What follows belongs to an exercise in optimizing a design on an open flow for small area and a short achievable clock period; a production flow would make more cautious choices.
RTL that was checked went through simulation tests only; none was proved equivalent to the original.
Some runs may be left out. An edit can pass the tests and still lose a function that they never use.
For run 10, only the layout was checked, not whether the RTL still works.
Power figures rest on the tool's default switching activity, not on a simulated workload.

==> config.mk <==
export PLATFORM = sky130hd
export DESIGN_NAME = Benes_8p
export DESIGN_NICKNAME = Benes_8p
export VERILOG_FILES = /design/flow/design.v
export SDC_FILE = /design/flow/constraint.sdc
export NUM_CORES = 4
export LEC_CHECK = 0
export CAP_MARGIN = 20
export CORE_MARGIN = 2
export CORE_UTILIZATION = 40
export SLEW_MARGIN = 20
==> constraint.sdc <==
create_clock -name core_clock -period 2.5 [get_ports {clk}]
set_input_delay 0.5000 -clock core_clock [delete_from_list [all_inputs] [get_ports {clk}]]
set_output_delay 0.5000 -clock core_clock [all_outputs]
set_load 0.01 [all_outputs]
==> design.v <==
module MN_Serials (
    input wire [2:0] mp0, mp1, mp2, mp3, mp4, mp5, mp6, mp7,
    output wire [2:0]  mn0, mn1, mn2, mn3, mn4, mn5, mn6, mn7
);
    wire [2:0] mp [0:7];
    reg [2:0] mn [0:7];
    assign mp[0] = mp0;
    assign mp[1] = mp1;
    assign mp[2] = mp2;
    assign mp[3] = mp3;
    assign mp[4] = mp4;
    assign mp[5] = mp5;
    assign mp[6] = mp6;
    assign mp[7] = mp7;
    assign mn0 = mn[0];
    assign mn1 = mn[1];
    assign mn2 = mn[2];
    assign mn3 = mn[3];
    assign mn4 = mn[4];
    assign mn5 = mn[5];
    assign mn6 = mn[6];
    assign mn7 = mn[7];
    integer i;
    always @(*) begin
        for (i=0; i<8; i=i+1) begin
            mn[i] = 3'd0;
        end
        for (i=0; i<8; i=i+1) begin
            mn[mp[i]] = i;
        end
    end
endmodule
module NB_Series (
    input wire [2:0] mp0, mp1, mp2, mp3, mp4, mp5, mp6, mp7,mn0, mn1, mn2, mn3, mn4, mn5, mn6, mn7,
    output wire [2:0]  nb0, nb1, nb2, nb3, nb4, nb5, nb6, nb7
);
    wire [2:0] mp [0:7];
    reg [2:0] nb [0:7];
    wire [2:0] mt [0:7];
    wire [2:0] mn [0:7];
    assign mp[0] = mp0;
    assign mp[1] = mp1;
    assign mp[2] = mp2;
    assign mp[3] = mp3;
    assign mp[4] = mp4;
    assign mp[5] = mp5;
    assign mp[6] = mp6;
    assign mp[7] = mp7;
    assign mn[0] = mn0;
    assign mn[1] = mn1;
    assign mn[2] = mn2;
    assign mn[3] = mn3;
    assign mn[4] = mn4;
    assign mn[5] = mn5;
    assign mn[6] = mn6;
    assign mn[7] = mn7;
    assign nb0 = nb[0];
    assign nb1 = nb[1];
    assign nb2 = nb[2];
    assign nb3 = nb[3];
    assign nb4 = nb[4];
    assign nb5 = nb[5];
    assign nb6 = nb[6];
    assign nb7 = nb[7];
    assign mt[0] = 3'd1;
    assign mt[1] = 3'd0;
    assign mt[2] = 3'd3;
    assign mt[3] = 3'd2;
    assign mt[4] = 3'd5;
    assign mt[5] = 3'd4;
    assign mt[6] = 3'd7;
    assign mt[7] = 3'd6;
    integer i;
    always @(*) begin
        for (i=0; i<8; i=i+1) begin
            nb[i] = mn[mt[mp[i]]];
        end
    end
endmodule
`timescale 1ns / 1ps
module Priority_4_Encoder(input wire [3:0] in1, output wire [1:0] value);
    wire [1:0] data_2;
    assign value[1] = &(in1[1:0]);
    assign value[0] = data_2[0];
    assign data_2 = value[1] ? in1[3:2] : in1[1:0];
endmodule
module decoder2to4 (
    input [1:0] in,      
    output reg [3:0] out  
);
always @(*) begin
    out = 4'b0000;  
    case (in)
        2'b00: out[0] = 1;
        2'b01: out[1] = 1;
        2'b10: out[2] = 1;
        2'b11: out[3] = 1;
        default: out = 4'b0000;  
    endcase
end
endmodule
module benes_4(
    input [1:0] in0,
    input [1:0] in1,
    input [1:0] in2,
    input [1:0] in3,
    output reg state_0_0,
    output reg state_0_1,
    output reg state_0_2,
    output reg state_1_0,
    output reg state_1_1,
    output reg state_1_2
);
always @(*) begin
    case({in0, in1, in2, in3})
        {2'd0, 2'd1, 2'd2, 2'd3}: begin
            state_0_0 = 1'b1;
            state_0_1 = 1'b1;
            state_0_2 = 1'b1;
            state_1_0 = 1'b1;
            state_1_1 = 1'b1;
            state_1_2 = 1'b1;
        end
        {2'd0, 2'd1, 2'd3, 2'd2}: begin
            state_0_0 = 1'b1;
            state_0_1 = 1'b1;
            state_0_2 = 1'b1;
            state_1_0 = 1'b1;
            state_1_1 = 1'b1;
            state_1_2 = 1'b0;
        end
        {2'd0, 2'd2, 2'd1, 2'd3}: begin
            state_0_0 = 1'b1;
            state_0_1 = 1'b1;
            state_0_2 = 1'b1;
            state_1_0 = 1'b0;
            state_1_1 = 1'b0;
            state_1_2 = 1'b0;
        end
        {2'd0, 2'd2, 2'd3, 2'd1}: begin
            state_0_0 = 1'b1;
            state_0_1 = 1'b1;
            state_0_2 = 1'b1;
            state_1_0 = 1'b1;
            state_1_1 = 1'b0;
            state_1_2 = 1'b0;
        end
        {2'd0, 2'd3, 2'd1, 2'd2}: begin
            state_0_0 = 1'b1;
            state_0_1 = 1'b1;
            state_0_2 = 1'b1;
            state_1_0 = 1'b0;
            state_1_1 = 1'b0;
            state_1_2 = 1'b1;
        end
        {2'd0, 2'd3, 2'd2, 2'd1}: begin
            state_0_0 = 1'b1;
            state_0_1 = 1'b1;
            state_0_2 = 1'b1;
            state_1_0 = 1'b1;
            state_1_1 = 1'b0;
            state_1_2 = 1'b1;
        end
        {2'd1, 2'd0, 2'd2, 2'd3}: begin
            state_0_0 = 1'b1;
            state_0_1 = 1'b1;
            state_0_2 = 1'b0;
            state_1_0 = 1'b1;
            state_1_1 = 1'b1;
            state_1_2 = 1'b1;
        end
        {2'd1, 2'd0, 2'd3, 2'd2}: begin
            state_0_0 = 1'b1;
            state_0_1 = 1'b1;
            state_0_2 = 1'b0;
            state_1_0 = 1'b1;
            state_1_1 = 1'b1;
            state_1_2 = 1'b0;
        end
        {2'd1, 2'd2, 2'd0, 2'd3}: begin
            state_0_0 = 1'b1;
            state_0_1 = 1'b1;
            state_0_2 = 1'b0;
            state_1_0 = 1'b0;
            state_1_1 = 1'b0;
            state_1_2 = 1'b0;
        end
        {2'd1, 2'd2, 2'd3, 2'd0}: begin
            state_0_0 = 1'b1;
            state_0_1 = 1'b1;
            state_0_2 = 1'b0;
            state_1_0 = 1'b1;
            state_1_1 = 1'b0;
            state_1_2 = 1'b0;
        end
        {2'd1, 2'd3, 2'd0, 2'd2}: begin
            state_0_0 = 1'b1;
            state_0_1 = 1'b1;
            state_0_2 = 1'b0;
            state_1_0 = 1'b0;
            state_1_1 = 1'b0;
            state_1_2 = 1'b1;
        end
        {2'd1, 2'd3, 2'd2, 2'd0}: begin
            state_0_0 = 1'b1;
            state_0_1 = 1'b1;
            state_0_2 = 1'b0;
            state_1_0 = 1'b1;
            state_1_1 = 1'b0;
            state_1_2 = 1'b1;
        end
        {2'd2, 2'd0, 2'd1, 2'd3}: begin
            state_0_0 = 1'b1;
            state_0_1 = 1'b0;
            state_0_2 = 1'b0;
            state_1_0 = 1'b1;
            state_1_1 = 1'b1;
            state_1_2 = 1'b1;
        end
        {2'd2, 2'd0, 2'd3, 2'd1}: begin
            state_0_0 = 1'b1;
            state_0_1 = 1'b0;
            state_0_2 = 1'b0;
            state_1_0 = 1'b0;
            state_1_1 = 1'b1;
            state_1_2 = 1'b1;
        end
        {2'd2, 2'd1, 2'd0, 2'd3}: begin
            state_0_0 = 1'b1;
            state_0_1 = 1'b0;
            state_0_2 = 1'b1;
            state_1_0 = 1'b1;
            state_1_1 = 1'b1;
            state_1_2 = 1'b1;
        end
        {2'd2, 2'd1, 2'd3, 2'd0}: begin
            state_0_0 = 1'b1;
            state_0_1 = 1'b0;
            state_0_2 = 1'b1;
            state_1_0 = 1'b0;
            state_1_1 = 1'b1;
            state_1_2 = 1'b1;
        end
        {2'd2, 2'd3, 2'd0, 2'd1}: begin
            state_0_0 = 1'b1;
            state_0_1 = 1'b0;
            state_0_2 = 1'b1;
            state_1_0 = 1'b1;
            state_1_1 = 1'b0;
            state_1_2 = 1'b1;
        end
        {2'd2, 2'd3, 2'd1, 2'd0}: begin
            state_0_0 = 1'b1;
            state_0_1 = 1'b0;
            state_0_2 = 1'b0;
            state_1_0 = 1'b1;
            state_1_1 = 1'b0;
            state_1_2 = 1'b1;
        end
        {2'd3, 2'd0, 2'd1, 2'd2}: begin
            state_0_0 = 1'b1;
            state_0_1 = 1'b0;
            state_0_2 = 1'b0;
            state_1_0 = 1'b1;
            state_1_1 = 1'b1;
            state_1_2 = 1'b0;
        end
        {2'd3, 2'd0, 2'd2, 2'd1}: begin
            state_0_0 = 1'b1;
            state_0_1 = 1'b0;
            state_0_2 = 1'b0;
            state_1_0 = 1'b0;
            state_1_1 = 1'b1;
            state_1_2 = 1'b0;
        end
        {2'd3, 2'd1, 2'd0, 2'd2}: begin
            state_0_0 = 1'b1;
            state_0_1 = 1'b0;
            state_0_2 = 1'b1;
            state_1_0 = 1'b1;
            state_1_1 = 1'b1;
            state_1_2 = 1'b0;
        end
        {2'd3, 2'd1, 2'd2, 2'd0}: begin
            state_0_0 = 1'b1;
            state_0_1 = 1'b0;
            state_0_2 = 1'b1;
            state_1_0 = 1'b0;
            state_1_1 = 1'b1;
            state_1_2 = 1'b0;
        end
        {2'd3, 2'd2, 2'd0, 2'd1}: begin
            state_0_0 = 1'b1;
            state_0_1 = 1'b0;
            state_0_2 = 1'b1;
            state_1_0 = 1'b1;
            state_1_1 = 1'b0;
            state_1_2 = 1'b0;
        end
        {2'd3, 2'd2, 2'd1, 2'd0}: begin
            state_0_0 = 1'b1;
            state_0_1 = 1'b0;
            state_0_2 = 1'b0;
            state_1_0 = 1'b1;
            state_1_1 = 1'b0;
            state_1_2 = 1'b0;
        end
        default: begin
            state_0_0 = 1'b0;
            state_0_1 = 1'b0;
            state_0_2 = 1'b0;
            state_1_0 = 1'b0;
            state_1_1 = 1'b0;
            state_1_2 = 1'b0;
        end
    endcase
end
endmodule
module Benes_8p (input wire [2:0] mp0, mp1, mp2, mp3, mp4, mp5, mp6, mp7,
    input clk,
    output reg [19:0] state
);
    wire [2:0] nb0, nb1, nb2, nb3, nb4, nb5, nb6, nb7;
    wire [2:0]  mn0, mn1, mn2, mn3, mn4, mn5, mn6, mn7;
    MN_Serials m1(.mp0(mp0),
    .mp1(mp1),
    .mp2(mp2),
    .mp3(mp3),
    .mp4(mp4),
    .mp5(mp5),
    .mp6(mp6),
    .mp7(mp7),
    .mn0(mn0),
    .mn1(mn1),
    .mn2(mn2),
    .mn3(mn3),
    .mn4(mn4),
    .mn5(mn5),
    .mn6(mn6),
    .mn7(mn7)
    );
    NB_Series m2(.mp0(MP_1[0]),
    .mp1(MP_1[1]),
    .mp2(MP_1[2]),
    .mp3(MP_1[3]),
    .mp4(MP_1[4]),
    .mp5(MP_1[5]),
    .mp6(MP_1[6]),
    .mp7(MP_1[7]),
    .mn0(MN_1[0]),
    .mn1(MN_1[1]),
    .mn2(MN_1[2]),
    .mn3(MN_1[3]),
    .mn4(MN_1[4]),
    .mn5(MN_1[5]),
    .mn6(MN_1[6]),
    .mn7(MN_1[7]),
    .nb0(nb0),
    .nb1(nb1),
    .nb2(nb2),
    .nb3(nb3),
    .nb4(nb4),
    .nb5(nb5),
    .nb6(nb6),
    .nb7(nb7)
    );
    wire [2:0] mp [0:7];
    integer i, j, m;
    reg [2:0] MP_1 [0:7];
    reg [2:0] MN_1 [0:7];
    reg [2:0] MP_2 [0:7];
    reg [2:0] NB_2 [0:7];
    reg [3:0] CI_2;
    reg [2:0] MP_3 [0:7];
    reg [2:0] NB_3 [0:7];
    reg [3:0] CI_3;
    wire [2:0] P_NEXT_3_W;
    reg [2:0] P_NEXT_3;
    reg [3:0] COVER_TBL_3;
    assign P_NEXT_3_W = (NB_2[1] == 3'b000) ? 3'b010 : NB_2[1];
    wire [3:0] MASK_3_2, MASK_3;
    wire [1:0] MIN_PORT_3_W; 
    assign MASK_3_2 = 4'b0001;
    decoder2to4 d3(.in(P_NEXT_3_W[2:1]),
    .out(MASK_3)
    );
    Priority_4_Encoder p3(.in1(COVER_TBL_3),
    .value(MIN_PORT_3_W)
    );
    reg [2:0] MP_4 [0:7];
    reg [2:0] NB_4 [0:7];
    reg [3:0] CI_4;
    wire [2:0] P_NEXT_4_W, P_NEXT_4_W1;
    reg [2:0] P_NEXT_4;
    reg [3:0] COVER_TBL_4;
    assign P_NEXT_4_W = NB_3[{P_NEXT_3[2:1], ~P_NEXT_3[0]}];
    assign P_NEXT_4_W1 = (COVER_TBL_3[P_NEXT_4_W[2:1]] == 0) ? P_NEXT_4_W: {MIN_PORT_3_W,1'b0} ;
    wire [3:0] MASK_4;
    wire [1:0] MIN_PORT_4_W;
    decoder2to4 d4(.in(P_NEXT_4_W1[2:1]),
    .out(MASK_4)
    );
    Priority_4_Encoder p4(.in1(COVER_TBL_4),
    .value(MIN_PORT_4_W)
    );
    reg [2:0] P_NEXT_5;
    reg [3:0] CI_5;
    reg [2:0] MP_5 [0:7];
    wire [2:0] P_NEXT_5_W, P_NEXT_5_W1;
    assign P_NEXT_5_W = NB_4[{P_NEXT_4[2:1], ~P_NEXT_4[0]}];
    assign P_NEXT_5_W1 = (COVER_TBL_4[P_NEXT_5_W[2:1]] == 0) ? P_NEXT_5_W: {MIN_PORT_4_W,1'b0} ;
    wire [3:0] MASK_5;
    decoder2to4 d5(.in(P_NEXT_5_W1[2:1]),
    .out(MASK_5)
    );
    reg [7:0] CO;
    reg [3:0] CI_6;
    reg [1:0] ump [0:3];
    reg [1:0] dmp [0:3];
    wire state_0_0, state_0_1, state_0_2, state_1_0, state_1_1, state_1_2;
    wire state_0_0d, state_0_1d, state_0_2d, state_1_0d, state_1_1d, state_1_2d;
    benes_4 B6_U(.in0(ump[0]),
        .in1(ump[1]),
        .in2(ump[2]),
        .in3(ump[3]),
        .state_0_0(state_0_0),
        .state_0_1(state_0_1),
        .state_0_2(state_0_2),
        .state_1_0(state_1_0),
        .state_1_1(state_1_1),
        .state_1_2(state_1_2)
    );
    benes_4 B6_D(.in0(dmp[0]),
        .in1(dmp[1]),
        .in2(dmp[2]),
        .in3(dmp[3]),
        .state_0_0(state_0_0d),
        .state_0_1(state_0_1d),
        .state_0_2(state_0_2d),
        .state_1_0(state_1_0d),
        .state_1_1(state_1_1d),
        .state_1_2(state_1_2d)
    );
    always@(posedge clk)begin
        MN_1[0] <= mn0;
        MN_1[1] <= mn1;
        MN_1[2] <= mn2;
        MN_1[3] <= mn3;
        MN_1[4] <= mn4;
        MN_1[5] <= mn5;
        MN_1[6] <= mn6;
        MN_1[7] <= mn7;
        MP_1[0] <= mp0;
        MP_1[1] <= mp1;
        MP_1[2] <= mp2;
        MP_1[3] <= mp3;
        MP_1[4] <= mp4;
        MP_1[5] <= mp5;
        MP_1[6] <= mp6;
        MP_1[7] <= mp7;
        NB_2[0] <= nb0;
        NB_2[1] <= nb1;
        NB_2[2] <= nb2;
        NB_2[3] <= nb3;
        NB_2[4] <= nb4;
        NB_2[5] <= nb5;
        NB_2[6] <= nb6;
        NB_2[7] <= nb7;
        MP_2[0] <= MP_1[0];
        MP_2[1] <= MP_1[1];
        MP_2[2] <= MP_1[2];
        MP_2[3] <= MP_1[3];
        MP_2[4] <= MP_1[4];
        MP_2[5] <= MP_1[5];
        MP_2[6] <= MP_1[6];
        MP_2[7] <= MP_1[7];
        CI_2[0] <= 1'b1;
        CI_2[1] <= 1'b0;
        CI_2[2] <= 1'b0;
        CI_2[3] <= 1'b0;
        P_NEXT_3 <= P_NEXT_3_W; 
        CI_3 <= CI_2 | (MASK_3 & {4{~P_NEXT_3_W[0]}});
        MP_3[0] <= MP_2[0];
        MP_3[1] <= MP_2[1];
        MP_3[2] <= MP_2[2];
        MP_3[3] <= MP_2[3];
        MP_3[4] <= MP_2[4];
        MP_3[5] <= MP_2[5];
        MP_3[6] <= MP_2[6];
        MP_3[7] <= MP_2[7];
        NB_3[0] <= NB_2[0];
        NB_3[1] <= NB_2[1];
        NB_3[2] <= NB_2[2];
        NB_3[3] <= NB_2[3];
        NB_3[4] <= NB_2[4];
        NB_3[5] <= NB_2[5];
        NB_3[6] <= NB_2[6];
        NB_3[7] <= NB_2[7];
        COVER_TBL_3 <= MASK_3 | MASK_3_2;
        P_NEXT_4 <= P_NEXT_4_W1; 
        CI_4 <= CI_3 | (MASK_4 & {4{~P_NEXT_4_W1[0]}});
        MP_4[0] <= MP_3[0];
        MP_4[1] <= MP_3[1];
        MP_4[2] <= MP_3[2];
        MP_4[3] <= MP_3[3];
        MP_4[4] <= MP_3[4];
        MP_4[5] <= MP_3[5];
        MP_4[6] <= MP_3[6];
        MP_4[7] <= MP_3[7];
        NB_4[0] <= NB_3[0];
        NB_4[1] <= NB_3[1];
        NB_4[2] <= NB_3[2];
        NB_4[3] <= NB_3[3];
        NB_4[4] <= NB_3[4];
        NB_4[5] <= NB_3[5];
        NB_4[6] <= NB_3[6];
        NB_4[7] <= NB_3[7];
        COVER_TBL_4 <= MASK_4 | COVER_TBL_3;
        MP_5[0] <= MP_4[0];
        MP_5[1] <= MP_4[1];
        MP_5[2] <= MP_4[2];
        MP_5[3] <= MP_4[3];
        MP_5[4] <= MP_4[4];
        MP_5[5] <= MP_4[5];
        MP_5[6] <= MP_4[6];
        MP_5[7] <= MP_4[7];
        P_NEXT_5 <= P_NEXT_5_W1; 
        CI_5 <= CI_4 | (MASK_5 & {4{~P_NEXT_5_W1[0]}});
        for (i=0; i<8; i=i+1) begin
            CO[MP_5[i]] <= CI_5[i[2:1]] ^ i[0] ;
        end
        for (j=0; j<4; j=j+1) begin
            ump[j] <= (CI_5[j]== 1'b1) ? MP_5[2*j][2:1] : MP_5[2*j+1][2:1];
            dmp[j] <= (CI_5[j]== 1'b1) ? MP_5[2*j+1][2:1] : MP_5[2*j][2:1];
        end
        CI_6 <= CI_5;
        for (m=0; m<4; m=m+1) begin
            state[5*m] <= CI_6[m];
            state[5*m+4] <= CO[2*m];
        end
        state[1] <= state_0_0;
        state[2] <= state_0_1;
        state[3] <= state_0_2;
        state[6] <= state_1_0;
        state[7] <= state_1_1;
        state[8] <= state_1_2;
        state[11] <= state_0_0d;
        state[12] <= state_0_1d;
        state[13] <= state_0_2d;
        state[16] <= state_1_0d;
        state[17] <= state_1_1d;
        state[18] <= state_1_2d;
    end
endmodule
==> run.sh <==
#!/bin/bash
# synth_recipe.tcl (not shown) runs the flow's synth.tcl, then flattens the netlist and writes it again
# the make line also repeats each setting of config.mk as NAME=value (left out here)
make -C /OpenROAD-flow-scripts/flow DESIGN_CONFIG=/design/flow/config.mk WORK_HOME=/design/flow/orfs CLKGATE_MAP_FILE= SYNTH_SCRIPT=/design/flow/synth_recipe.tcl finish
Fig. 1: run 1, signal wires on met2
Cells faint in the background.
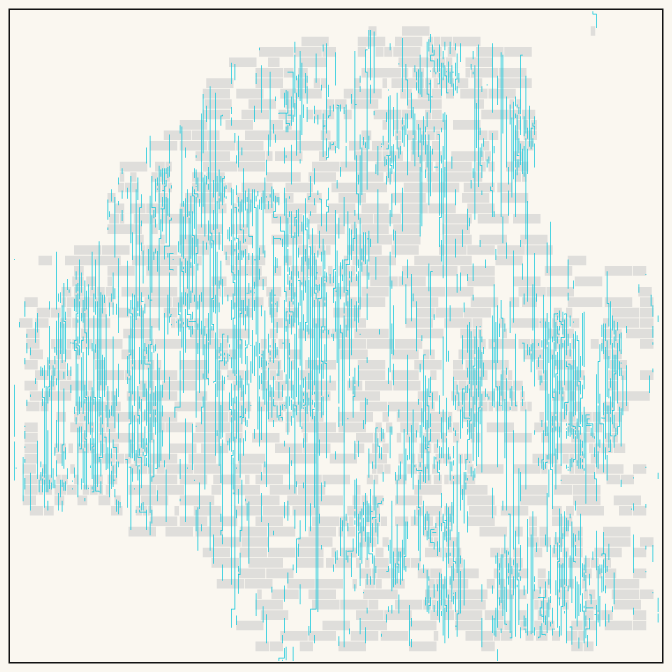
- share of all routed wire: 48%
- wire length on this layer: 12100 um
- longest straight run: 86.4 um
- nets with wire on the layer: 956
- main direction: vertical
routed via count: 8334
GRT met2 Usage: 30.17%
final WL: 25440 um

Fig. 2: run 1, clock wires, drivers and flops
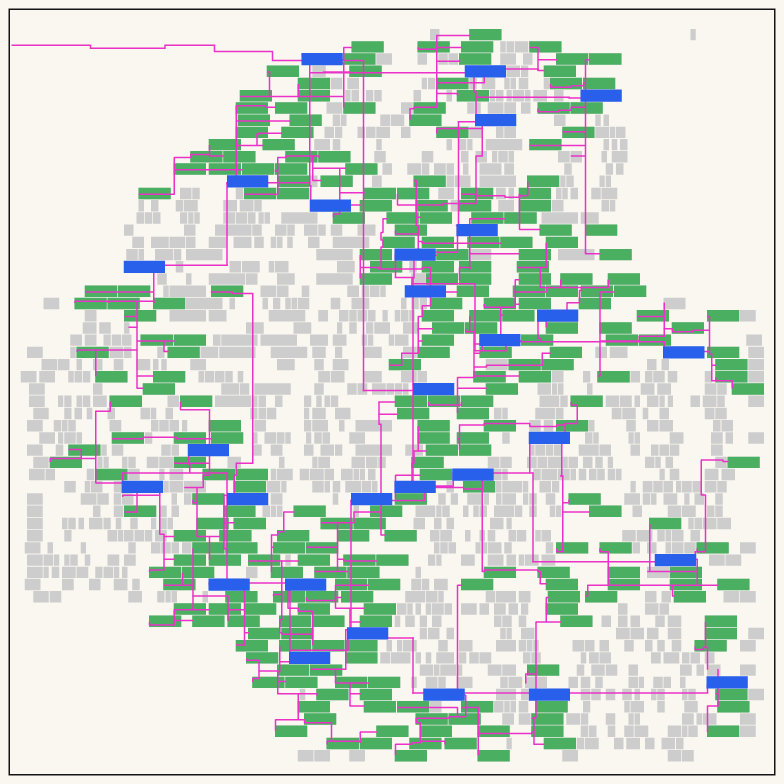
- blue: clock-net drivers (count 29)
- green: flip-flops (count 279)
- magenta: clock wires (length 3000 um)
- routed clock nets: 30
power share of the clock group: 32.3%
clk pwr: 4.00 mW
Clock Skew: 0.01434 ns

==> flow_summary.yaml, run 1 <==
layout:
  multi_input_area_share_pct: 39.65
  regArea_sq_um: 5585
  clkbuf_count: 40
  clk_share_pct: 7.258
  post-route-util_pct: 46.63
  final_common_cell: "dfxtp_1"
  area_growth_pct: 14.26
  n_fill_cell: 2550
  buffer_area_share_pct: 3.892
  layout.cells.most_common_list: "279 x dfxtp_1, 80 x nand2_1, 63 x nor2_1"
  diodes: 0
  largest_class: "flip-flops and latches"
  multi_input_area_sq_um: 4996
  multi_input_gates: 734
  design.seq.count: 279
  stdcell_count: 1507
  drive_gt1_share_pct: 9.863
  inv_count: 50
  final_area_sq_um: 12600
  seq-cell-share_pct: 44.33
  buffers: 51
  num-nets-final: 1181
synthesis:
  synth_seq_cells: 279
  synth-main-ff-cell: "dfxtp_1"
  syn_area_per_cell_sq_um: 9.785
  synth_area_leader_cell: "dfxtp_1"
  synth_area_leaders: "dfxtp_1 51%, mux4_2 4.7%, a21oi_1 2.8%"
  synth.most_common_cell: "dfxtp_1"
  syn_inst: 1127
  syn-cell-area_sq_um: 11030
  synth.yosys.warnings: 29
  yosysSeqAreaShare_pct: 50.65
  yosys-top-cells-count: "279 x dfxtp_1, 80 x nand2_1, 63 x nor2_1"
  synth.distinct_cells: 73
  async_reset_ff_share_pct: 0
  synth_edf_count: 0
  netlist.area_leader.share_pct: 50.65
pwr:
  ir_worst_vdd_v: 0.0005119
  p_per_area_nw_per_um2: 983.0
  pg_seq_mw: 6.01
  p_comb_mw: 2.38
  seqPwrFrac_pct: 48.5
  pwr-share-comb_pct: 19.2
  p_switching_mw: 3.716
  p_sw_share_pct: 30.00
  fin_total_pwr_mw: 12.39
  p_leak_nw: 4.928
  intPower_mw: 8.671
  power_leader: "sequential cells"
worst_hold_path:
  worstHoldPathCells: 0
  holdPathEnd: "NB_3[6][1]"
  hold_class: "reg2reg"
  hold_path.startpoint: "NB_2[6][1]"
die:
  die_area_sq_um: 28910
  coreArea_sq_um: 27030
  tapcell.inserted: 341
  start_util_pct: 40.81
  ios: 45
  rows: 60
routing:
  drc_errors: 0
  first_pass_iters: 5
  detail-route-antenna-nets: 0
  dr.first_iter.drc_count: 668
  avgViaCountPerCell: 5.530
  wl_per_cell_um: 16.88
sta:
  timing.slew.headroom_pct: 55.78
  fin_tns_setup_ns: 0
  layout_setup_ws_ns: 0.2212
  period_minus_slack_ns: 2.279
  setup_viol: 0
  fin_crit_sh_pct: 91.15
  hold_viol: 0
  worst_pin_slew_ns: 0.6624
  holdWs_ns: 0.3232
  rsz0062_at_grt: "no"
  slew_violations: 0
  max_freq_mhz: 438.8
flow_run:
  maxCapViolCount: 0
placed_design:
  place.gp.congestion: 0.8755
  dp_hpwl_um: 18270
  place_ws_ns: 0.2971
  placed_cell_area_sq_um: 11690
  place_inst: 1455
cts:
  root_buffer: "clkbuf_16"
  cts_sinks: 279
  tritoncts.num_buffers: 29
  clk_latency_ns: 0.54
  post_cts_buffers: 0
  cts_tree: "built"
  htreeDepth: 1
  clockBufferDepth: 3
  cts_hold_buffers: 0
  path_clk_slew_ns: 0.06
  cts_resized: 0
critical_path:
  worstSetupEndpointType: "flop"
  timing.rr.start: "MP_5[3][1]"
  r2r_end: "CO[0]"
  required_ns: 2.90
  worstSetupPathType: "reg2reg"
  critPathMaxFanout: 5
  arrival_ns: 2.68
  slowest_delay_ns: 0.39
  cp_slowest_cell: "dfxtp_1"
  startpoint_type: "flop"
  r2r_cells: 8
  path_cells: "inv_1 > ha_1 > nor4_1 > nand2_1 > and3_1 > a211o_1 > a221oi_1 > o221ai_1"
  crit_path_end: "CO[0]"
  crit_start: "MP_5[3][1]"
  ff2ff_setup_slack_ns: 0.22
global_routing:
  grt_antenna_before_repair: 0
  grt_overflow_total: 0
  grt.total_usage_pct: 17.62
  grt_pass1_wl_um: 40920
  grt_pass1_vias: 7802
  grt_max_degree: 18
outcome:
  status: "no timing/DRC/antenna violations"
Fig. 3: run 1, ports around the boundary
Pins as bars across the die edge, other pins in gray.
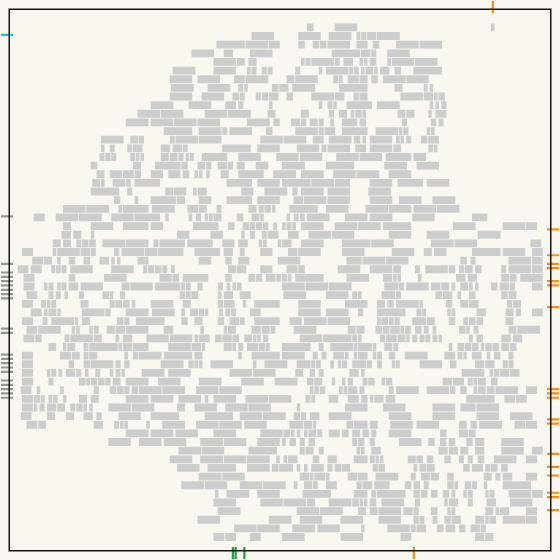
- cyan: clk (pins 1; direction input; edge left)
- orange: state (pins 20; direction output; edge 18 right, 1 top, 1 bottom)
- green: mp0 (pins 3; direction input; edge bottom)
- all pins by edge: 22 left, 18 right, 4 bottom, 1 top
Die Wd: 170.0 um
die height: 170.0 um
number of port buffers: 43

==> run 1: cell families (layout without fill, tap and decap cells) <==
| group | Yosys count | in the layout | synth area share (%) |
|---|---|---|---|
| and+or+nand+nor | 382 | 382 | 18.78 |
| buffers and inverters | 114 | 153 | 4.050 |
| other | 1 | 1 | 0.03400 |
| DFF | 279 | 279 | 50.65 |
| xor gates and xnor gates | 11 | 11 | 0.8736 |
| adders and majority gates | 11 | 11 | 1.248 |
| muxes | 64 | 64 | 8.645 |
| AOI/OAI and AO/OA | 265 | 265 | 15.73 |
==> run 1: worst max-delay path: cells and delay by family (launching register included) <==
kind	cells	cell delay [ns]
AO/OA/AOI/OAI	3	0.68
adder cells (fa/ha/maj)	1	0.30
buffers and inverters	1	0.07
flip-flops	1	0.39
AND/OR/NAND/NOR	3	0.70
==> run 1: metal layers <==
metal | GRT usage (%) | wire length, um | up-vias
met3 | 2.558 | 1334 | 41
met1 | 22.98 | 11390 | 3917
li1 | - | - | 4103
met5 | 0 | 0 | -
met4 | 5.425 | 598 | 0
met2 | 30.17 | 12110 | 273
Fig. 4: run 1, placed standard cells
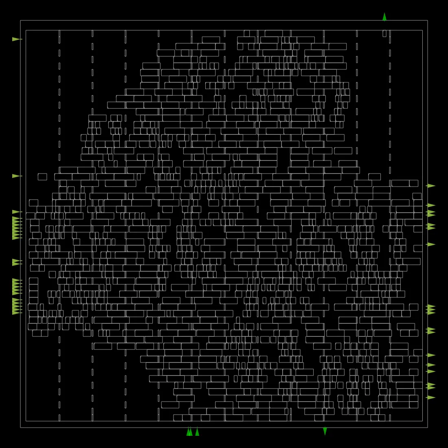

--- run 2 (changed files replaced; the others as in run 1) ---
==> design.v <==
module Col0_Route (
    input  [23:0] p,
    output [2:0]  s0       
);
    wire [1:0] d [0:7];
    genvar k;
    generate for (k = 0; k < 8; k = k + 1) begin : g_d
        assign d[k] = p[3*k+1 +: 2];
    end endgenerate
    wire bs01 = (d[0] == d[3]) | (d[1] == d[2]);
    wire bd01 = (d[0] == d[2]) | (d[1] == d[3]);
    wire bs02 = (d[0] == d[5]) | (d[1] == d[4]);
    wire bd02 = (d[0] == d[4]) | (d[1] == d[5]);
    wire bs03 = (d[0] == d[7]) | (d[1] == d[6]);
    wire bd03 = (d[0] == d[6]) | (d[1] == d[7]);
    wire bs12 = (d[2] == d[5]) | (d[3] == d[4]);
    wire bd12 = (d[2] == d[4]) | (d[3] == d[5]);
    wire bs13 = (d[2] == d[7]) | (d[3] == d[6]);
    wire bd13 = (d[2] == d[6]) | (d[3] == d[7]);
    wire bs23 = (d[4] == d[7]) | (d[5] == d[6]);
    wire bd23 = (d[4] == d[6]) | (d[5] == d[7]);
    wire a1 = bs01 | bd01, a2 = bs02 | bd02, a3 = bs03 | bd03;
    wire v1 = bs01, v2 = bs02, v3 = bs03;
    wire h1_2 = a2 & (bs12 | bd12);
    wire h1_3 = a3 & (bs13 | bd13);
    wire w1   = h1_2 ? (v2 ^ bd12) : h1_3 ? (v3 ^ bd13) : 1'b1;
    wire s1   = a1 ? v1 : w1;
    wire h2_1 = a1 & (bs12 | bd12);
    wire h2_3 = a3 & (bs23 | bd23);
    wire w2   = h2_1 ? (v1 ^ bd12) : h2_3 ? (v3 ^ bd23) :
                (bs12 | bd12) ? (s1 ^ bd12) : 1'b1;
    wire s2   = a2 ? v2 : w2;
    wire h3_1 = a1 & (bs13 | bd13);
    wire h3_2 = a2 & (bs23 | bd23);
    wire w3   = h3_1 ? (v1 ^ bd13) : h3_2 ? (v2 ^ bd23) :
                (bs13 | bd13) ? (s1 ^ bd13) : (bs23 | bd23) ? (s2 ^ bd23) : 1'b1;
    wire s3   = a3 ? v3 : w3;
    assign s0 = {s3, s2, s1};
endmodule
module Sub_Route (
    input [1:0] g0,
    input       g1h,
    input [1:0] g2,
    input       g3l,
    output [4:0] s     
);
    wire c11 = g2[1] ^ g0[1];
    wire a   = ~g0[0];
    wire b   = c11 ? ~g2[0] : ~g3l;
    assign s[0] = c11;
    assign s[1] = ~g0[1];
    assign s[2] = ~g1h;
    assign s[3] = g0[1] ? b : a;
    assign s[4] = g0[1] ? a : b;
endmodule
module Benes_8p (input wire [2:0] mp0, mp1, mp2, mp3, mp4, mp5, mp6, mp7,
    input clk,
    output wire [19:0] state
);
    reg [23:0] p1;
    always @(posedge clk) p1 <= {mp7, mp6, mp5, mp4, mp3, mp2, mp1, mp0};
    wire [2:0] s0_w;
    Col0_Route c0(.p(p1), .s0(s0_w));
    reg [2:0] s0_2;
    reg [7:0] su_2;      
    reg [3:0] lu_2;      
    reg [5:0] sl_2;      
    wire [3:0] s0x = {s0_w, 1'b1};
    integer r;
    always @(posedge clk) begin
        s0_2 <= s0_w;
        for (r = 0; r < 4; r = r + 1) begin
            su_2[2*r +: 2] <= s0x[r] ? p1[6*r+1 +: 2] : p1[6*r+4 +: 2];
            lu_2[r]        <= s0x[r] ? p1[6*r]        : p1[6*r+3];
        end
        sl_2[1:0] <= p1[5:4];                         
        sl_2[2]   <= s0x[1] ? p1[11]    : p1[8];      
        sl_2[4:3] <= s0x[2] ? p1[17:16] : p1[14:13];  
        sl_2[5]   <= s0x[3] ? p1[22]    : p1[19];     
    end
    wire [3:0] t_w;
    wire [4:0] bu_w, bl_w;
    assign t_w[0] = |{su_2[1:0] == 2'd0 & ~lu_2[0], su_2[3:2] == 2'd0 & ~lu_2[1],
                      su_2[5:4] == 2'd0 & ~lu_2[2], su_2[7:6] == 2'd0 & ~lu_2[3]};
    assign t_w[1] = |{su_2[1:0] == 2'd1 & ~lu_2[0], su_2[3:2] == 2'd1 & ~lu_2[1],
                      su_2[5:4] == 2'd1 & ~lu_2[2], su_2[7:6] == 2'd1 & ~lu_2[3]};
    assign t_w[2] = |{su_2[1:0] == 2'd2 & ~lu_2[0], su_2[3:2] == 2'd2 & ~lu_2[1],
                      su_2[5:4] == 2'd2 & ~lu_2[2], su_2[7:6] == 2'd2 & ~lu_2[3]};
    assign t_w[3] = |{su_2[1:0] == 2'd3 & ~lu_2[0], su_2[3:2] == 2'd3 & ~lu_2[1],
                      su_2[5:4] == 2'd3 & ~lu_2[2], su_2[7:6] == 2'd3 & ~lu_2[3]};
    Sub_Route bu(.g0(su_2[1:0]), .g1h(su_2[3]), .g2(su_2[5:4]), .g3l(su_2[6]), .s(bu_w));
    Sub_Route bl(.g0(sl_2[1:0]), .g1h(sl_2[2]), .g2(sl_2[4:3]), .g3l(sl_2[5]), .s(bl_w));
    reg [16:0] q3, q4, q5, q6, q7;
    always @(posedge clk) begin
        q3 <= {t_w, s0_2, bl_w, bu_w};
        q4 <= q3;
        q5 <= q4;
        q6 <= q5;
        q7 <= q6;
    end
    assign state[0]  = 1'b1;
    assign state[1]  = 1'b1;
    assign state[2]  = q7[1];
    assign state[3]  = q7[3];
    assign state[4]  = q7[13];
    assign state[5]  = q7[10];
    assign state[6]  = q7[0];
    assign state[7]  = q7[2];
    assign state[8]  = q7[4];
    assign state[9]  = q7[14];
    assign state[10] = q7[11];
    assign state[11] = 1'b1;
    assign state[12] = q7[6];
    assign state[13] = q7[8];
    assign state[14] = q7[15];
    assign state[15] = q7[12];
    assign state[16] = q7[5];
    assign state[17] = q7[7];
    assign state[18] = q7[9];
    assign state[19] = q7[16];
endmodule
Fig. 5: run 2, placed standard cells
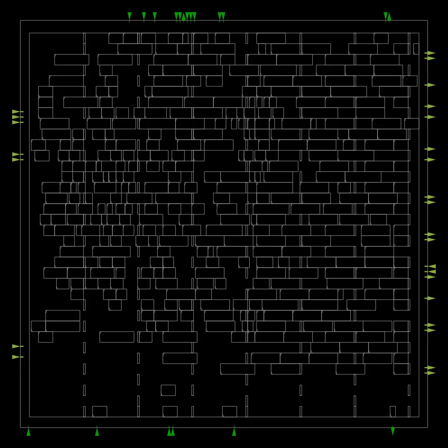
fillers: 847
num tapcells: 133

Fig. 6: run 2, clock wires, drivers and flops
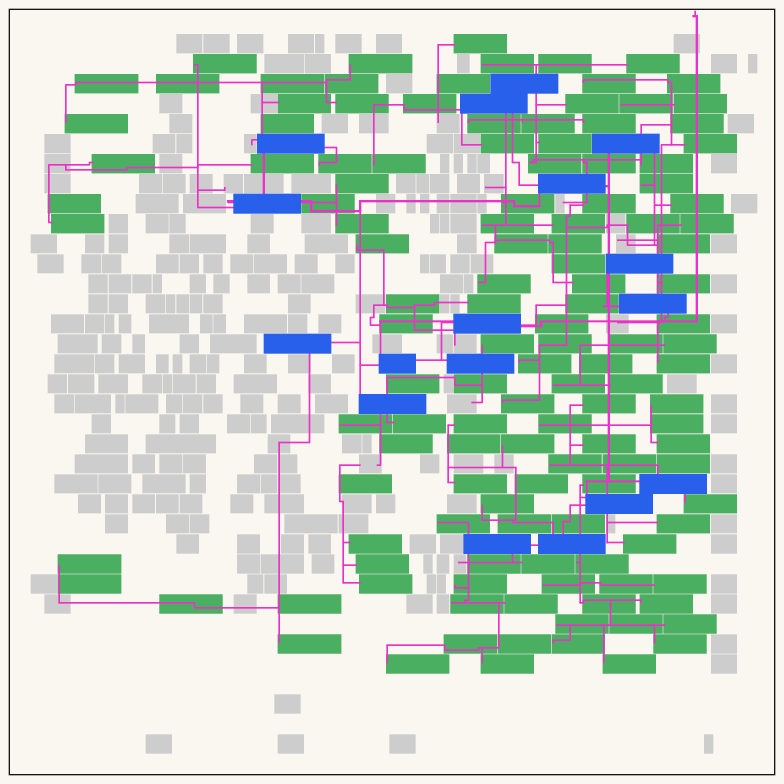
- magenta: clock wires (length 1360 um)
- green: flip-flops (count 129)
- blue: clock-net drivers (count 17)
- routed clock nets: 18
clk pwr: 2.12 mW
Clock Skew: 0.01238 ns

Fig. 7: run 2, ports around the boundary
Pins as bars across the die edge, other pins in gray.
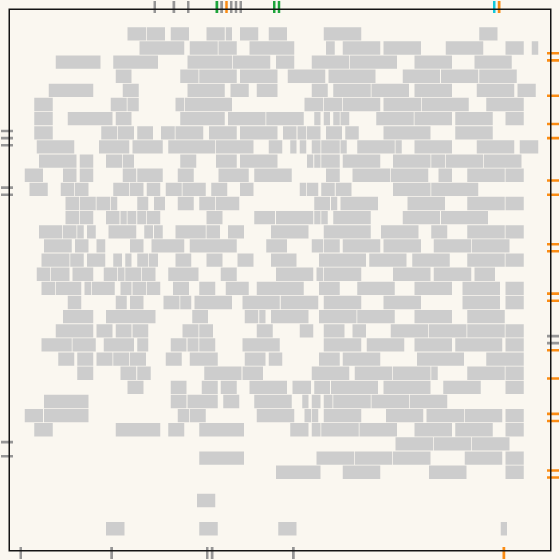
- green: mp0 (pins 3; direction input; edge top)
- cyan: clk (pins 1; direction input; edge top)
- orange: state (pins 20; direction output; edge 17 right, 2 top, 1 bottom)
die height: 103.9 um
number of port buffers: 40

Fig. 8: run 2, the whole layout, all layers
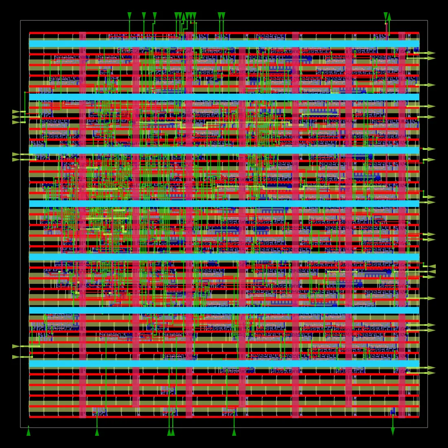
Die Wd: 103.9 um
final WL: 6677 um

==> flow_summary.yaml, run 2 <==
critical_path:
  slowest_delay_ns: 0.55
  crit_family: "compound AO/OA/AOI/OAI gates"
  cp_slowest_cell: "or4_4"
  r2r_end: "su_2[6]"
  cp_num_buf_inv: 0
  r2r_cells: 9
  startpoint_type: "flop"
  timing.rr.start: "p1[5]"
  required_ns: 2.88
  worstSetupPathType: "reg2reg"
  path_cells: "xor2_2 > o22a_1 > nand4_1 > a21oi_1 > o32a_1 > or4_4 > o311ai_4 > a31o_4 > mux2_4"
  worstSetupEndpointType: "flop"
  critPathMaxFanout: 7
  ff2ff_setup_slack_ns: -0.33
  arrival_ns: 3.21
placed_design:
  placed_cell_area_sq_um: 4716
  place_inst: 491
  dp_hpwl_um: 4507
  place.gp.congestion: 0.9042
  place_ws_ns: -0.4850
synthesis:
  yosys-top-cells-count: "129 x dfxtp_1, 49 x xor2_1, 12 x o22ai_1"
  synth-main-ff-cell: "dfxtp_1"
  synth.most_common_cell: "dfxtp_1"
  syn-cell-area_sq_um: 3989
  synth_mux_area_share_pct: 5.050
  yosysSeqAreaShare_pct: 64.74
  synth.distinct_cells: 44
  synthSimpleGateAreaFrac_pct: 4.423
  netlist.area_leader.share_pct: 64.74
  synth_edf_count: 0
  synth_fa_ha_area_share_pct: 0
  syn_inst: 308
  synth_area_leaders: "dfxtp_1 65%, xor2_1 11%, o22ai_1 1.9%"
  synth_xor_area_share_pct: 11.17
  async_reset_ff_share_pct: 0
  synth_seq_cells: 129
  synth_compound_area_share_pct: 10.29
  synth_top_family_by_area: "XOR/XNOR gates"
  synth_area_leader_cell: "dfxtp_1"
  syn_area_per_cell_sq_um: 12.95
  synth.yosys.warnings: 2
cts:
  cts_resized: 42
  cts_tree: "built"
  path_clk_slew_ns: 0.06
  cts_hold_buffers: 0
  htreeDepth: 4
  clk_latency_ns: 0.50
  cts_sinks: 129
  post_cts_buffers: 5
  clockBufferDepth: 2
  tritoncts.num_buffers: 17
  root_buffer: "clkbuf_8"
die:
  die_area_sq_um: 10790
  rows: 36
  start_util_pct: 41.00
  coreArea_sq_um: 9729
  ios: 45
routing:
  topRoutingLayerUsed: "met4"
  routed-via-count: 2360
  wl_met2_um: 3359
  avgViaCountPerCell: 4.504
  wl_per_cell_um: 12.74
  detail-route-antenna-nets: 0
  wl_met1_um: 2870
  routed-wl-met3_um: 230
  drc_errors: 0
  first_pass_iters: 4
  dr.first_iter.drc_count: 54
layout:
  top_register: "p1"
  final_common_cell: "dfxtp_1"
  multi_input_gates: 153
  num-nets-final: 403
  inv_count: 8
  seq-cell-share_pct: 49.10
  largest_class: "flip-flops and latches"
  clk_share_pct: 9.769
  multi_input_area_sq_um: 1380
  buffers: 69
  final_area_sq_um: 5366
  multi_input_area_share_pct: 25.72
  layout.cells.most_common_list: "115 x dfxtp_1, 41 x xor2_1, 40 x clkdlybuf4s50_1"
  area_growth_pct: 34.54
  buffer_area_share_pct: 11.75
  design.seq.count: 129
  stdcell_count: 524
  clkbuf_count: 19
  post-route-util_pct: 55.16
  regArea_sq_um: 2635
  diodes: 0
pwr:
  pwr-share-comb_pct: 14.8
  power_leader: "sequential cells"
  ir_worst_vdd_v: 0.0004492
  p_switching_mw: 1.376
  p_sw_share_pct: 24.88
  p_leak_nw: 2.220
  p_comb_mw: 0.819
  fin_total_pwr_mw: 5.529
  seqPwrFrac_pct: 46.9
  intPower_mw: 4.153
  pwr-share-clk_pct: 38.3
  pg_seq_mw: 2.59
  p_per_area_nw_per_um2: 1030
global_routing:
  grt_overflow_total: 0
  grt.busiest_layer: "met2"
  use_met3_pct: 4.198
  grt_pass1_vias: 2338
  grtUsageMet2_pct: 22.18
  grt_pass1_wl_um: 11030
  grt_max_degree: 17
  grtUsageMet1_pct: 14.55
  grt_antenna_before_repair: 0
  grt.total_usage_pct: 13.24
outcome:
  so_faults: "negative setup slack"
  status: "failed layout checks"
sta:
  holdWs_ns: 0.3139
  fin_crit_sh_pct: 113.1
  slew_violations: 0
  period_minus_slack_ns: 2.826
  setup_viol: 10
  max_freq_mhz: 353.8
  hold_viol: 0
  rsz0062_at_grt: "yes"
  fin_tns_setup_ns: -2.447
  layout_setup_ws_ns: -0.3264
worst_hold_path:
  hold_class: "reg2reg"
  worstHoldPathCells: 0
  holdPathEnd: "q4[0]"
  hold_path.startpoint: "q3[0]"
flow_run:
  maxCapViolCount: 0
[run 2: cell types whose count changed after synthesis, moves of 28 or more]
cell / before / now
nor2_1: 63 / 10
nand2b_1: 36 / 4
clkbuf_1: 58 / 0
nand2_1: 80 / 5
a21oi_1: 61 / 10
dfxtp_1: 279 / 129
o21ai_0: 61 / 0
xor2_1: 7 / 49
inv_1: 50 / 7
nor2b_1: 28 / 0
nand3_1: 36 / 0
[run 2: worst register-to-register path: stages, from the launching register on]
cell and delay (ns):
dfxtp_4 0.39, xor2_2 0.19, o22a_1 0.26, nand4_1 0.13
a21oi_1 0.07, o32a_1 0.32, or4_4 0.55, o311ai_4 0.24
a31o_4 0.25, mux2_4 0.31
[run 2: worst max path at each step]
stage / cells past startpoint / startpoint / to
after floorplan: 10 / p1[17] / lu_2[3]
after global placement: 9 / p1[19] / sl_2[5]
after detailed placement: 9 / p1[19] / sl_2[5]
after CTS: 9 / p1[5] / su_2[6]
after global routing: 9 / p1[7] / sl_2[5]
final: 9 / p1[5] / su_2[6]
Fig. 9: run 2, cells by drive strength
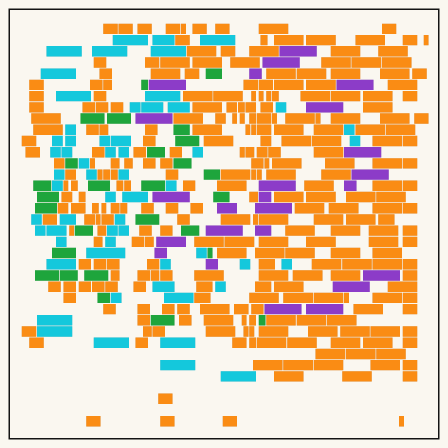

--- run 3 (diff from run 2) ---
--- a/design.v
+++ b/design.v
@@ -57,8 +57,7 @@
     input clk,
     output wire [19:0] state
 );
-    reg [23:0] p1;
-    always @(posedge clk) p1 <= {mp7, mp6, mp5, mp4, mp3, mp2, mp1, mp0};
+    wire [23:0] p1 = {mp7, mp6, mp5, mp4, mp3, mp2, mp1, mp0};
     wire [2:0] s0_w;
     Col0_Route c0(.p(p1), .s0(s0_w));
     reg [2:0] s0_2;
@@ -90,9 +89,10 @@
                       su_2[5:4] == 2'd3 & ~lu_2[2], su_2[7:6] == 2'd3 & ~lu_2[3]};
     Sub_Route bu(.g0(su_2[1:0]), .g1h(su_2[3]), .g2(su_2[5:4]), .g3l(su_2[6]), .s(bu_w));
     Sub_Route bl(.g0(sl_2[1:0]), .g1h(sl_2[2]), .g2(sl_2[4:3]), .g3l(sl_2[5]), .s(bl_w));
-    reg [16:0] q3, q4, q5, q6, q7;
+    reg [16:0] q2, q3, q4, q5, q6, q7;
     always @(posedge clk) begin
-        q3 <= {t_w, s0_2, bl_w, bu_w};
+        q2 <= {t_w, s0_2, bl_w, bu_w};
+        q3 <= q2;
         q4 <= q3;
         q5 <= q4;
         q6 <= q5;
Fig. 10: run 3, cells by drive strength
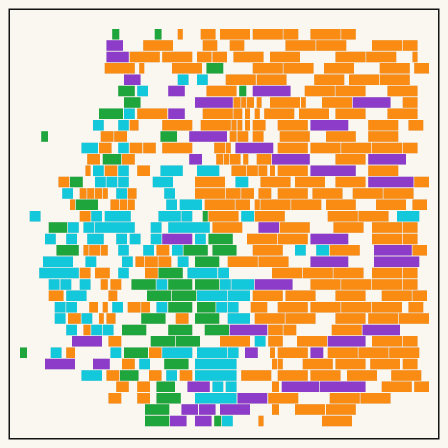
- purple: x6 and larger (cells 40)
- cyan: x3 and x4 (cells 90)
- green: x2 (cells 43)
- orange: x1 and smaller (cells 247)
Synth-to-Final Area Change: 51.16%
post-route setup slack: -0.09541 ns
Non-CTS buffers: 105

Fig. 11: run 3, the whole layout, all layers
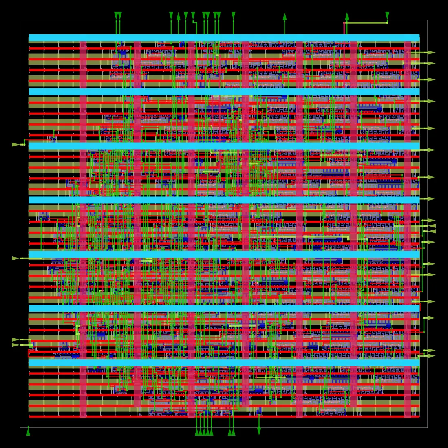
Finished Layout Cells: 549
Final Cell Area: 5848 sq um
IO Pins: 45

==> flow_summary.yaml, run 3 <==
outcome:
  status: "failed layout checks"
  so_faults: "negative setup slack"
sta:
  setup_viol: 4
  fin_crit_sh_pct: 103.8
  hold_viol: 0
  max_freq_mhz: 385.3
  fin_tns_setup_ns: -0.3728
  slew_violations: 0
  period_minus_slack_ns: 2.595
  layout_setup_ws_ns: -0.09541
  rsz0062_at_grt: "yes"
  holdWs_ns: 0.1951
synthesis:
  syn-cell-area_sq_um: 3869
  synth_edf_count: 0
  syn_inst: 302
  synth_area_leaders: "dfxtp_1 64%, xor2_1 11%, o22ai_1 1.9%"
  yosysSeqAreaShare_pct: 63.65
  synth_area_leader_cell: "dfxtp_1"
  netlist.area_leader.share_pct: 63.65
  synth.distinct_cells: 44
  synth-main-ff-cell: "dfxtp_1"
  syn_area_per_cell_sq_um: 12.81
  async_reset_ff_share_pct: 0
  synth.most_common_cell: "dfxtp_1"
  synth_seq_cells: 123
  yosys-top-cells-count: "123 x dfxtp_1, 49 x xor2_1, 12 x o22ai_1"
  synth.yosys.warnings: 2
routing:
  dr.first_iter.drc_count: 75
  first_pass_iters: 4
  wl_per_cell_um: 13.60
  detail-route-antenna-nets: 0
  routed-via-count: 2467
  drt-total-wl_um: 7469
  avgViaCountPerCell: 4.494
  drc_errors: 0
die:
  die_y_um: 102.3
  tapcell.inserted: 129
  coreArea_sq_um: 9328
  die_w_um: 102.3
  start_util_pct: 41.48
  die_area_sq_um: 10470
pwr:
  p_leak_nw: 2.489
  p_switching_mw: 1.400
  fin_total_pwr_mw: 5.998
  pg_seq_mw: 2.52
  power_leader: "sequential cells"
  p_per_area_nw_per_um2: 1026
  p_comb_mw: 1.03
  ir_worst_vdd_v: 0.0006281
  p_sw_share_pct: 23.35
  pwr-share-comb_pct: 17.1
  intPower_mw: 4.597
  seqPwrFrac_pct: 42.0
  pwr.group.clock_mw: 2.45
cts:
  htreeDepth: 4
  cts_sinks: 123
  post_cts_buffers: 26
  root_buffer: "clkbuf_8"
  cts_tree: "built"
  path_clk_slew_ns: 0.05
  clockBufferDepth: 2
  cts_hold_buffers: 0
  tritoncts.num_buffers: 17
  cts_resized: 114
  clk_latency_ns: 0.49
global_routing:
  grt_max_degree: 17
  grt_antenna_before_repair: 0
  grt_pass1_wl_um: 11930
  grt.total_usage_pct: 15.33
  grt_pass1_vias: 2542
  grt_overflow_total: 0
critical_path:
  arrival_ns: 2.98
  cp_slowest_cell: "or4_4"
  path_cells: "buf_2 > buf_12 > xor2_1 > o22a_1 > nand4_1 > a21oi_1 > o32a_1 > or4_4 > o311ai_4 > a31o_4 > mux2_4"
  slowest_delay_ns: 0.54
  worstSetupEndpointType: "flop"
  cp.depth: 11
  cp_num_buf_inv: 2
  critPathMaxFanout: 7
  startpoint_type: "input port"
  worstSetupPathType: "in2reg"
  required_ns: 2.88
  crit_family: "compound AO/OA/AOI/OAI gates"
  r2r_cells: 3
layout:
  layout.cells.most_common_list: "123 x dfxtp_1, 56 x buf_4, 24 x xor2_2, 24 x clkdlybuf4s50_1, 22 x xor2_1"
  multi_input_area_share_pct: 27.98
  drive_gt1_share_pct: 41.19
  buffer_area_share_pct: 16.20
  multi_input_gates: 153
  multi_input_area_sq_um: 1637
  clk_share_pct: 10.44
  final_common_cell: "dfxtp_1"
  diodes: 0
  seq-cell-share_pct: 42.11
  clkbuf_count: 18
  num-nets-final: 433
  regArea_sq_um: 2462
  design.seq.count: 123
  largest_class: "flip-flops and latches"
  n_fill_cell: 753
  inv_count: 8
placed_design:
  place.gp.congestion: 0.8050
  dp_hpwl_um: 4784
  place_ws_ns: -1.098
  io_buffers: 40
  place_inst: 497
  placed_cell_area_sq_um: 4701
worst_hold_path:
  hold_class: "in2reg"
  worstHoldPathCells: 1
flow_run:
  maxCapViolCount: 0
Fig. 12: run 3, placed standard cells
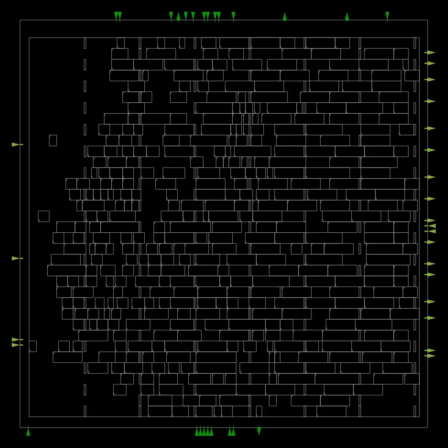
row cnt: 35
Final Util: 62.70%

Fig. 13: run 3, clock wires, drivers and flops
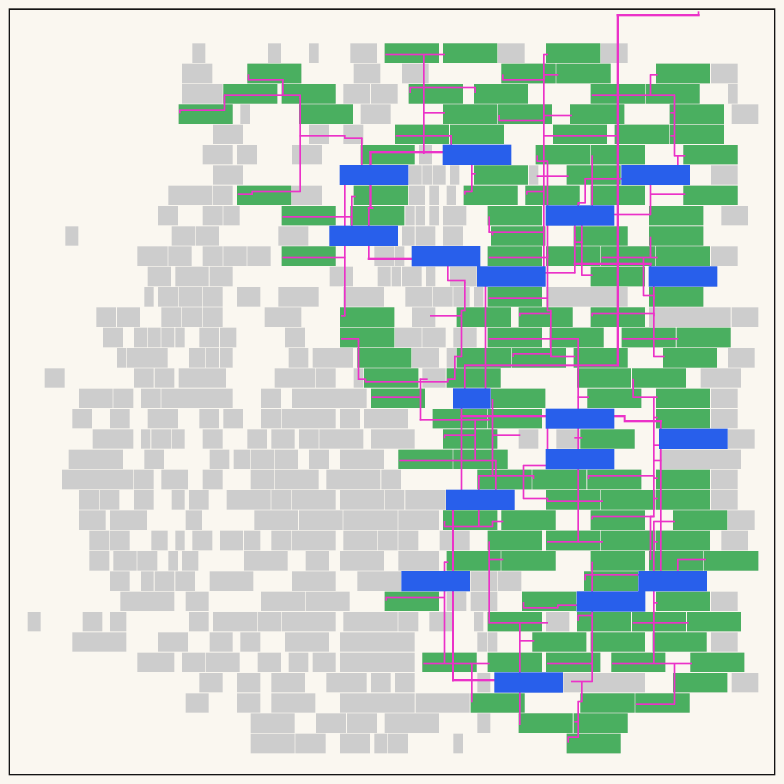
- magenta: clock wires (length 1220 um)
- blue: clock-net drivers (count 17)
- green: flip-flops (count 123)
- routed clock nets: 18
power share of the clock group: 40.9%
Clock Skew: 0.004849 ns

==> run 3: cell count changes in the layout (fill, tap and decap cells not counted), sizes merged <==
cell / change
buf: +48
bufinv: +4
dfxtp: -6
clkbuf: +3
clkdlybuf4s50: -16
clkinvlp: -3
clkinv: +2
inv: -3
==> run 3: path summary, 6_finish.rpt <==
path,start,end,slack [ns]
max,mp4[2],su_2[7],-0.1
min,mp0[1],su_2[0],0.20
max reg2reg,su_2[1],q2[16],1.38
min reg2reg,q5[5],q6[5],0.32
==> run 3: per-layer routing <==
metal / part of all wire, % / wire (um) / track usage [%] / vias up
met2: 55 / 4081 / 27.43 / 54
met3: 2.4 / 177 / 5.130 / 15
li1: - / - / - / 1211
met5: 0 / 0 / 0 / -
met4: 2.4 / 180 / 7.692 / 0
met1: 41 / 3029 / 16.03 / 1187
==> run 3: logic make-up after synthesis <==
logic type,after synthesis,share of synthesized area (%)
AO/OA/AOI/OAI,51,10.61
XOR/XNOR,50,11.51
buffers and inverters,28,4.366
flip-flops,123,63.65
multiplexers,17,5.207
other,1,0.09693
AND/OR/NAND/NOR,32,4.560
Fig. 14: run 3, register map, names as in the netlist
Scale bar: 20 um. Other sequential cells in the stronger gray, the rest of the logic in the fainter gray.
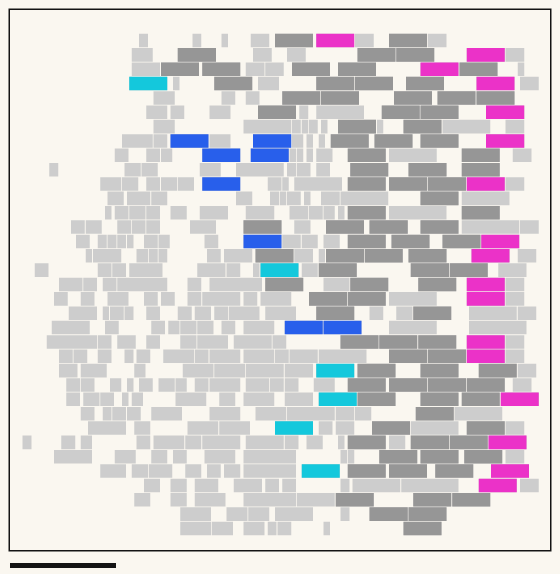

--- run 4 (diff from run 3) ---
--- a/design.v
+++ b/design.v
@@ -19,22 +19,14 @@
     wire bd13 = (d[2] == d[6]) | (d[3] == d[7]);
     wire bs23 = (d[4] == d[7]) | (d[5] == d[6]);
     wire bd23 = (d[4] == d[6]) | (d[5] == d[7]);
-    wire a1 = bs01 | bd01, a2 = bs02 | bd02, a3 = bs03 | bd03;
-    wire v1 = bs01, v2 = bs02, v3 = bs03;
-    wire h1_2 = a2 & (bs12 | bd12);
-    wire h1_3 = a3 & (bs13 | bd13);
-    wire w1   = h1_2 ? (v2 ^ bd12) : h1_3 ? (v3 ^ bd13) : 1'b1;
-    wire s1   = a1 ? v1 : w1;
-    wire h2_1 = a1 & (bs12 | bd12);
-    wire h2_3 = a3 & (bs23 | bd23);
-    wire w2   = h2_1 ? (v1 ^ bd12) : h2_3 ? (v3 ^ bd23) :
-                (bs12 | bd12) ? (s1 ^ bd12) : 1'b1;
-    wire s2   = a2 ? v2 : w2;
-    wire h3_1 = a1 & (bs13 | bd13);
-    wire h3_2 = a2 & (bs23 | bd23);
-    wire w3   = h3_1 ? (v1 ^ bd13) : h3_2 ? (v2 ^ bd23) :
-                (bs13 | bd13) ? (s1 ^ bd13) : (bs23 | bd23) ? (s2 ^ bd23) : 1'b1;
-    wire s3   = a3 ? v3 : w3;
+    wire f0_1 = bd01 | (bs02 & bd12) | (bd02 & bs12) | (bs03 & bd13) | (bd03 & bs13);
+    wire f1_2 = bs02 | (bs01 & bs12) | (bd01 & bd12) | (bs03 & bs23) | (bd03 & bd23);
+    wire f0_2 = bd02 | (bs01 & bd12) | (bd01 & bs12) | (bs03 & bd23) | (bd03 & bs23);
+    wire f1_3 = bs03 | (bs01 & bs13) | (bd01 & bd13) | (bs02 & bs23) | (bd02 & bd23);
+    wire f0_3 = bd03 | (bs01 & bd13) | (bd01 & bs13) | (bs02 & bd23) | (bd02 & bs23);
+    wire s1 = ~f0_1;
+    wire s2 = f1_2 | ~(f0_2 | bd12);
+    wire s3 = f1_3 | ~(f0_3 | bd13 | (bd23 & ~bs13));
     assign s0 = {s3, s2, s1};
 endmodule
 module Sub_Route (
@@ -57,7 +49,8 @@
     input clk,
     output wire [19:0] state
 );
-    wire [23:0] p1 = {mp7, mp6, mp5, mp4, mp3, mp2, mp1, mp0};
+    reg [23:0] p1;
+    always @(posedge clk) p1 <= {mp7, mp6, mp5, mp4, mp3, mp2, mp1, mp0};
     wire [2:0] s0_w;
     Col0_Route c0(.p(p1), .s0(s0_w));
     reg [2:0] s0_2;
@@ -89,10 +82,9 @@
                       su_2[5:4] == 2'd3 & ~lu_2[2], su_2[7:6] == 2'd3 & ~lu_2[3]};
     Sub_Route bu(.g0(su_2[1:0]), .g1h(su_2[3]), .g2(su_2[5:4]), .g3l(su_2[6]), .s(bu_w));
     Sub_Route bl(.g0(sl_2[1:0]), .g1h(sl_2[2]), .g2(sl_2[4:3]), .g3l(sl_2[5]), .s(bl_w));
-    reg [16:0] q2, q3, q4, q5, q6, q7;
+    reg [16:0] q3, q4, q5, q6, q7;
     always @(posedge clk) begin
-        q2 <= {t_w, s0_2, bl_w, bu_w};
-        q3 <= q2;
+        q3 <= {t_w, s0_2, bl_w, bu_w};
         q4 <= q3;
         q5 <= q4;
         q6 <= q5;
--- a/config.mk
+++ b/config.mk
@@ -8,4 +8,5 @@
 export CAP_MARGIN = 20
 export CORE_MARGIN = 2
 export CORE_UTILIZATION = 40
+export SETUP_SLACK_MARGIN = 1.1
 export SLEW_MARGIN = 20
Fig. 15: run 4, register map, names as in the netlist
Scale bar: 20 um. Other sequential cells in the stronger gray, the rest of the logic in the fainter gray.
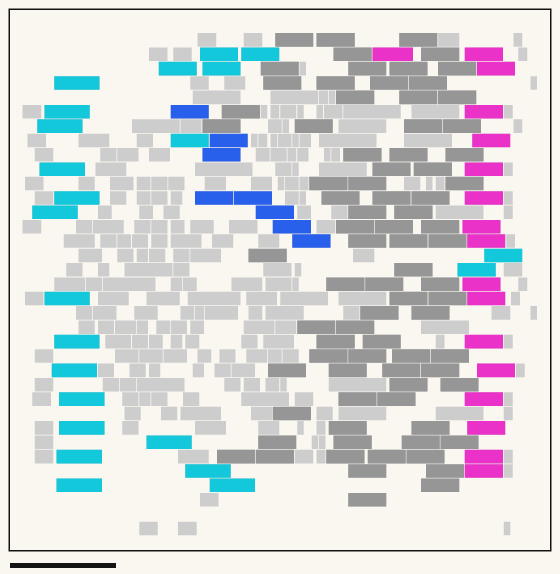
- cyan: p1 (placed flops 23)
- blue: su_2 (placed flops 8)
- magenta: q7 (placed flops 17)
- not colored: 81
Reg area: 2644 sq um
Final Util: 55.69%
Sequential Power: 2.55 mW

Fig. 16: run 4, clock wires, drivers and flops
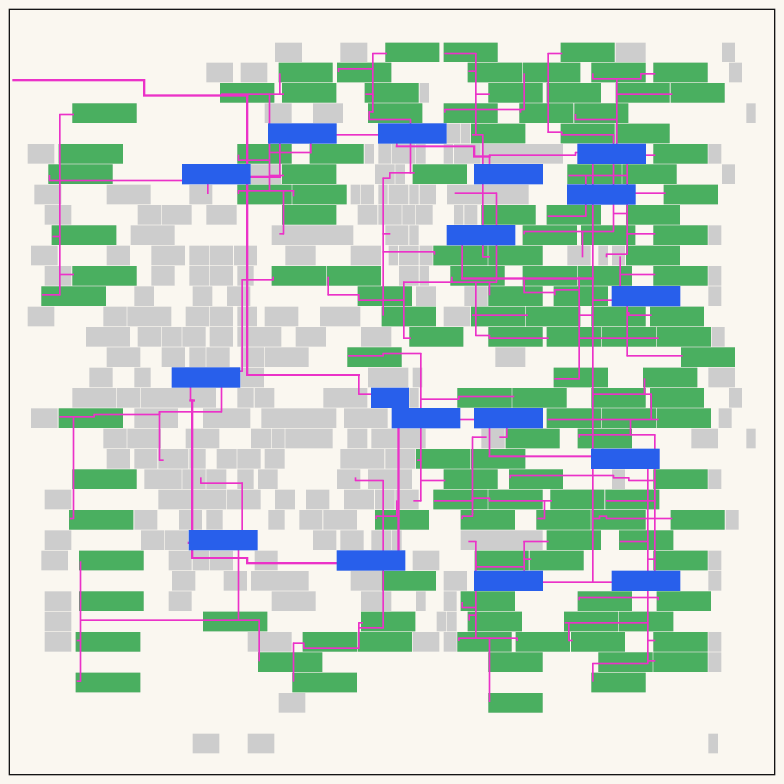
- magenta: clock wires (length 1380 um)
- green: flip-flops (count 129)
- blue: clock-net drivers (count 17)
- routed clock nets: 18
clk pwr: 2.53 mW
Clock Skew: 0.01333 ns
Clock Latency Late Sink: 0.51 ns
power share of the clock group: 45.0%

Fig. 17: run 4, placed standard cells
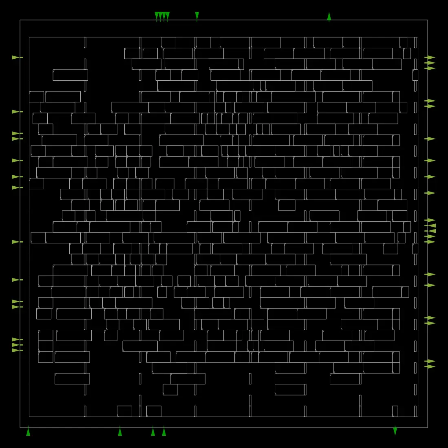
sequential cell area share: 51.14%
fillers: 783
num tapcells: 129

Fig. 18: run 4, the whole layout, all layers
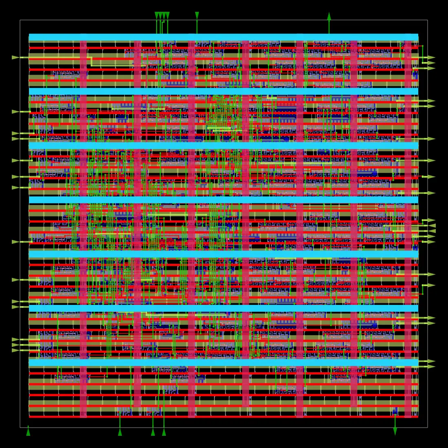
final WL: 5850 um
die height: 102.2 um
Finished Layout Cells: 484

==> flow_summary.yaml, run 4 <==
die:
  rows: 35
  ios: 45
  die_area_sq_um: 10450
  die_w_um: 102.2
  start_util_pct: 41.56
cts:
  cts_hold_buffers: 0
  root_buffer: "clkbuf_8"
  cts_resized: 112
  path_clk_slew_ns: 0.06
  post_cts_buffers: 8
  cts_tree: "built"
  cts_sinks: 129
sta:
  period_minus_slack_ns: 1.949
  rsz0062_at_grt: "yes"
  max_freq_mhz: 513.1
  slew_violations: 0
  fin_crit_sh_pct: 77.96
  setup_viol: 0
layout:
  drive_gt1_share_pct: 35.77
  area_growth_pct: 33.98
  final_common_cell: "dfxtp_1"
  num-nets-final: 367
  layout.cells.most_common_list: "112 x dfxtp_1, 27 x xor2_1, 23 x clkdlybuf4s50_1"
pwr:
  power_leader: "sequential cells"
  p_comb_mw: 0.554
  p_per_area_nw_per_um2: 1089
  p_switching_mw: 1.280
  ir_worst_vdd_v: 0.0005366
  p_leak_nw: 2.144
  seqPwrFrac_pct: 45.2
synthesis:
  synth_mux_area_share_pct: 4.831
  synth_edf_count: 0
  synth_compound_area_share_pct: 7.166
  syn_inst: 287
  syn_area_per_cell_sq_um: 13.44
  synth.most_common_cell: "dfxtp_1"
global_routing:
  grt_antenna_before_repair: 0
  grtUsageMet2_pct: 19.43
  grt_max_degree: 17
  grt_overflow_total: 0
  grt_pass1_wl_um: 9604
worst_hold_path:
  worstHoldPathCells: 0
  holdPathEnd: "q5[10]"
  hold_path.startpoint: "q4[10]"
routing:
  routed-wl-met3_um: 310
  wl_met1_um: 2556
  wl_met2_um: 2893
  first_pass_iters: 4
  dr.first_iter.drc_count: 59
  wl_per_cell_um: 12.09
critical_path:
  cp_slowest_cell: "dfxtp_4"
  timing.rr.start: "p1[22]"
  cp.depth: 7
  critPathMaxFanout: 7
  startpoint_type: "flop"
  worstSetupPathType: "reg2reg"
  crit_family: "compound AO/OA/AOI/OAI gates"
  path_cells: "xor2_2 > o22ai_2 > nand2_2 > a2111oi_4 > a211oi_2 > buf_4 > mux2_4"
  ff2ff_setup_slack_ns: 0.55
outcome:
  status: "no timing/DRC/antenna violations"
placed_design:
  place.gp.congestion: 0.9156
## run 4: changes by cell type in the layout (fill, tap and decap cells not counted), sizes merged, moves of 5 or more
cell | before | now
xnor2 | 0 | 12
dfxtp | 123 | 129
buf | 77 | 31
o22ai | 14 | 9
xor2 | 50 | 38
a22oi | 2 | 7
o22a | 6 | 0
## run 4: stage by stage
stage / cells / hold slack (ns) / utilization [%] / total power, mW / area [sq um]
floorplan: 289 / 0.3096 / - / 2.892 / 3875
global placement: 440 / 0.3095 / 46.19 / 3.075 / 4288
detailed placement: 440 / 0.3121 / 46.19 / 3.094 / 4288
CTS: 480 / 0.3199 / 53.94 / 5.649 / 5007
global route: 484 / 0.3247 / 55.69 / 5.886 / 5170
finish: 484 / 0.3150 / 55.69 / 5.629 / 5170
## run 4: final cells by class
cell class              count  area (sq um)
fillers                   783          4114
multi-input cells         133          1284
well taps                 129         161.4
repair buffers             54         434.2
clock buffers              18         417.9
flip-flops and latches    129          2644
clock inverters            14         202.7
inverters                   7         26.28
--- run 5 (diff from run 4) ---
--- a/config.mk
+++ b/config.mk
@@ -8,5 +8,7 @@
 export CAP_MARGIN = 20
 export CORE_MARGIN = 2
 export CORE_UTILIZATION = 40
+export CTS_CLUSTER_DIAMETER = 150
+export CTS_CLUSTER_SIZE = 50
 export SETUP_SLACK_MARGIN = 1.1
 export SLEW_MARGIN = 20
Fig. 19: run 5, ports around the boundary
Pins as bars across the die edge, other pins in gray.
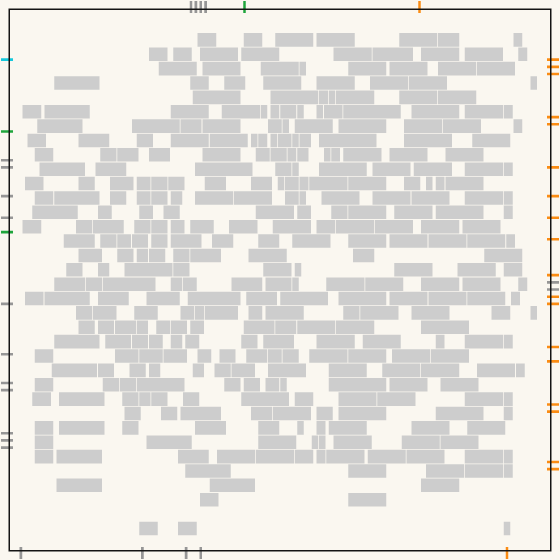
- orange: state (pins 20; direction output; edge 18 right, 1 bottom, 1 top)
- cyan: clk (pins 1; direction input; edge left)
- green: mp0 (pins 3; direction input; edge 2 left, 1 top)
- all pins by edge: 20 right, 14 left, 6 top, 5 bottom
Die Wd: 102.2 um

Fig. 20: run 5, cells by drive strength
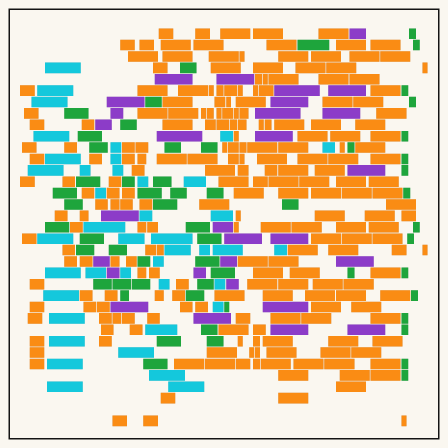
- purple: x6 and larger (cells 29)
- green: x2 (cells 57)
- cyan: x3 and x4 (cells 41)
- orange: x1 and smaller (cells 228)
Final Cell Area: 5170 sq um
post-route setup slack: 0.5511 ns
Synth-to-Final Area Change: 33.98%
Non-CTS buffers: 54

==> flow_summary.yaml, run 5 <==
routing:
  wl_met1_um: 2556
  first_pass_iters: 4
  routed-wl-met3_um: 310
  dr.first_iter.drc_count: 59
  detail-route-antenna-nets: 0
  topRoutingLayerUsed: "met4"
  wl_met2_um: 2893
  routed-via-count: 2038
  drt-total-wl_um: 5850
critical_path:
  ff2ff_setup_slack_ns: 0.55
  crit_path_end: "su_2[7]"
  timing.rr.start: "p1[22]"
  worstSetupPathType: "reg2reg"
  startpoint_type: "flop"
  critPathMaxFanout: 7
  r2r_cells: 7
  arrival_ns: 2.35
  crit_start: "p1[22]"
  worstSetupEndpointType: "flop"
cts:
  clk_latency_ns: 0.51
  htreeDepth: 4
  cts_tree: "built"
pwr:
  ir_worst_vdd_v: 0.0005366
  fin_total_pwr_mw: 5.629
  p_leak_nw: 2.144
placed_design:
  place_ws_ns: 0.2900
  place.gp.congestion: 0.9156
  dp_hpwl_um: 3500
  io_buffers: 40
synthesis:
  netlist.area_leader.share_pct: 66.93
  synth_fa_ha_area_share_pct: 0
  syn-cell-area_sq_um: 3859
  yosys-top-cells-count: "129 x dfxtp_1, 38 x xor2_1, 15 x buf_4"
  synth_mux_area_share_pct: 4.831
  synth_compound_area_share_pct: 7.166
  syn_area_per_cell_sq_um: 13.44
  syn_inst: 287
  yosysSeqAreaShare_pct: 66.93
  synthSimpleGateAreaFrac_pct: 4.507
  synth_top_family_by_area: "XOR/XNOR gates"
  synth_area_leader_cell: "dfxtp_1"
  async_reset_ff_share_pct: 0
  synth.most_common_cell: "dfxtp_1"
  synth_seq_cells: 129
  synth_xor_area_share_pct: 11.54
  synth.distinct_cells: 41
global_routing:
  grt.total_usage_pct: 12.83
  grt.busiest_layer: "met2"
  use_met3_pct: 6.908
  grt_pass1_wl_um: 9604
  grt_pass1_vias: 1948
  grtUsageMet2_pct: 19.43
sta:
  holdWs_ns: 0.3150
  setup_viol: 0
  hold_viol: 0
  fin_tns_setup_ns: 0
  rsz0062_at_grt: "yes"
  finClkSkew_ns: 0.01333
  fin_crit_sh_pct: 77.96
  slew_violations: 0
  max_freq_mhz: 513.1
layout:
  final_common_cell: "dfxtp_1"
  drive_gt1_share_pct: 35.77
  top_register: "p1"
  regArea_sq_um: 2644
  diodes: 0
die:
  die_area_sq_um: 10450
  ios: 45
  rows: 35
outcome:
  status: "no timing/DRC/antenna violations"
worst_hold_path:
  worstHoldPathCells: 0
  hold_path.startpoint: "q4[10]"
flow_run:
  maxCapViolCount: 0
==> run 5: cell counts in the layout (fill, tap and decap cells not counted) <==
No cell type changed its count.
==> run 5: cell type report <==
type / instances / area share [%]
inverter: 7 / 0.5082
sequential: 129 / 51.14
clock buffer: 18 / 8.083
clock inverter: 14 / 3.921
multi-input combinational: 133 / 24.83
timing repair buffer: 54 / 8.398
tap: 129 / 3.122
==> run 5: report_power, final <==
part           internal (mW)  switching [mW]
clock network           1.64           0.892
logic                  0.313           0.240
registers               2.40           0.147
total                   4.35            1.28
==> run 5: worst max-delay path, cell delays in order, from the launching register on <==
cell       delay [ns]
dfxtp_4          0.40
xor2_2           0.19
o22ai_2          0.22
nand2_2          0.11
a2111oi_4        0.34
a211oi_2         0.11
buf_4            0.17
mux2_4           0.29
==> run 5: what timing repair did <==
action / in CTS / in global routing
endpoints found under the hold margin: 0 / 0
resized for setup: 112 / 21
pin swaps: 6 / 6
buffers inserted: 8 / 4
endpoints found under the setup margin: 33 / 33
==> run 5: metrics by stage <==
stage	instances	utilization, %
CTS	480	53.94
finish	484	55.69
floorplan	289	-
global route	484	55.69
global placement	440	46.19
detailed placement	440	46.19
--- run 6 (diff from run 5) ---
--- a/config.mk
+++ b/config.mk
@@ -8,7 +8,7 @@
 export CAP_MARGIN = 20
 export CORE_MARGIN = 2
 export CORE_UTILIZATION = 40
-export CTS_CLUSTER_DIAMETER = 150
-export CTS_CLUSTER_SIZE = 50
+export CTS_CLUSTER_DIAMETER = 100
+export CTS_CLUSTER_SIZE = 30
 export SETUP_SLACK_MARGIN = 1.1
 export SLEW_MARGIN = 20
==> flow_summary.yaml, run 6 <==
pwr:
  fin_total_pwr_mw: 5.629
  pwr.group.clock_mw: 2.53
  ir_worst_vdd_v: 0.0005366
  p_leak_nw: 2.144
  pwr-share-comb_pct: 9.8
  p_comb_mw: 0.554
  pg_seq_mw: 2.55
  pwr-share-clk_pct: 45.0
  power_leader: "sequential cells"
  seqPwrFrac_pct: 45.2
  p_switching_mw: 1.280
  p_sw_share_pct: 22.74
  intPower_mw: 4.349
synthesis:
  synth_area_leader_cell: "dfxtp_1"
  yosysSeqAreaShare_pct: 66.93
  synthSimpleGateAreaFrac_pct: 4.507
  syn-cell-area_sq_um: 3859
  synth_area_leaders: "dfxtp_1 67%, xor2_1 8.6%, mux2_2 3.8%"
  synth.yosys.warnings: 2
  synth.most_common_cell: "dfxtp_1"
  synth_compound_area_share_pct: 7.166
  synth_edf_count: 0
  async_reset_ff_share_pct: 0
  syn_inst: 287
  synth_top_family_by_area: "XOR/XNOR gates"
  synth_fa_ha_area_share_pct: 0
  synth_xor_area_share_pct: 11.54
  synth.distinct_cells: 41
  yosys-top-cells-count: "129 x dfxtp_1, 38 x xor2_1, 15 x buf_4"
  synth-main-ff-cell: "dfxtp_1"
  synth_seq_cells: 129
  netlist.area_leader.share_pct: 66.93
  synth_mux_area_share_pct: 4.831
global_routing:
  grt_max_degree: 17
  grtUsageMet2_pct: 19.43
  use_met3_pct: 6.908
  grt_pass1_wl_um: 9604
  grt.total_usage_pct: 12.83
  grtUsageMet1_pct: 14.51
  grt_pass1_vias: 1948
  grt.busiest_layer: "met2"
  grt_antenna_before_repair: 0
  grt_overflow_total: 0
sta:
  setup_viol: 0
  period_minus_slack_ns: 1.949
  fin_crit_sh_pct: 77.96
  hold_viol: 0
  rsz0062_at_grt: "yes"
  slew_violations: 0
  layout_setup_ws_ns: 0.5511
  finClkSkew_ns: 0.01333
  fin_tns_setup_ns: 0
  holdWs_ns: 0.3150
  max_freq_mhz: 513.1
layout:
  layout.cells.most_common_list: "112 x dfxtp_1, 27 x xor2_1, 23 x clkdlybuf4s50_1"
  drive_gt1_share_pct: 35.77
  stdcell_count: 484
  top_register: "p1"
  num-nets-final: 367
  final_area_sq_um: 5170
  diodes: 0
  post-route-util_pct: 55.69
  final_common_cell: "dfxtp_1"
  area_growth_pct: 33.98
placed_design:
  dp_hpwl_um: 3500
  place_inst: 440
  io_buffers: 40
  placed_cell_area_sq_um: 4288
  place_ws_ns: 0.2900
cts:
  tritoncts.num_buffers: 17
  cts_tree: "built"
  clk_latency_ns: 0.51
  path_clk_slew_ns: 0.06
  root_buffer: "clkbuf_8"
  clockBufferDepth: 2
  cts_sinks: 129
routing:
  avgViaCountPerCell: 4.211
  wl_met2_um: 2893
  wl_met1_um: 2556
  topRoutingLayerUsed: "met4"
  routed-wl-met3_um: 310
  detail-route-antenna-nets: 0
  wl_per_cell_um: 12.09
  drt-total-wl_um: 5850
  first_pass_iters: 4
  drc_errors: 0
  routed-via-count: 2038
  dr.first_iter.drc_count: 59
die:
  die_y_um: 102.2
  ios: 45
  die_w_um: 102.2
  coreArea_sq_um: 9284
  start_util_pct: 41.56
  rows: 35
  die_area_sq_um: 10450
critical_path:
  worstSetupEndpointType: "flop"
  worstSetupPathType: "reg2reg"
  required_ns: 2.90
  slowest_delay_ns: 0.40
  crit_path_end: "su_2[7]"
  timing.rr.start: "p1[22]"
  path_cells: "xor2_2 > o22ai_2 > nand2_2 > a2111oi_4 > a211oi_2 > buf_4 > mux2_4"
  r2r_end: "su_2[7]"
  cp_slowest_cell: "dfxtp_4"
  crit_start: "p1[22]"
  ff2ff_setup_slack_ns: 0.55
  r2r_cells: 7
  arrival_ns: 2.35
  critPathMaxFanout: 7
worst_hold_path:
  worstHoldPathCells: 0
  hold_class: "reg2reg"
flow_run:
  maxCapViolCount: 0
outcome:
  status: "no timing/DRC/antenna violations"
## run 6: cell counts after synthesis
Identical to the previous run, type by type.
## run 6: area by class of cell
cell class	count	area, sq um
sequential	129	2644
clock buffer	18	417.9
tap	129	161.4
clock inverter	14	202.7
multi-input combinational	133	1284
fill	783	4114
timing repair buffer	54	434.2
inverter	7	26.28
## run 6: worst min-delay path by stage
stage / to / slack, ns / from
2_1_floorplan: lu_2[0] / 0.31 / p1[0]
3_3_place_gp: q7[11] / 0.31 / q6[11]
3_5_place_dp: q4[0] / 0.31 / q3[0]
4_1_cts: q6[12] / 0.32 / q5[12]
5_1_grt: q5[10] / 0.32 / q4[10]
6_report: q5[10] / 0.31 / q4[10]
## run 6: worst max-delay path, delay by kind of cell (launching register included)
kind / cells / cell delay [ns]
muxes: 1 / 0.29
buffers and inverters: 1 / 0.17
and+or+nand+nor: 1 / 0.11
xor gates and xnor gates: 1 / 0.19
DFF: 1 / 0.40
AOI/OAI and AO/OA: 3 / 0.67
## run 6: what timing repair did
action,4_1_cts,5_1_grt
setup buffers,8,4
resized for setup,112,21
hold buffers,0,0
pin swaps,6,6
setup endpoints to repair,33,33
--- run 7 (diff from run 6) ---
--- a/config.mk
+++ b/config.mk
@@ -8,7 +8,4 @@
 export CAP_MARGIN = 20
 export CORE_MARGIN = 2
 export CORE_UTILIZATION = 40
-export CTS_CLUSTER_DIAMETER = 100
-export CTS_CLUSTER_SIZE = 30
-export SETUP_SLACK_MARGIN = 1.1
 export SLEW_MARGIN = 20
Fig. 21: run 7, placed standard cells
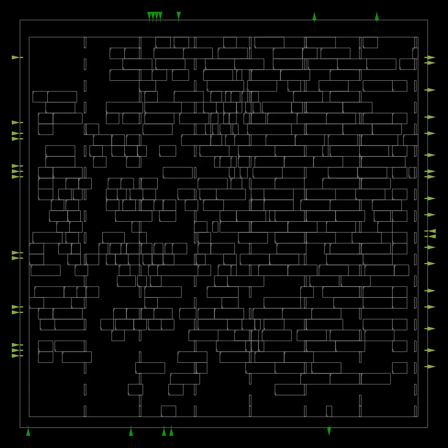
core footprint: 9284 sq um
fillers: 810
sequential cell count: 129
Final Util: 52.44%
Finished Layout Cells: 473

Fig. 22: run 7, ports around the boundary
Pins as bars across the die edge, other pins in gray.
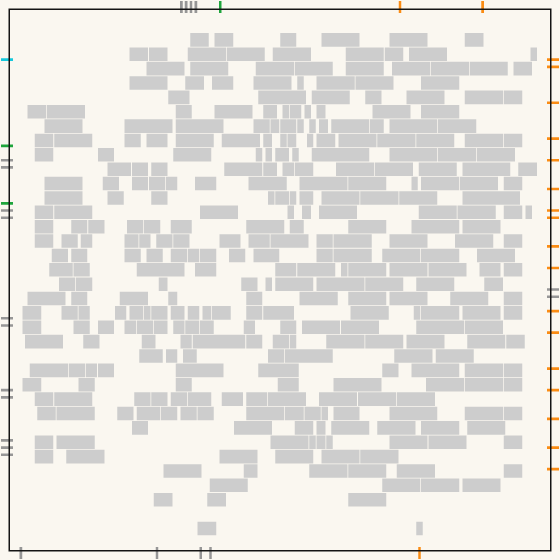
- green: mp0 (pins 3; direction input; edge 2 left, 1 top)
- orange: state (pins 20; direction output; edge 17 right, 2 top, 1 bottom)
- cyan: clk (pins 1; direction input; edge left)

Fig. 23: run 7, clock wires, drivers and flops
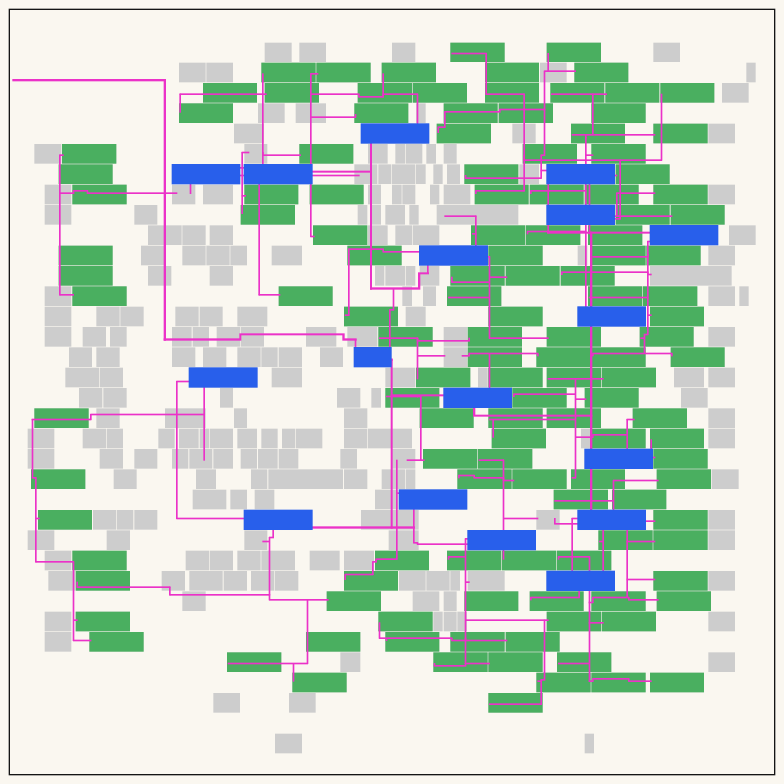
- magenta: clock wires (length 1400 um)
- blue: clock-net drivers (count 17)
- green: flip-flops (count 129)
- flops lie: widely spread
- routed clock nets: 18
clk pwr: 2.36 mW
Clock Skew: 0.006018 ns

Fig. 24: run 7, register map, names as in the netlist
Scale bar: 20 um. Other sequential cells in the stronger gray, the rest of the logic in the fainter gray.
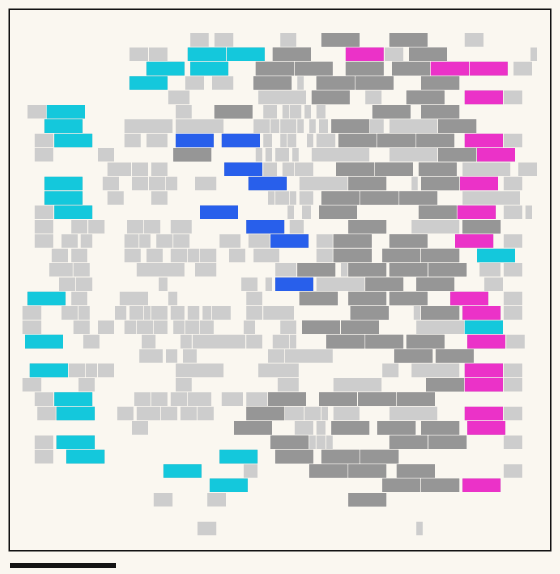
- blue: su_2 (placed flops 8)
- magenta: q7 (placed flops 17)
- cyan: p1 (placed flops 23)
Sequential Power: 2.54 mW
Reg area: 2582 sq um
sequential cell area share: 53.05%

==> flow_summary.yaml, run 7 <==
synthesis:
  synth-main-ff-cell: "dfxtp_1"
  yosys-top-cells-count: "129 x dfxtp_1, 38 x xor2_1, 15 x buf_4"
  syn_area_per_cell_sq_um: 13.44
  synth.distinct_cells: 41
  synth_seq_cells: 129
  yosysSeqAreaShare_pct: 66.93
  async_reset_ff_share_pct: 0
  synth_edf_count: 0
  syn_inst: 287
  netlist.area_leader.share_pct: 66.93
  synth_area_leaders: "dfxtp_1 67%, xor2_1 8.6%, mux2_2 3.8%"
  synth_area_leader_cell: "dfxtp_1"
  syn-cell-area_sq_um: 3859
  synth.most_common_cell: "dfxtp_1"
  synth.yosys.warnings: 2
cts:
  cts_hold_buffers: 0
  root_buffer: "clkbuf_8"
  htreeDepth: 4
  cts_sinks: 129
  cts_tree: "built"
  path_clk_slew_ns: 0.06
  post_cts_buffers: 0
  clk_latency_ns: 0.51
  clockBufferDepth: 2
  cts_resized: 0
  tritoncts.num_buffers: 17
critical_path:
  path_cells: "xnor2_1 > a22oi_4 > nand2_1 > a2111oi_2 > a211oi_2 > buf_4 > mux2_2"
  cp_num_buf_inv: 1
  worstSetupPathType: "reg2reg"
  startpoint_type: "flop"
  worstSetupEndpointType: "flop"
  required_ns: 2.89
  arrival_ns: 2.64
  slowest_delay_ns: 0.61
  crit_family: "compound AO/OA/AOI/OAI gates"
  ff2ff_setup_slack_ns: 0.25
  critPathMaxFanout: 8
  cp_slowest_cell: "dfxtp_1"
sta:
  hold_viol: 0
  slew_violations: 0
  setup_viol: 0
  timing.slew.headroom_pct: 65.66
  rsz0062_at_grt: "no"
  holdWs_ns: 0.3210
  max_freq_mhz: 445.0
  fin_crit_sh_pct: 89.89
  layout_setup_ws_ns: 0.2528
  worst_pin_slew_ns: 0.5151
  period_minus_slack_ns: 2.247
  fin_tns_setup_ns: 0
flow_run:
  maxCapViolCount: 0
global_routing:
  grt_max_degree: 17
  grt_pass1_wl_um: 9149
  grt.total_usage_pct: 12.25
  grt_antenna_before_repair: 0
  grt_pass1_vias: 1901
  grt_overflow_total: 0
layout:
  diodes: 0
  layout.cells.most_common_list: "129 x dfxtp_1, 40 x clkdlybuf4s50_1, 38 x xor2_1"
  largest_register_ffs: 23
  top_register: "p1"
  drive_gt1_share_pct: 16.57
  final_common_cell: "dfxtp_1"
  final_area_sq_um: 4868
  num-nets-final: 356
  area_growth_pct: 26.17
pwr:
  p_sw_share_pct: 22.97
  seqPwrFrac_pct: 47.0
  p_leak_nw: 2.005
  p_switching_mw: 1.242
  intPower_mw: 4.168
  ir_worst_vdd_v: 0.0004196
  fin_total_pwr_mw: 5.410
  pwr-share-clk_pct: 43.7
  p_comb_mw: 0.504
  p_per_area_nw_per_um2: 1111
  pwr-share-comb_pct: 9.3
  power_leader: "sequential cells"
placed_design:
  place_inst: 441
  dp_hpwl_um: 3565
  io_buffers: 40
  place.gp.congestion: 0.8959
  placed_cell_area_sq_um: 4287
  place_ws_ns: 0.2806
die:
  die_y_um: 102.2
  start_util_pct: 41.56
  ios: 45
  rows: 35
  die_area_sq_um: 10450
  die_w_um: 102.2
routing:
  routed-via-count: 2001
  dr.first_iter.drc_count: 95
  drt-total-wl_um: 5682
  detail-route-antenna-nets: 0
  wl_per_cell_um: 12.01
  drc_errors: 0
  first_pass_iters: 4
  avgViaCountPerCell: 4.230
outcome:
  status: "no timing/DRC/antenna violations"
worst_hold_path:
  hold_class: "reg2reg"
## run 7: layout make-up
class | count | area (sq um)
flip-flops and latches | 129 | 2582
fillers | 810 | 4415
repair buffers | 43 | 422.9
clock buffers | 20 | 435.4
multi-input cells | 133 | 1094
well taps | 129 | 161.4
clock inverters | 12 | 146.4
inverters | 7 | 26.28
## run 7: cell families (layout without fill, tap and decap cells)
| family | after synthesis | after routing | synth area share [%] |
|---|---|---|---|
| DFF | 129 | 129 | 66.93 |
| xor gates and xnor gates | 50 | 50 | 11.54 |
| other | 1 | 3 | 0.09718 |
| AOI/OAI and AO/OA | 31 | 31 | 7.166 |
| muxes | 17 | 17 | 4.831 |
| buffers and inverters | 27 | 82 | 4.929 |
| and+or+nand+nor | 32 | 32 | 4.507 |
## run 7: layer usage
metal,vias to the layer above,global-route usage [%],share of wire [%]
li1,1032,-,-
met1,887,13.60,46
met2,63,19.38,45
met3,19,5.472,5.5
met4,0,7.385,3.1
met5,-,0,0
## run 7: final timing paths
check | startpoint | end | cells past startpoint
min | q6[14] | q7[14] | 0
max | p1[14] | su_2[6] | 7
min reg2reg | q6[14] | q7[14] | 0
max reg2reg | p1[14] | su_2[6] | 7
Fig. 25: run 7, the whole layout, all layers
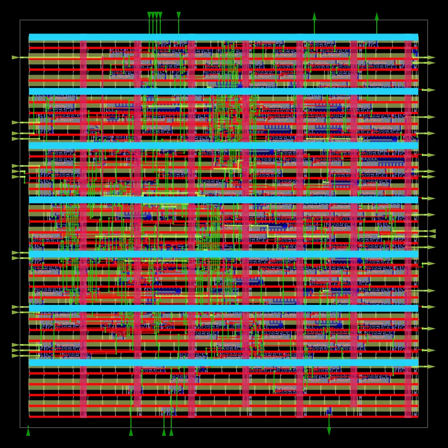

--- run 8 (diff from run 7) ---
--- a/design.v
+++ b/design.v
@@ -49,8 +49,7 @@
     input clk,
     output wire [19:0] state
 );
-    reg [23:0] p1;
-    always @(posedge clk) p1 <= {mp7, mp6, mp5, mp4, mp3, mp2, mp1, mp0};
+    wire [23:0] p1 = {mp7, mp6, mp5, mp4, mp3, mp2, mp1, mp0};
     wire [2:0] s0_w;
     Col0_Route c0(.p(p1), .s0(s0_w));
     reg [2:0] s0_2;
@@ -82,9 +81,10 @@
                       su_2[5:4] == 2'd3 & ~lu_2[2], su_2[7:6] == 2'd3 & ~lu_2[3]};
     Sub_Route bu(.g0(su_2[1:0]), .g1h(su_2[3]), .g2(su_2[5:4]), .g3l(su_2[6]), .s(bu_w));
     Sub_Route bl(.g0(sl_2[1:0]), .g1h(sl_2[2]), .g2(sl_2[4:3]), .g3l(sl_2[5]), .s(bl_w));
-    reg [16:0] q3, q4, q5, q6, q7;
+    reg [16:0] q2, q3, q4, q5, q6, q7;
     always @(posedge clk) begin
-        q3 <= {t_w, s0_2, bl_w, bu_w};
+        q2 <= {t_w, s0_2, bl_w, bu_w};
+        q3 <= q2;
         q4 <= q3;
         q5 <= q4;
         q6 <= q5;
--- a/config.mk
+++ b/config.mk
@@ -8,4 +8,5 @@
 export CAP_MARGIN = 20
 export CORE_MARGIN = 2
 export CORE_UTILIZATION = 40
+export SETUP_SLACK_MARGIN = 1.1
 export SLEW_MARGIN = 20
Fig. 26: run 8, the whole layout, all layers
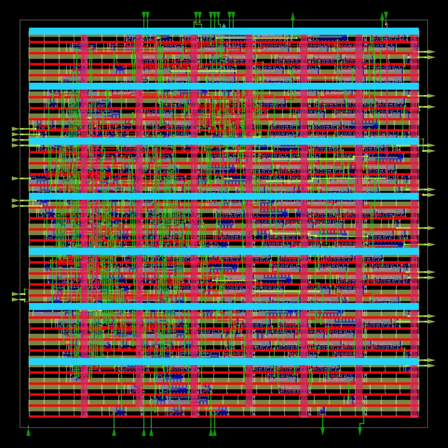
Die Wd: 100.7 um
Final Cell Area: 5648 sq um
Finished Layout Cells: 513
Die Area: 10140 sq um

Fig. 27: run 8, clock wires, drivers and flops
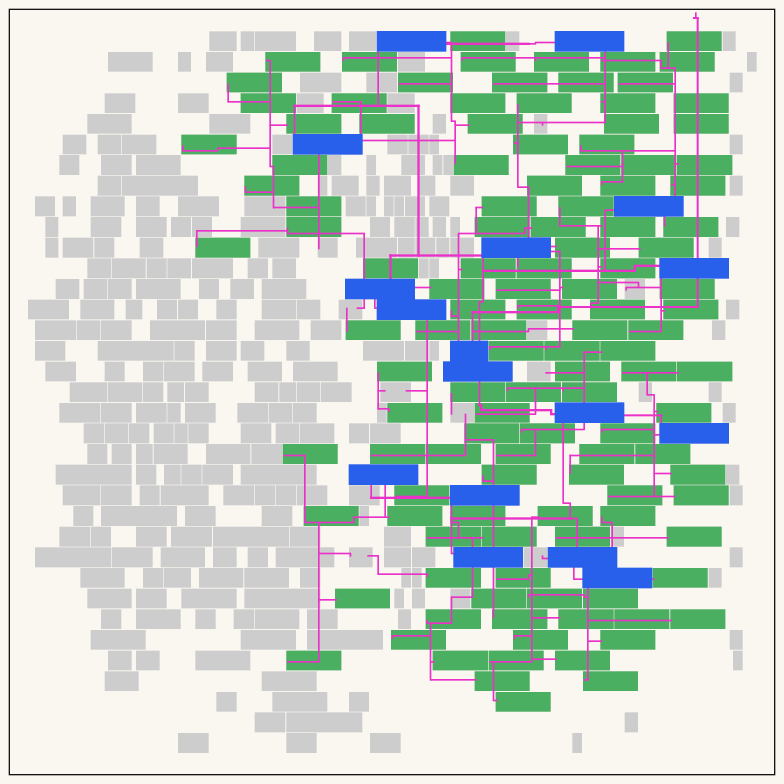
- blue: clock-net drivers (count 17)
- green: flip-flops (count 123)
- magenta: clock wires (length 1280 um)
- routed clock nets: 18
clk pwr: 2.10 mW
power share of the clock group: 39.1%

Fig. 28: run 8, register map, names as in the netlist
Scale bar: 20 um. Other sequential cells in the stronger gray, the rest of the logic in the fainter gray.
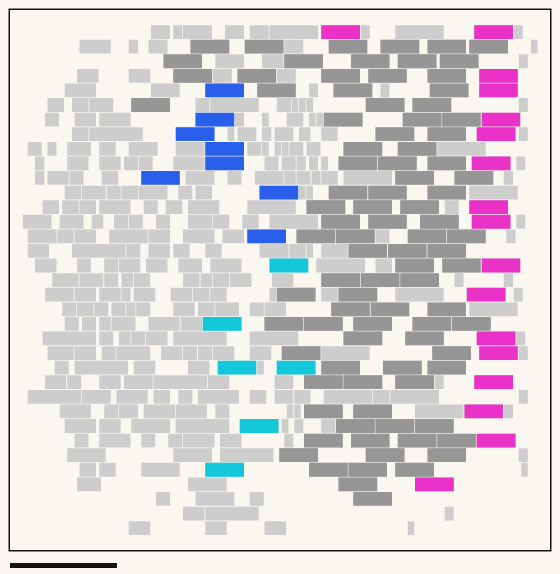
- cyan: sl_2 (placed flops 6)
- magenta: q7 (placed flops 17)
- blue: su_2 (placed flops 8; where top center)
- not colored: 92
Final Util: 61.71%
Reg area: 2462 sq um
sequential cell area share: 43.60%
Sequential Power: 2.45 mW

Fig. 29: run 8, ports around the boundary
Pins as bars across the die edge, other pins in gray.
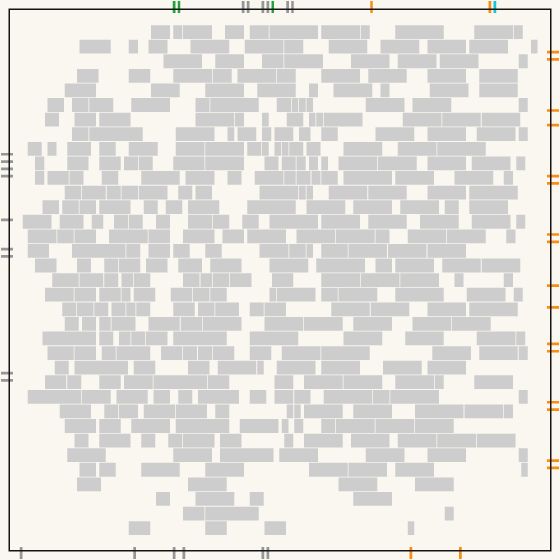
- orange: state (pins 20; direction output; edge 16 right, 2 bottom, 2 top)
- green: mp0 (pins 3; direction input; edge top)
- cyan: clk (pins 1; direction input; edge top)
- all pins by edge: 16 right, 12 top, 9 left, 8 bottom
die height: 100.7 um

==> flow_summary.yaml, run 8 <==
routing:
  avgViaCountPerCell: 4.388
  wl_met1_um: 2762
  routed-via-count: 2251
  dr.first_iter.drc_count: 108
  first_pass_iters: 4
  wl_met2_um: 3548
  drt-total-wl_um: 6806
  wl_per_cell_um: 13.27
  routed-wl-met3_um: 263
  topRoutingLayerUsed: "met4"
  drc_errors: 0
  detail-route-antenna-nets: 0
critical_path:
  path_cells: "buf_6 > buf_8 > buf_6 > xnor2_2 > a22oi_2 > nor2b_4 > a2111oi_4 > nand3_4 > mux2_4"
  startpoint_type: "input port"
  cp_slowest_cell: "a2111oi_4"
  arrival_ns: 2.22
  required_ns: 2.89
  worstSetupPathType: "in2reg"
  slowest_delay_ns: 0.39
  cp_num_buf_inv: 3
  cpMostUsedCell: "buf_6"
  critPathMaxFanout: 7
  crit_family: "compound AO/OA/AOI/OAI gates"
  worstSetupEndpointType: "flop"
die:
  start_util_pct: 40.85
  ios: 45
  coreArea_sq_um: 9153
  rows: 35
synthesis:
  synth_fa_ha_area_share_pct: 0
  syn-cell-area_sq_um: 3739
  synth_seq_cells: 123
  synthSimpleGateAreaFrac_pct: 4.652
  yosys-top-cells-count: "123 x dfxtp_1, 38 x xor2_1, 15 x buf_4"
  synth_top_family_by_area: "XOR/XNOR gates"
  syn_inst: 281
  netlist.area_leader.share_pct: 65.86
  synth_mux_area_share_pct: 4.987
  synth.yosys.warnings: 2
  synth.most_common_cell: "dfxtp_1"
  syn_area_per_cell_sq_um: 13.30
  async_reset_ff_share_pct: 0
  synth_edf_count: 0
  synth_xor_area_share_pct: 11.91
  synth_compound_area_share_pct: 7.396
  synth.distinct_cells: 41
  synth_area_leader_cell: "dfxtp_1"
  synth-main-ff-cell: "dfxtp_1"
  yosysSeqAreaShare_pct: 65.86
  synth_area_leaders: "dfxtp_1 66%, xor2_1 8.9%, mux2_2 3.9%"
pwr:
  p_comb_mw: 0.826
  ir_worst_vdd_v: 0.0004916
  power_leader: "sequential cells"
  p_per_area_nw_per_um2: 951.3
  pwr-share-comb_pct: 15.4
  p_leak_nw: 2.459
  p_switching_mw: 1.337
  fin_total_pwr_mw: 5.373
  seqPwrFrac_pct: 45.5
  p_sw_share_pct: 24.89
  intPower_mw: 4.036
placed_design:
  place_inst: 454
  place.gp.congestion: 0.8138
  place_ws_ns: -0.3714
  dp_hpwl_um: 4128
  placed_cell_area_sq_um: 4463
  io_buffers: 40
cts:
  cts_hold_buffers: 0
  htreeDepth: 4
  cts_tree: "built"
  clk_latency_ns: 0.50
  tritoncts.num_buffers: 17
  cts_sinks: 123
  root_buffer: "clkbuf_8"
  clockBufferDepth: 2
  path_clk_slew_ns: 0.06
sta:
  hold_viol: 0
  period_minus_slack_ns: 1.835
  fin_crit_sh_pct: 73.41
  finClkSkew_ns: 0.004366
  layout_setup_ws_ns: 0.6648
  rsz0062_at_grt: "yes"
  holdWs_ns: 0.2398
  setup_viol: 0
  fin_tns_setup_ns: 0
  slew_violations: 0
  max_freq_mhz: 544.9
layout:
  diodes: 0
  num-nets-final: 414
  n_fill_cell: 700
  layout.cells.most_common_list: "123 x dfxtp_1, 35 x buf_6, 32 x buf_4"
  drive_gt1_share_pct: 48.01
  area_growth_pct: 51.07
  final_common_cell: "dfxtp_1"
outcome:
  status: "no timing/DRC/antenna violations"
global_routing:
  grtUsageMet2_pct: 22.77
  grt_pass1_vias: 2242
  grt.total_usage_pct: 13.93
  grt_max_degree: 17
  grt_overflow_total: 0
  use_met3_pct: 5.409
  grt_pass1_wl_um: 10480
  grtUsageMet1_pct: 15.40
  grt_antenna_before_repair: 0
  grt.busiest_layer: "met2"
worst_hold_path:
  hold_class: "in2reg"
flow_run:
  maxCapViolCount: 0
-- run 8: changes by cell type in the layout (fill, tap and decap cells not counted), sizes merged --
cell,delta
clkinv,+2
buf,+95
dfxtp,-6
inv,-1
clkdlybuf4s50,-33
bufinv,-2
clkinvlp,+4
clkbuf,-1
-- run 8: path summary, 6_finish.rpt --
path,startpoint,endpoint,slack (ns),cells past startpoint
worst max register to register,su_2[5],q2[13],1.47,3
worst min-delay path,mp1[2],sl_2[1],0.24,2
worst max-delay path,mp6[1],su_2[4],0.66,9
worst min register to register,q2[14],q3[14],0.32,0
-- run 8: timing repair --
action / 4_1_cts / 5_1_grt
setup endpoints to repair: 33 / 33
pin swaps: 18 / 22
resized for setup: 187 / 60
buffers inserted: 17 / 10
-- run 8: final cells by class --
class | count | area (sq um) | area share, %
flip-flops and latches | 123 | 2462 | 43.60
multi-input cells | 133 | 1505 | 26.65
repair buffers | 107 | 984.7 | 17.43
clock buffers | 17 | 414.1 | 7.333
well taps | 111 | 138.9 | 2.459
clock inverters | 15 | 116.4 | 2.060
inverters | 7 | 26.28 | 0.4652
Fig. 30: run 8, placed standard cells
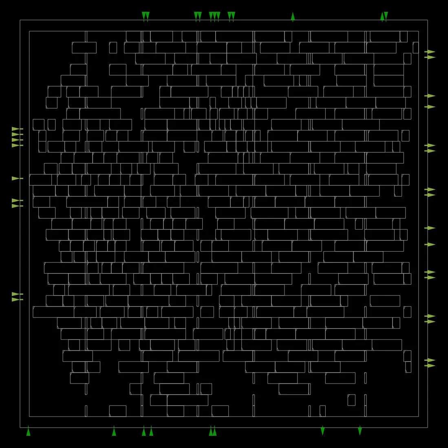

--- run 9 (diff from run 8) ---
--- a/config.mk
+++ b/config.mk
@@ -8,5 +8,4 @@
 export CAP_MARGIN = 20
 export CORE_MARGIN = 2
 export CORE_UTILIZATION = 40
-export SETUP_SLACK_MARGIN = 1.1
 export SLEW_MARGIN = 20
Fig. 31: run 9, placed standard cells
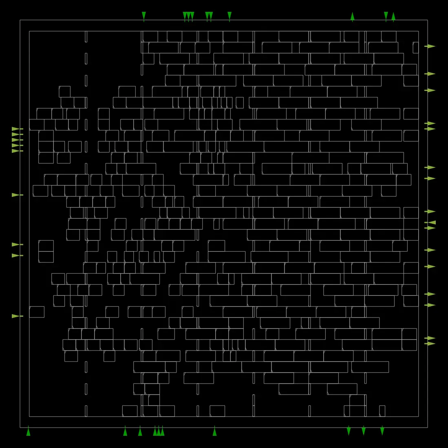
sequential cell count: 123
Final Util: 54.45%
fillers: 741
sequential cell area share: 49.41%
Finished Layout Cells: 484

Fig. 32: run 9, cells by drive strength
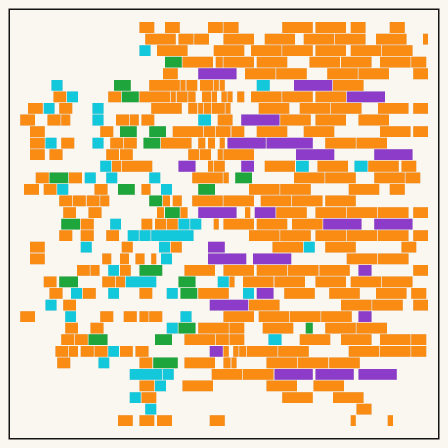
- green: x2 (cells 22)
- purple: x6 and larger (cells 25)
- cyan: x3 and x4 (cells 47)
- orange: x1 and smaller (cells 279)
Synth-to-Final Area Change: 33.30%
Non-CTS buffers: 78
Final Cell Area: 4984 sq um
post-route setup slack: 0.1345 ns

Fig. 33: run 9, ports around the boundary
Pins as bars across the die edge, other pins in gray.
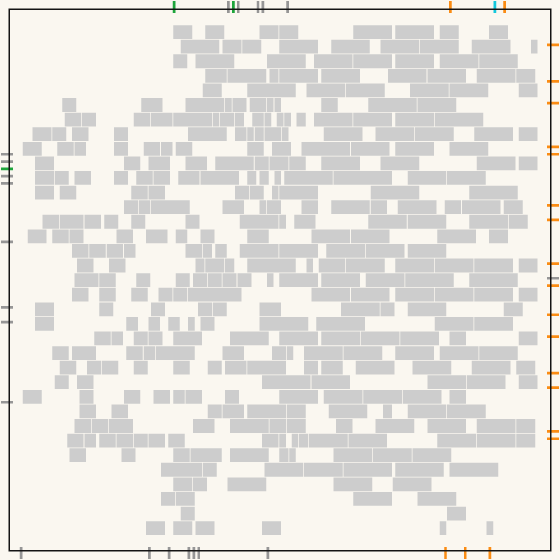
- cyan: clk (pins 1; direction input; edge top)
- orange: state (pins 20; direction output; edge 15 right, 3 bottom, 2 top)
- green: mp0 (pins 3; direction input; edge 2 top, 1 left)

Fig. 34: run 9, clock wires, drivers and flops
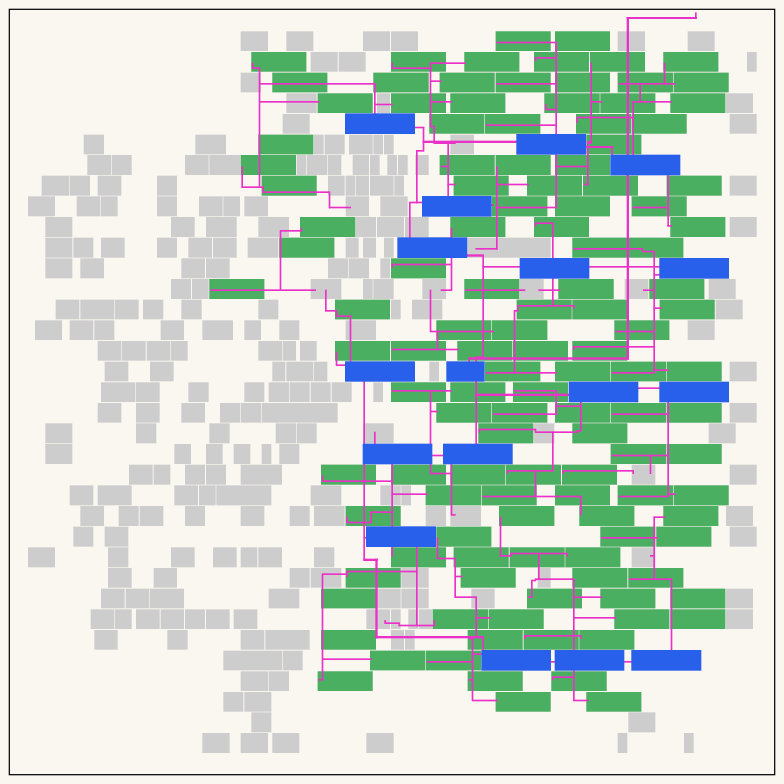
- magenta: clock wires (length 1190 um)
- blue: clock-net drivers (count 17)
- green: flip-flops (count 123)
- routed clock nets: 18
clk pwr: 2.25 mW
power share of the clock group: 42.2%

==> flow_summary.yaml, run 9 <==
routing:
  drc_errors: 0
  wl_per_cell_um: 12.19
  avgViaCountPerCell: 4.285
  routed-wl-met3_um: 190
  wl_met1_um: 2630
  detail-route-antenna-nets: 0
  dr.first_iter.drc_count: 97
  wl_met2_um: 2953
  first_pass_iters: 4
  drt-total-wl_um: 5899
  routed-via-count: 2074
  topRoutingLayerUsed: "met4"
sta:
  finClkSkew_ns: 0.005610
  slew_violations: 0
  fin_crit_sh_pct: 94.62
  holdWs_ns: 0.3198
  setup_viol: 0
  hold_viol: 0
  period_minus_slack_ns: 2.365
  rsz0062_at_grt: "no"
  max_freq_mhz: 422.8
global_routing:
  grt.busiest_layer: "met2"
  grt_overflow_total: 0
  grtUsageMet2_pct: 21.38
  grtUsageMet1_pct: 14.61
  grt_pass1_vias: 2047
  use_met3_pct: 4.993
  grt.total_usage_pct: 13.10
  grt_pass1_wl_um: 9832
  grt_max_degree: 17
  grt_antenna_before_repair: 0
layout:
  clk_share_pct: 11.42
  final_common_cell: "dfxtp_1"
  multi_input_area_share_pct: 22.09
  num-nets-final: 385
  drive_gt1_share_pct: 25.20
  clkbuf_count: 17
  multi_input_gates: 133
  multi_input_area_sq_um: 1101
  regArea_sq_um: 2462
  buffer_area_share_pct: 13.76
  largest_class: "flip-flops and latches"
  inv_count: 7
  layout.cells.most_common_list: "123 x dfxtp_1, 40 x clkdlybuf4s50_1, 38 x xor2_1, 38 x buf_4, 16 x clkbuf_16"
  diodes: 0
cts:
  cts_hold_buffers: 0
  root_buffer: "clkbuf_8"
  cts_resized: 0
  htreeDepth: 4
  post_cts_buffers: 0
  tritoncts.num_buffers: 17
  cts_tree: "built"
  path_clk_slew_ns: 0.06
  cts_sinks: 123
  clk_latency_ns: 0.49
  clockBufferDepth: 2
synthesis:
  netlist.area_leader.share_pct: 65.86
  syn-cell-area_sq_um: 3739
  synth.yosys.warnings: 2
  synth-main-ff-cell: "dfxtp_1"
  synth_edf_count: 0
  yosysSeqAreaShare_pct: 65.86
  syn_area_per_cell_sq_um: 13.30
  synth_seq_cells: 123
  synth_area_leaders: "dfxtp_1 66%, xor2_1 8.9%, mux2_2 3.9%"
  synth.most_common_cell: "dfxtp_1"
  yosys-top-cells-count: "123 x dfxtp_1, 38 x xor2_1, 15 x buf_4"
  syn_inst: 281
  synth.distinct_cells: 41
  synth_area_leader_cell: "dfxtp_1"
  async_reset_ff_share_pct: 0
critical_path:
  arrival_ns: 2.74
  cp_slowest_cell: "clkdlybuf4s50_1"
  worstSetupPathType: "in2reg"
  slowest_delay_ns: 0.65
  crit_family: "buffers and inverters"
  worstSetupEndpointType: "flop"
  cp_num_buf_inv: 2
  path_cells: "clkdlybuf4s50_1 > buf_4 > xnor2_1 > a22oi_2 > nor2b_1 > a2111oi_4 > nand3_2 > mux2_2"
  critPathMaxFanout: 6
  startpoint_type: "input port"
  required_ns: 2.88
die:
  rows: 35
  ios: 45
  die_y_um: 100.7
  start_util_pct: 40.85
  tapcell.inserted: 111
  die_w_um: 100.7
  coreArea_sq_um: 9153
  die_area_sq_um: 10140
placed_design:
  io_buffers: 40
  place.gp.congestion: 0.8630
  dp_hpwl_um: 4204
pwr:
  p_leak_nw: 2.120
  p_per_area_nw_per_um2: 1068
  ir_worst_vdd_v: 0.0004496
worst_hold_path:
  hold_class: "reg2reg"
flow_run:
  maxCapViolCount: 0
outcome:
  status: "no timing/DRC/antenna violations"
[run 9: cell counts after synthesis]
No cell type changed its count.
[run 9: power by group]
part	switching [mW]	total [mW]	internal [mW]
clock	0.893	2.25	1.35
combinational	0.270	0.626	0.356
sequential	0.107	2.45	2.34
total	1.27	5.32	4.05
[run 9: per-stage QoR]
step                      cells  setup slack, ns  power, mW  instance area (sq um)  setup TNS [ns]
final                       484           0.1345      5.323                   4984               0
after floorplan             283           0.4055      2.828                   3746               0
after global placement      452          -0.4453      3.095                   4407          -5.570
after global routing        484          0.04361      5.576                   4984               0
after CTS                   484           0.1524      5.388                   4976               0
after detailed placement    452          -0.3741      3.117                   4407          -4.642
[run 9: final timing paths]
kind              cells after the start  slack [ns]  endpoint     from
setup / recovery                      8        0.13   sl_2[3]   mp4[2]
hold reg to reg                       0        0.32     q3[2]    q2[2]
hold / removal                        0        0.32     q3[2]    q2[2]
setup reg to reg                      3        1.43    q2[13]  su_2[5]
[run 9: logic make-up (layout without fill, tap and decap cells)]
logic type	after synthesis	in the layout	share of synthesized area, %
compound gates	31	31	7.396
xor+xnor	50	50	11.91
buf+inv	27	117	5.087
flops	123	123	65.86
mux	17	17	4.987
other cells	1	3	0.1003
simple gates	32	32	4.652
Fig. 35: run 9, the whole layout, all layers
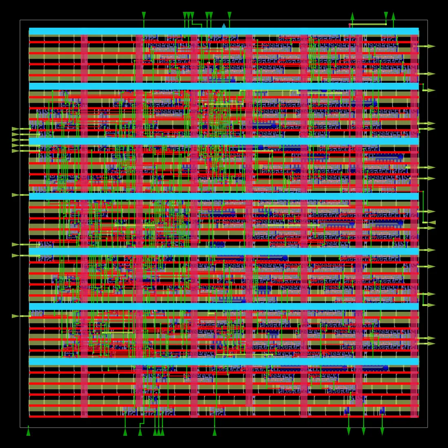

--- run 10 (diff from run 9) ---
--- a/design.v
+++ b/design.v
@@ -45,46 +45,54 @@
     assign s[3] = g0[1] ? b : a;
     assign s[4] = g0[1] ? a : b;
 endmodule
+module Rest_Route (
+    input  [23:0] p,
+    input  [2:0]  s0,
+    output [16:0] q     
+);
+    wire [3:0] s0x = {s0, 1'b1};
+    wire [7:0] su;      
+    wire [3:0] lu;      
+    wire [5:0] sl;      
+    genvar r;
+    generate for (r = 0; r < 4; r = r + 1) begin : g_u
+        assign su[2*r +: 2] = s0x[r] ? p[6*r+1 +: 2] : p[6*r+4 +: 2];
+        assign lu[r]        = s0x[r] ? p[6*r]        : p[6*r+3];
+    end endgenerate
+    assign sl[1:0] = p[5:4];                         
+    assign sl[2]   = s0x[1] ? p[11]    : p[8];       
+    assign sl[4:3] = s0x[2] ? p[17:16] : p[14:13];   
+    assign sl[5]   = s0x[3] ? p[22]    : p[19];      
+    wire [3:0] t;
+    genvar j;
+    generate for (j = 0; j < 4; j = j + 1) begin : g_t
+        assign t[j] = (su[1:0] == j & ~lu[0]) | (su[3:2] == j & ~lu[1]) |
+                      (su[5:4] == j & ~lu[2]) | (su[7:6] == j & ~lu[3]);
+    end endgenerate
+    wire [4:0] bu, bl;
+    Sub_Route u(.g0(su[1:0]), .g1h(su[3]), .g2(su[5:4]), .g3l(su[6]), .s(bu));
+    Sub_Route l(.g0(sl[1:0]), .g1h(sl[2]), .g2(sl[4:3]), .g3l(sl[5]), .s(bl));
+    assign q = {t, s0, bl, bu};
+endmodule
 module Benes_8p (input wire [2:0] mp0, mp1, mp2, mp3, mp4, mp5, mp6, mp7,
     input clk,
     output wire [19:0] state
 );
-    wire [23:0] p1 = {mp7, mp6, mp5, mp4, mp3, mp2, mp1, mp0};
+    reg [23:0] p1;
+    always @(posedge clk) p1 <= {mp7, mp6, mp5, mp4, mp3, mp2, mp1, mp0};
     wire [2:0] s0_w;
     Col0_Route c0(.p(p1), .s0(s0_w));
-    reg [2:0] s0_2;
-    reg [7:0] su_2;      
-    reg [3:0] lu_2;      
-    reg [5:0] sl_2;      
-    wire [3:0] s0x = {s0_w, 1'b1};
-    integer r;
+    reg [23:0] p2;
+    reg [2:0]  s0_2;
     always @(posedge clk) begin
+        p2   <= p1;
         s0_2 <= s0_w;
-        for (r = 0; r < 4; r = r + 1) begin
-            su_2[2*r +: 2] <= s0x[r] ? p1[6*r+1 +: 2] : p1[6*r+4 +: 2];
-            lu_2[r]        <= s0x[r] ? p1[6*r]        : p1[6*r+3];
-        end
-        sl_2[1:0] <= p1[5:4];                         
-        sl_2[2]   <= s0x[1] ? p1[11]    : p1[8];      
-        sl_2[4:3] <= s0x[2] ? p1[17:16] : p1[14:13];  
-        sl_2[5]   <= s0x[3] ? p1[22]    : p1[19];     
     end
-    wire [3:0] t_w;
-    wire [4:0] bu_w, bl_w;
-    assign t_w[0] = |{su_2[1:0] == 2'd0 & ~lu_2[0], su_2[3:2] == 2'd0 & ~lu_2[1],
-                      su_2[5:4] == 2'd0 & ~lu_2[2], su_2[7:6] == 2'd0 & ~lu_2[3]};
-    assign t_w[1] = |{su_2[1:0] == 2'd1 & ~lu_2[0], su_2[3:2] == 2'd1 & ~lu_2[1],
-                      su_2[5:4] == 2'd1 & ~lu_2[2], su_2[7:6] == 2'd1 & ~lu_2[3]};
-    assign t_w[2] = |{su_2[1:0] == 2'd2 & ~lu_2[0], su_2[3:2] == 2'd2 & ~lu_2[1],
-                      su_2[5:4] == 2'd2 & ~lu_2[2], su_2[7:6] == 2'd2 & ~lu_2[3]};
-    assign t_w[3] = |{su_2[1:0] == 2'd3 & ~lu_2[0], su_2[3:2] == 2'd3 & ~lu_2[1],
-                      su_2[5:4] == 2'd3 & ~lu_2[2], su_2[7:6] == 2'd3 & ~lu_2[3]};
-    Sub_Route bu(.g0(su_2[1:0]), .g1h(su_2[3]), .g2(su_2[5:4]), .g3l(su_2[6]), .s(bu_w));
-    Sub_Route bl(.g0(sl_2[1:0]), .g1h(sl_2[2]), .g2(sl_2[4:3]), .g3l(sl_2[5]), .s(bl_w));
-    reg [16:0] q2, q3, q4, q5, q6, q7;
+    wire [16:0] q_w;
+    Rest_Route rr(.p(p2), .s0(s0_2), .q(q_w));
+    reg [16:0] q3, q4, q5, q6, q7;
     always @(posedge clk) begin
-        q2 <= {t_w, s0_2, bl_w, bu_w};
-        q3 <= q2;
+        q3 <= q_w;
         q4 <= q3;
         q5 <= q4;
         q6 <= q5;
--- a/config.mk
+++ b/config.mk
@@ -8,4 +8,5 @@
 export CAP_MARGIN = 20
 export CORE_MARGIN = 2
 export CORE_UTILIZATION = 40
+export SETUP_SLACK_MARGIN = 1.1
 export SLEW_MARGIN = 20
Fig. 36: run 10, the whole layout, all layers
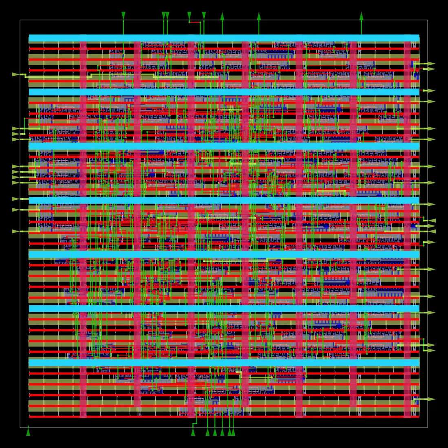
final WL: 6025 um
die height: 102.4 um
Finished Layout Cells: 470
Die Area: 10490 sq um
Die Wd: 102.4 um

Fig. 37: run 10, clock wires, drivers and flops
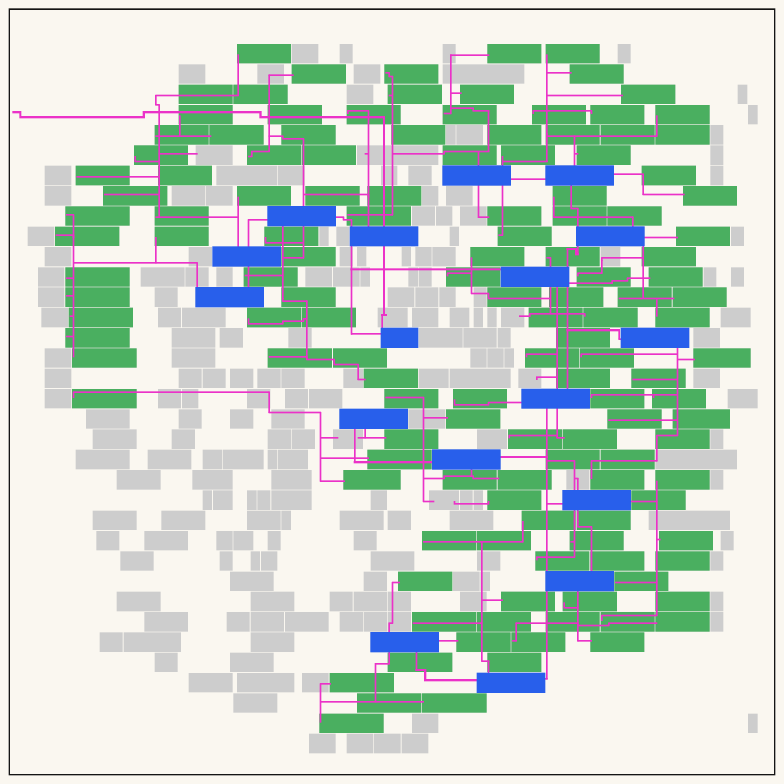
- green: flip-flops (count 134)
- magenta: clock wires (length 1340 um)
- blue: clock-net drivers (count 17)
- routed clock nets: 18
Clock Skew: 0.009624 ns
power share of the clock group: 45.4%
Clock Latency Late Sink: 0.50 ns
clk pwr: 2.61 mW

==> flow_summary.yaml, run 10 <==
synthesis:
  yosysSeqAreaShare_pct: 69.23
  yosys-top-cells-count: "134 x dfxtp_1, 28 x xor2_1, 22 x xnor2_1"
  async_reset_ff_share_pct: 0
  synth.most_common_cell: "dfxtp_1"
  netlist.area_leader.share_pct: 69.23
  synth.distinct_cells: 36
  synth_fa_ha_area_share_pct: 0
  synth_edf_count: 0
  synth-main-ff-cell: "dfxtp_1"
  synth_area_leaders: "dfxtp_1 69%, xor2_1 6.3%, xnor2_1 5.0%"
  synth_seq_cells: 134
  synth_xor_area_share_pct: 11.30
  syn_inst: 285
  syn_area_per_cell_sq_um: 13.60
  synth_top_family_by_area: "XOR/XNOR gates"
  synth_mux_area_share_pct: 3.972
  synth_area_leader_cell: "dfxtp_1"
  synth_compound_area_share_pct: 8.718
  synthSimpleGateAreaFrac_pct: 2.067
  synth.yosys.warnings: 2
  syn-cell-area_sq_um: 3875
cts:
  path_clk_slew_ns: 0.06
  root_buffer: "clkbuf_8"
  cts_hold_buffers: 0
  clockBufferDepth: 2
  htreeDepth: 4
  cts_sinks: 134
  tritoncts.num_buffers: 17
  cts_tree: "built"
global_routing:
  grtUsageMet1_pct: 15.00
  grt.busiest_layer: "met2"
  grt_pass1_vias: 1989
  grt_pass1_wl_um: 9632
  use_met3_pct: 5.951
  grt.total_usage_pct: 12.64
  grt_overflow_total: 0
  grt_antenna_before_repair: 0
  grt_max_degree: 17
  grtUsageMet2_pct: 19.81
worst_hold_path:
  hold_class: "reg2reg"
  hold_path.startpoint: "q6[2]"
  holdPathEnd: "q7[2]"
  worstHoldPathCells: 0
critical_path:
  startpoint_type: "flop"
  timing.rr.start: "p1[4]"
  cp_num_buf_inv: 0
  r2r_cells: 5
  crit_family: "compound AO/OA/AOI/OAI gates"
  cp_slowest_cell: "dfxtp_4"
  worstSetupPathType: "reg2reg"
  cp.depth: 5
  arrival_ns: 1.83
  critPathMaxFanout: 7
  path_cells: "xor2_1 > o22a_1 > o22ai_1 > a221oi_2 > o211ai_1"
  slowest_delay_ns: 0.44
  worstSetupEndpointType: "flop"
  r2r_end: "s0_2[2]"
  ff2ff_setup_slack_ns: 1.03
  required_ns: 2.86
placed_design:
  placed_cell_area_sq_um: 4319
  dp_hpwl_um: 3763
  place_ws_ns: 0.7962
  place.gp.congestion: 0.7679
  place_inst: 434
  io_buffers: 40
die:
  start_util_pct: 41.54
  ios: 45
  coreArea_sq_um: 9328
  rows: 35
layout:
  top_regs: "p1 x23, p2 x23"
  layout.cells.most_common_list: "113 x dfxtp_1, 23 x clkdlybuf4s50_1, 18 x xor2_1, 18 x dfxtp_4, 16 x clkbuf_16"
  n_fill_cell: 752
  area_growth_pct: 34.78
  drive_gt1_share_pct: 34.90
  num-nets-final: 353
  multi_input_area_sq_um: 1291
  final_common_cell: "dfxtp_1"
  diodes: 0
routing:
  wl_per_cell_um: 12.82
  avgViaCountPerCell: 4.326
  routed-wl-met3_um: 264
  wl_met2_um: 3028
  dr.first_iter.drc_count: 23
  routed-via-count: 2033
  topRoutingLayerUsed: "met4"
  first_pass_iters: 4
  wl_met1_um: 2705
  detail-route-antenna-nets: 0
  drc_errors: 0
sta:
  slew_violations: 0
  holdWs_ns: 0.3210
  period_minus_slack_ns: 1.470
  hold_viol: 0
  max_freq_mhz: 680.5
  setup_viol: 0
  fin_tns_setup_ns: 0
  fin_crit_sh_pct: 58.78
  rsz0062_at_grt: "yes"
outcome:
  status: "no timing/DRC/antenna violations"
flow_run:
  maxCapViolCount: 0
pwr:
  p_leak_nw: 2.145
  ir_worst_vdd_v: 0.0004238
  fin_total_pwr_mw: 5.760
  p_per_area_nw_per_um2: 1103
Fig. 38: run 10, register map, names as in the netlist
Scale bar: 20 um. Other sequential cells in the stronger gray, the rest of the logic in the fainter gray.
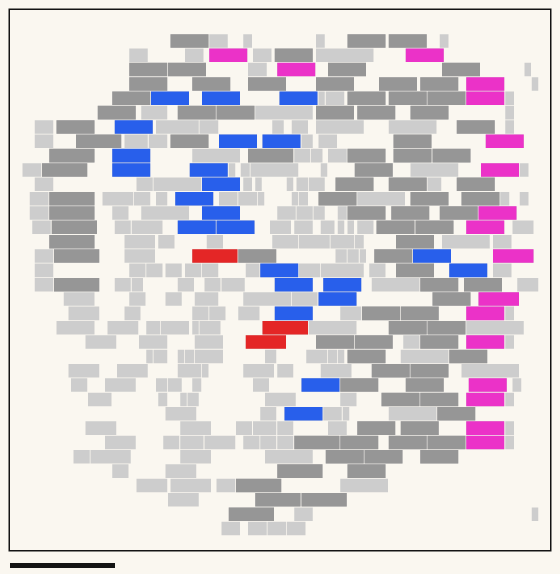
- red: s0_2 (placed flops 3)
- magenta: q7 (placed flops 17)
- blue: p2 (placed flops 23)
- not colored: 91
Reg area: 2754 sq um
Sequential Power: 2.63 mW
Final Util: 55.99%

Fig. 39: run 10, cells by drive strength
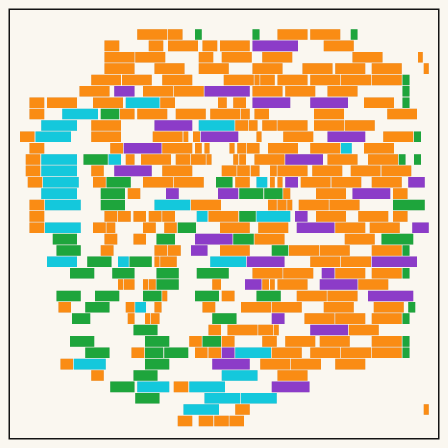
- purple: x6 and larger (cells 32)
- cyan: x3 and x4 (cells 29)
- orange: x1 and smaller (cells 222)
- green: x2 (cells 58)
Final Cell Area: 5223 sq um
post-route setup slack: 1.030 ns

[run 10: cell count changes after synthesis, moves of 5 or more]
cell,delta
mux2_2,-10
buf_2,+5
mux2i_1,+8
dfxtp_1,+11
o22ai_1,+5
xnor2_1,+11
xor2_1,-10
[run 10: repair_timing]
item | 4_1_cts | 5_1_grt
buffers inserted | 2 | 2
pin swaps | 7 | 7
setup endpoints to repair | 26 | 25
gates resized for setup | 118 | 27
[run 10: where the power goes]
| part | internal [mW] | switching, mW | total, mW |
|---|---|---|---|
| Combinational | 0.286 | 0.225 | 0.511 |
| Sequential | 2.47 | 0.160 | 2.63 |
| Clock | 1.68 | 0.934 | 2.61 |
[run 10: how the worst max path moves through the flow]
stage	endpoint	slack, ns	start
after floorplan	s0_2[1]	1.10	p1[10]
after global placement	s0_2[1]	0.76	p1[1]
after detailed placement	s0_2[1]	0.80	p1[1]
after CTS	s0_2[1]	1.04	p1[4]
after global routing	s0_2[2]	0.94	p1[1]
final	s0_2[2]	1.03	p1[4]
[run 10: layout make-up]
cell class                 count  area share [%]
inverter                       5          0.3594
tap                          129           3.091
sequential                   134           52.73
multi-input combinational    126           24.72
clock inverter                14           4.049
clock buffer                  18           8.194
timing repair buffer          44           6.852

-- static timing again, ports no longer ideal --
The flow's constraints put no driver on any port. The routed layouts listed below were extracted and timed again, unchanged, in two steps. Step 1, drivers: a clkbuf_16 drives clk and a buf_2 each remaining input, both assumed. Step 2 also shifts input and output timing later by t, the mid clock arrival at the registers, as if the neighbouring blocks saw the same clock. a / b / c = no drivers / after step 1 / after step 2; a / b = the first two.
run	shift t [ns]	slack for setup (ns)	worst hold slack (ns)	worst data-port slew with drivers (ns)	pins driven straight from the clock port
run 1	0.579	0.221 / 0.221 / 0.221	0.323 / 0.323 / 0.323	0.03	1
run 2	0.522	-0.326 / -0.326 / -0.326	0.314 / 0.314 / 0.314	0.04	1
run 3	0.523	-0.095 / -0.092 / -0.615	0.195 / 0.204 / 0.321	0.05	1
run 4	0.534	0.551 / 0.551 / 0.551	0.315 / 0.315 / 0.315	0.03	1
run 5	0.534	0.551 / 0.551 / 0.551	0.315 / 0.315 / 0.315	0.03	1
run 6	0.534	0.551 / 0.551 / 0.551	0.315 / 0.315 / 0.315	0.03	1
run 7	0.532	0.253 / 0.253 / 0.253	0.321 / 0.321 / 0.321	0.03	1
run 8	0.525	0.665 / 0.661 / 0.136	0.240 / 0.250 / 0.322	0.05	1
run 9	0.518	0.135 / 0.142 / -0.376	0.320 / 0.320 / 0.320	0.04	1
run 10	0.527	1.030 / 1.030 / 1.030	0.321 / 0.321 / 0.321	0.04	1
With both steps, setup timing fails in run 9, where it was met with ideal ports. The setup slack of run 8, which loses most, moves by -0.004 ns with the drivers and by -0.529 ns with both steps.
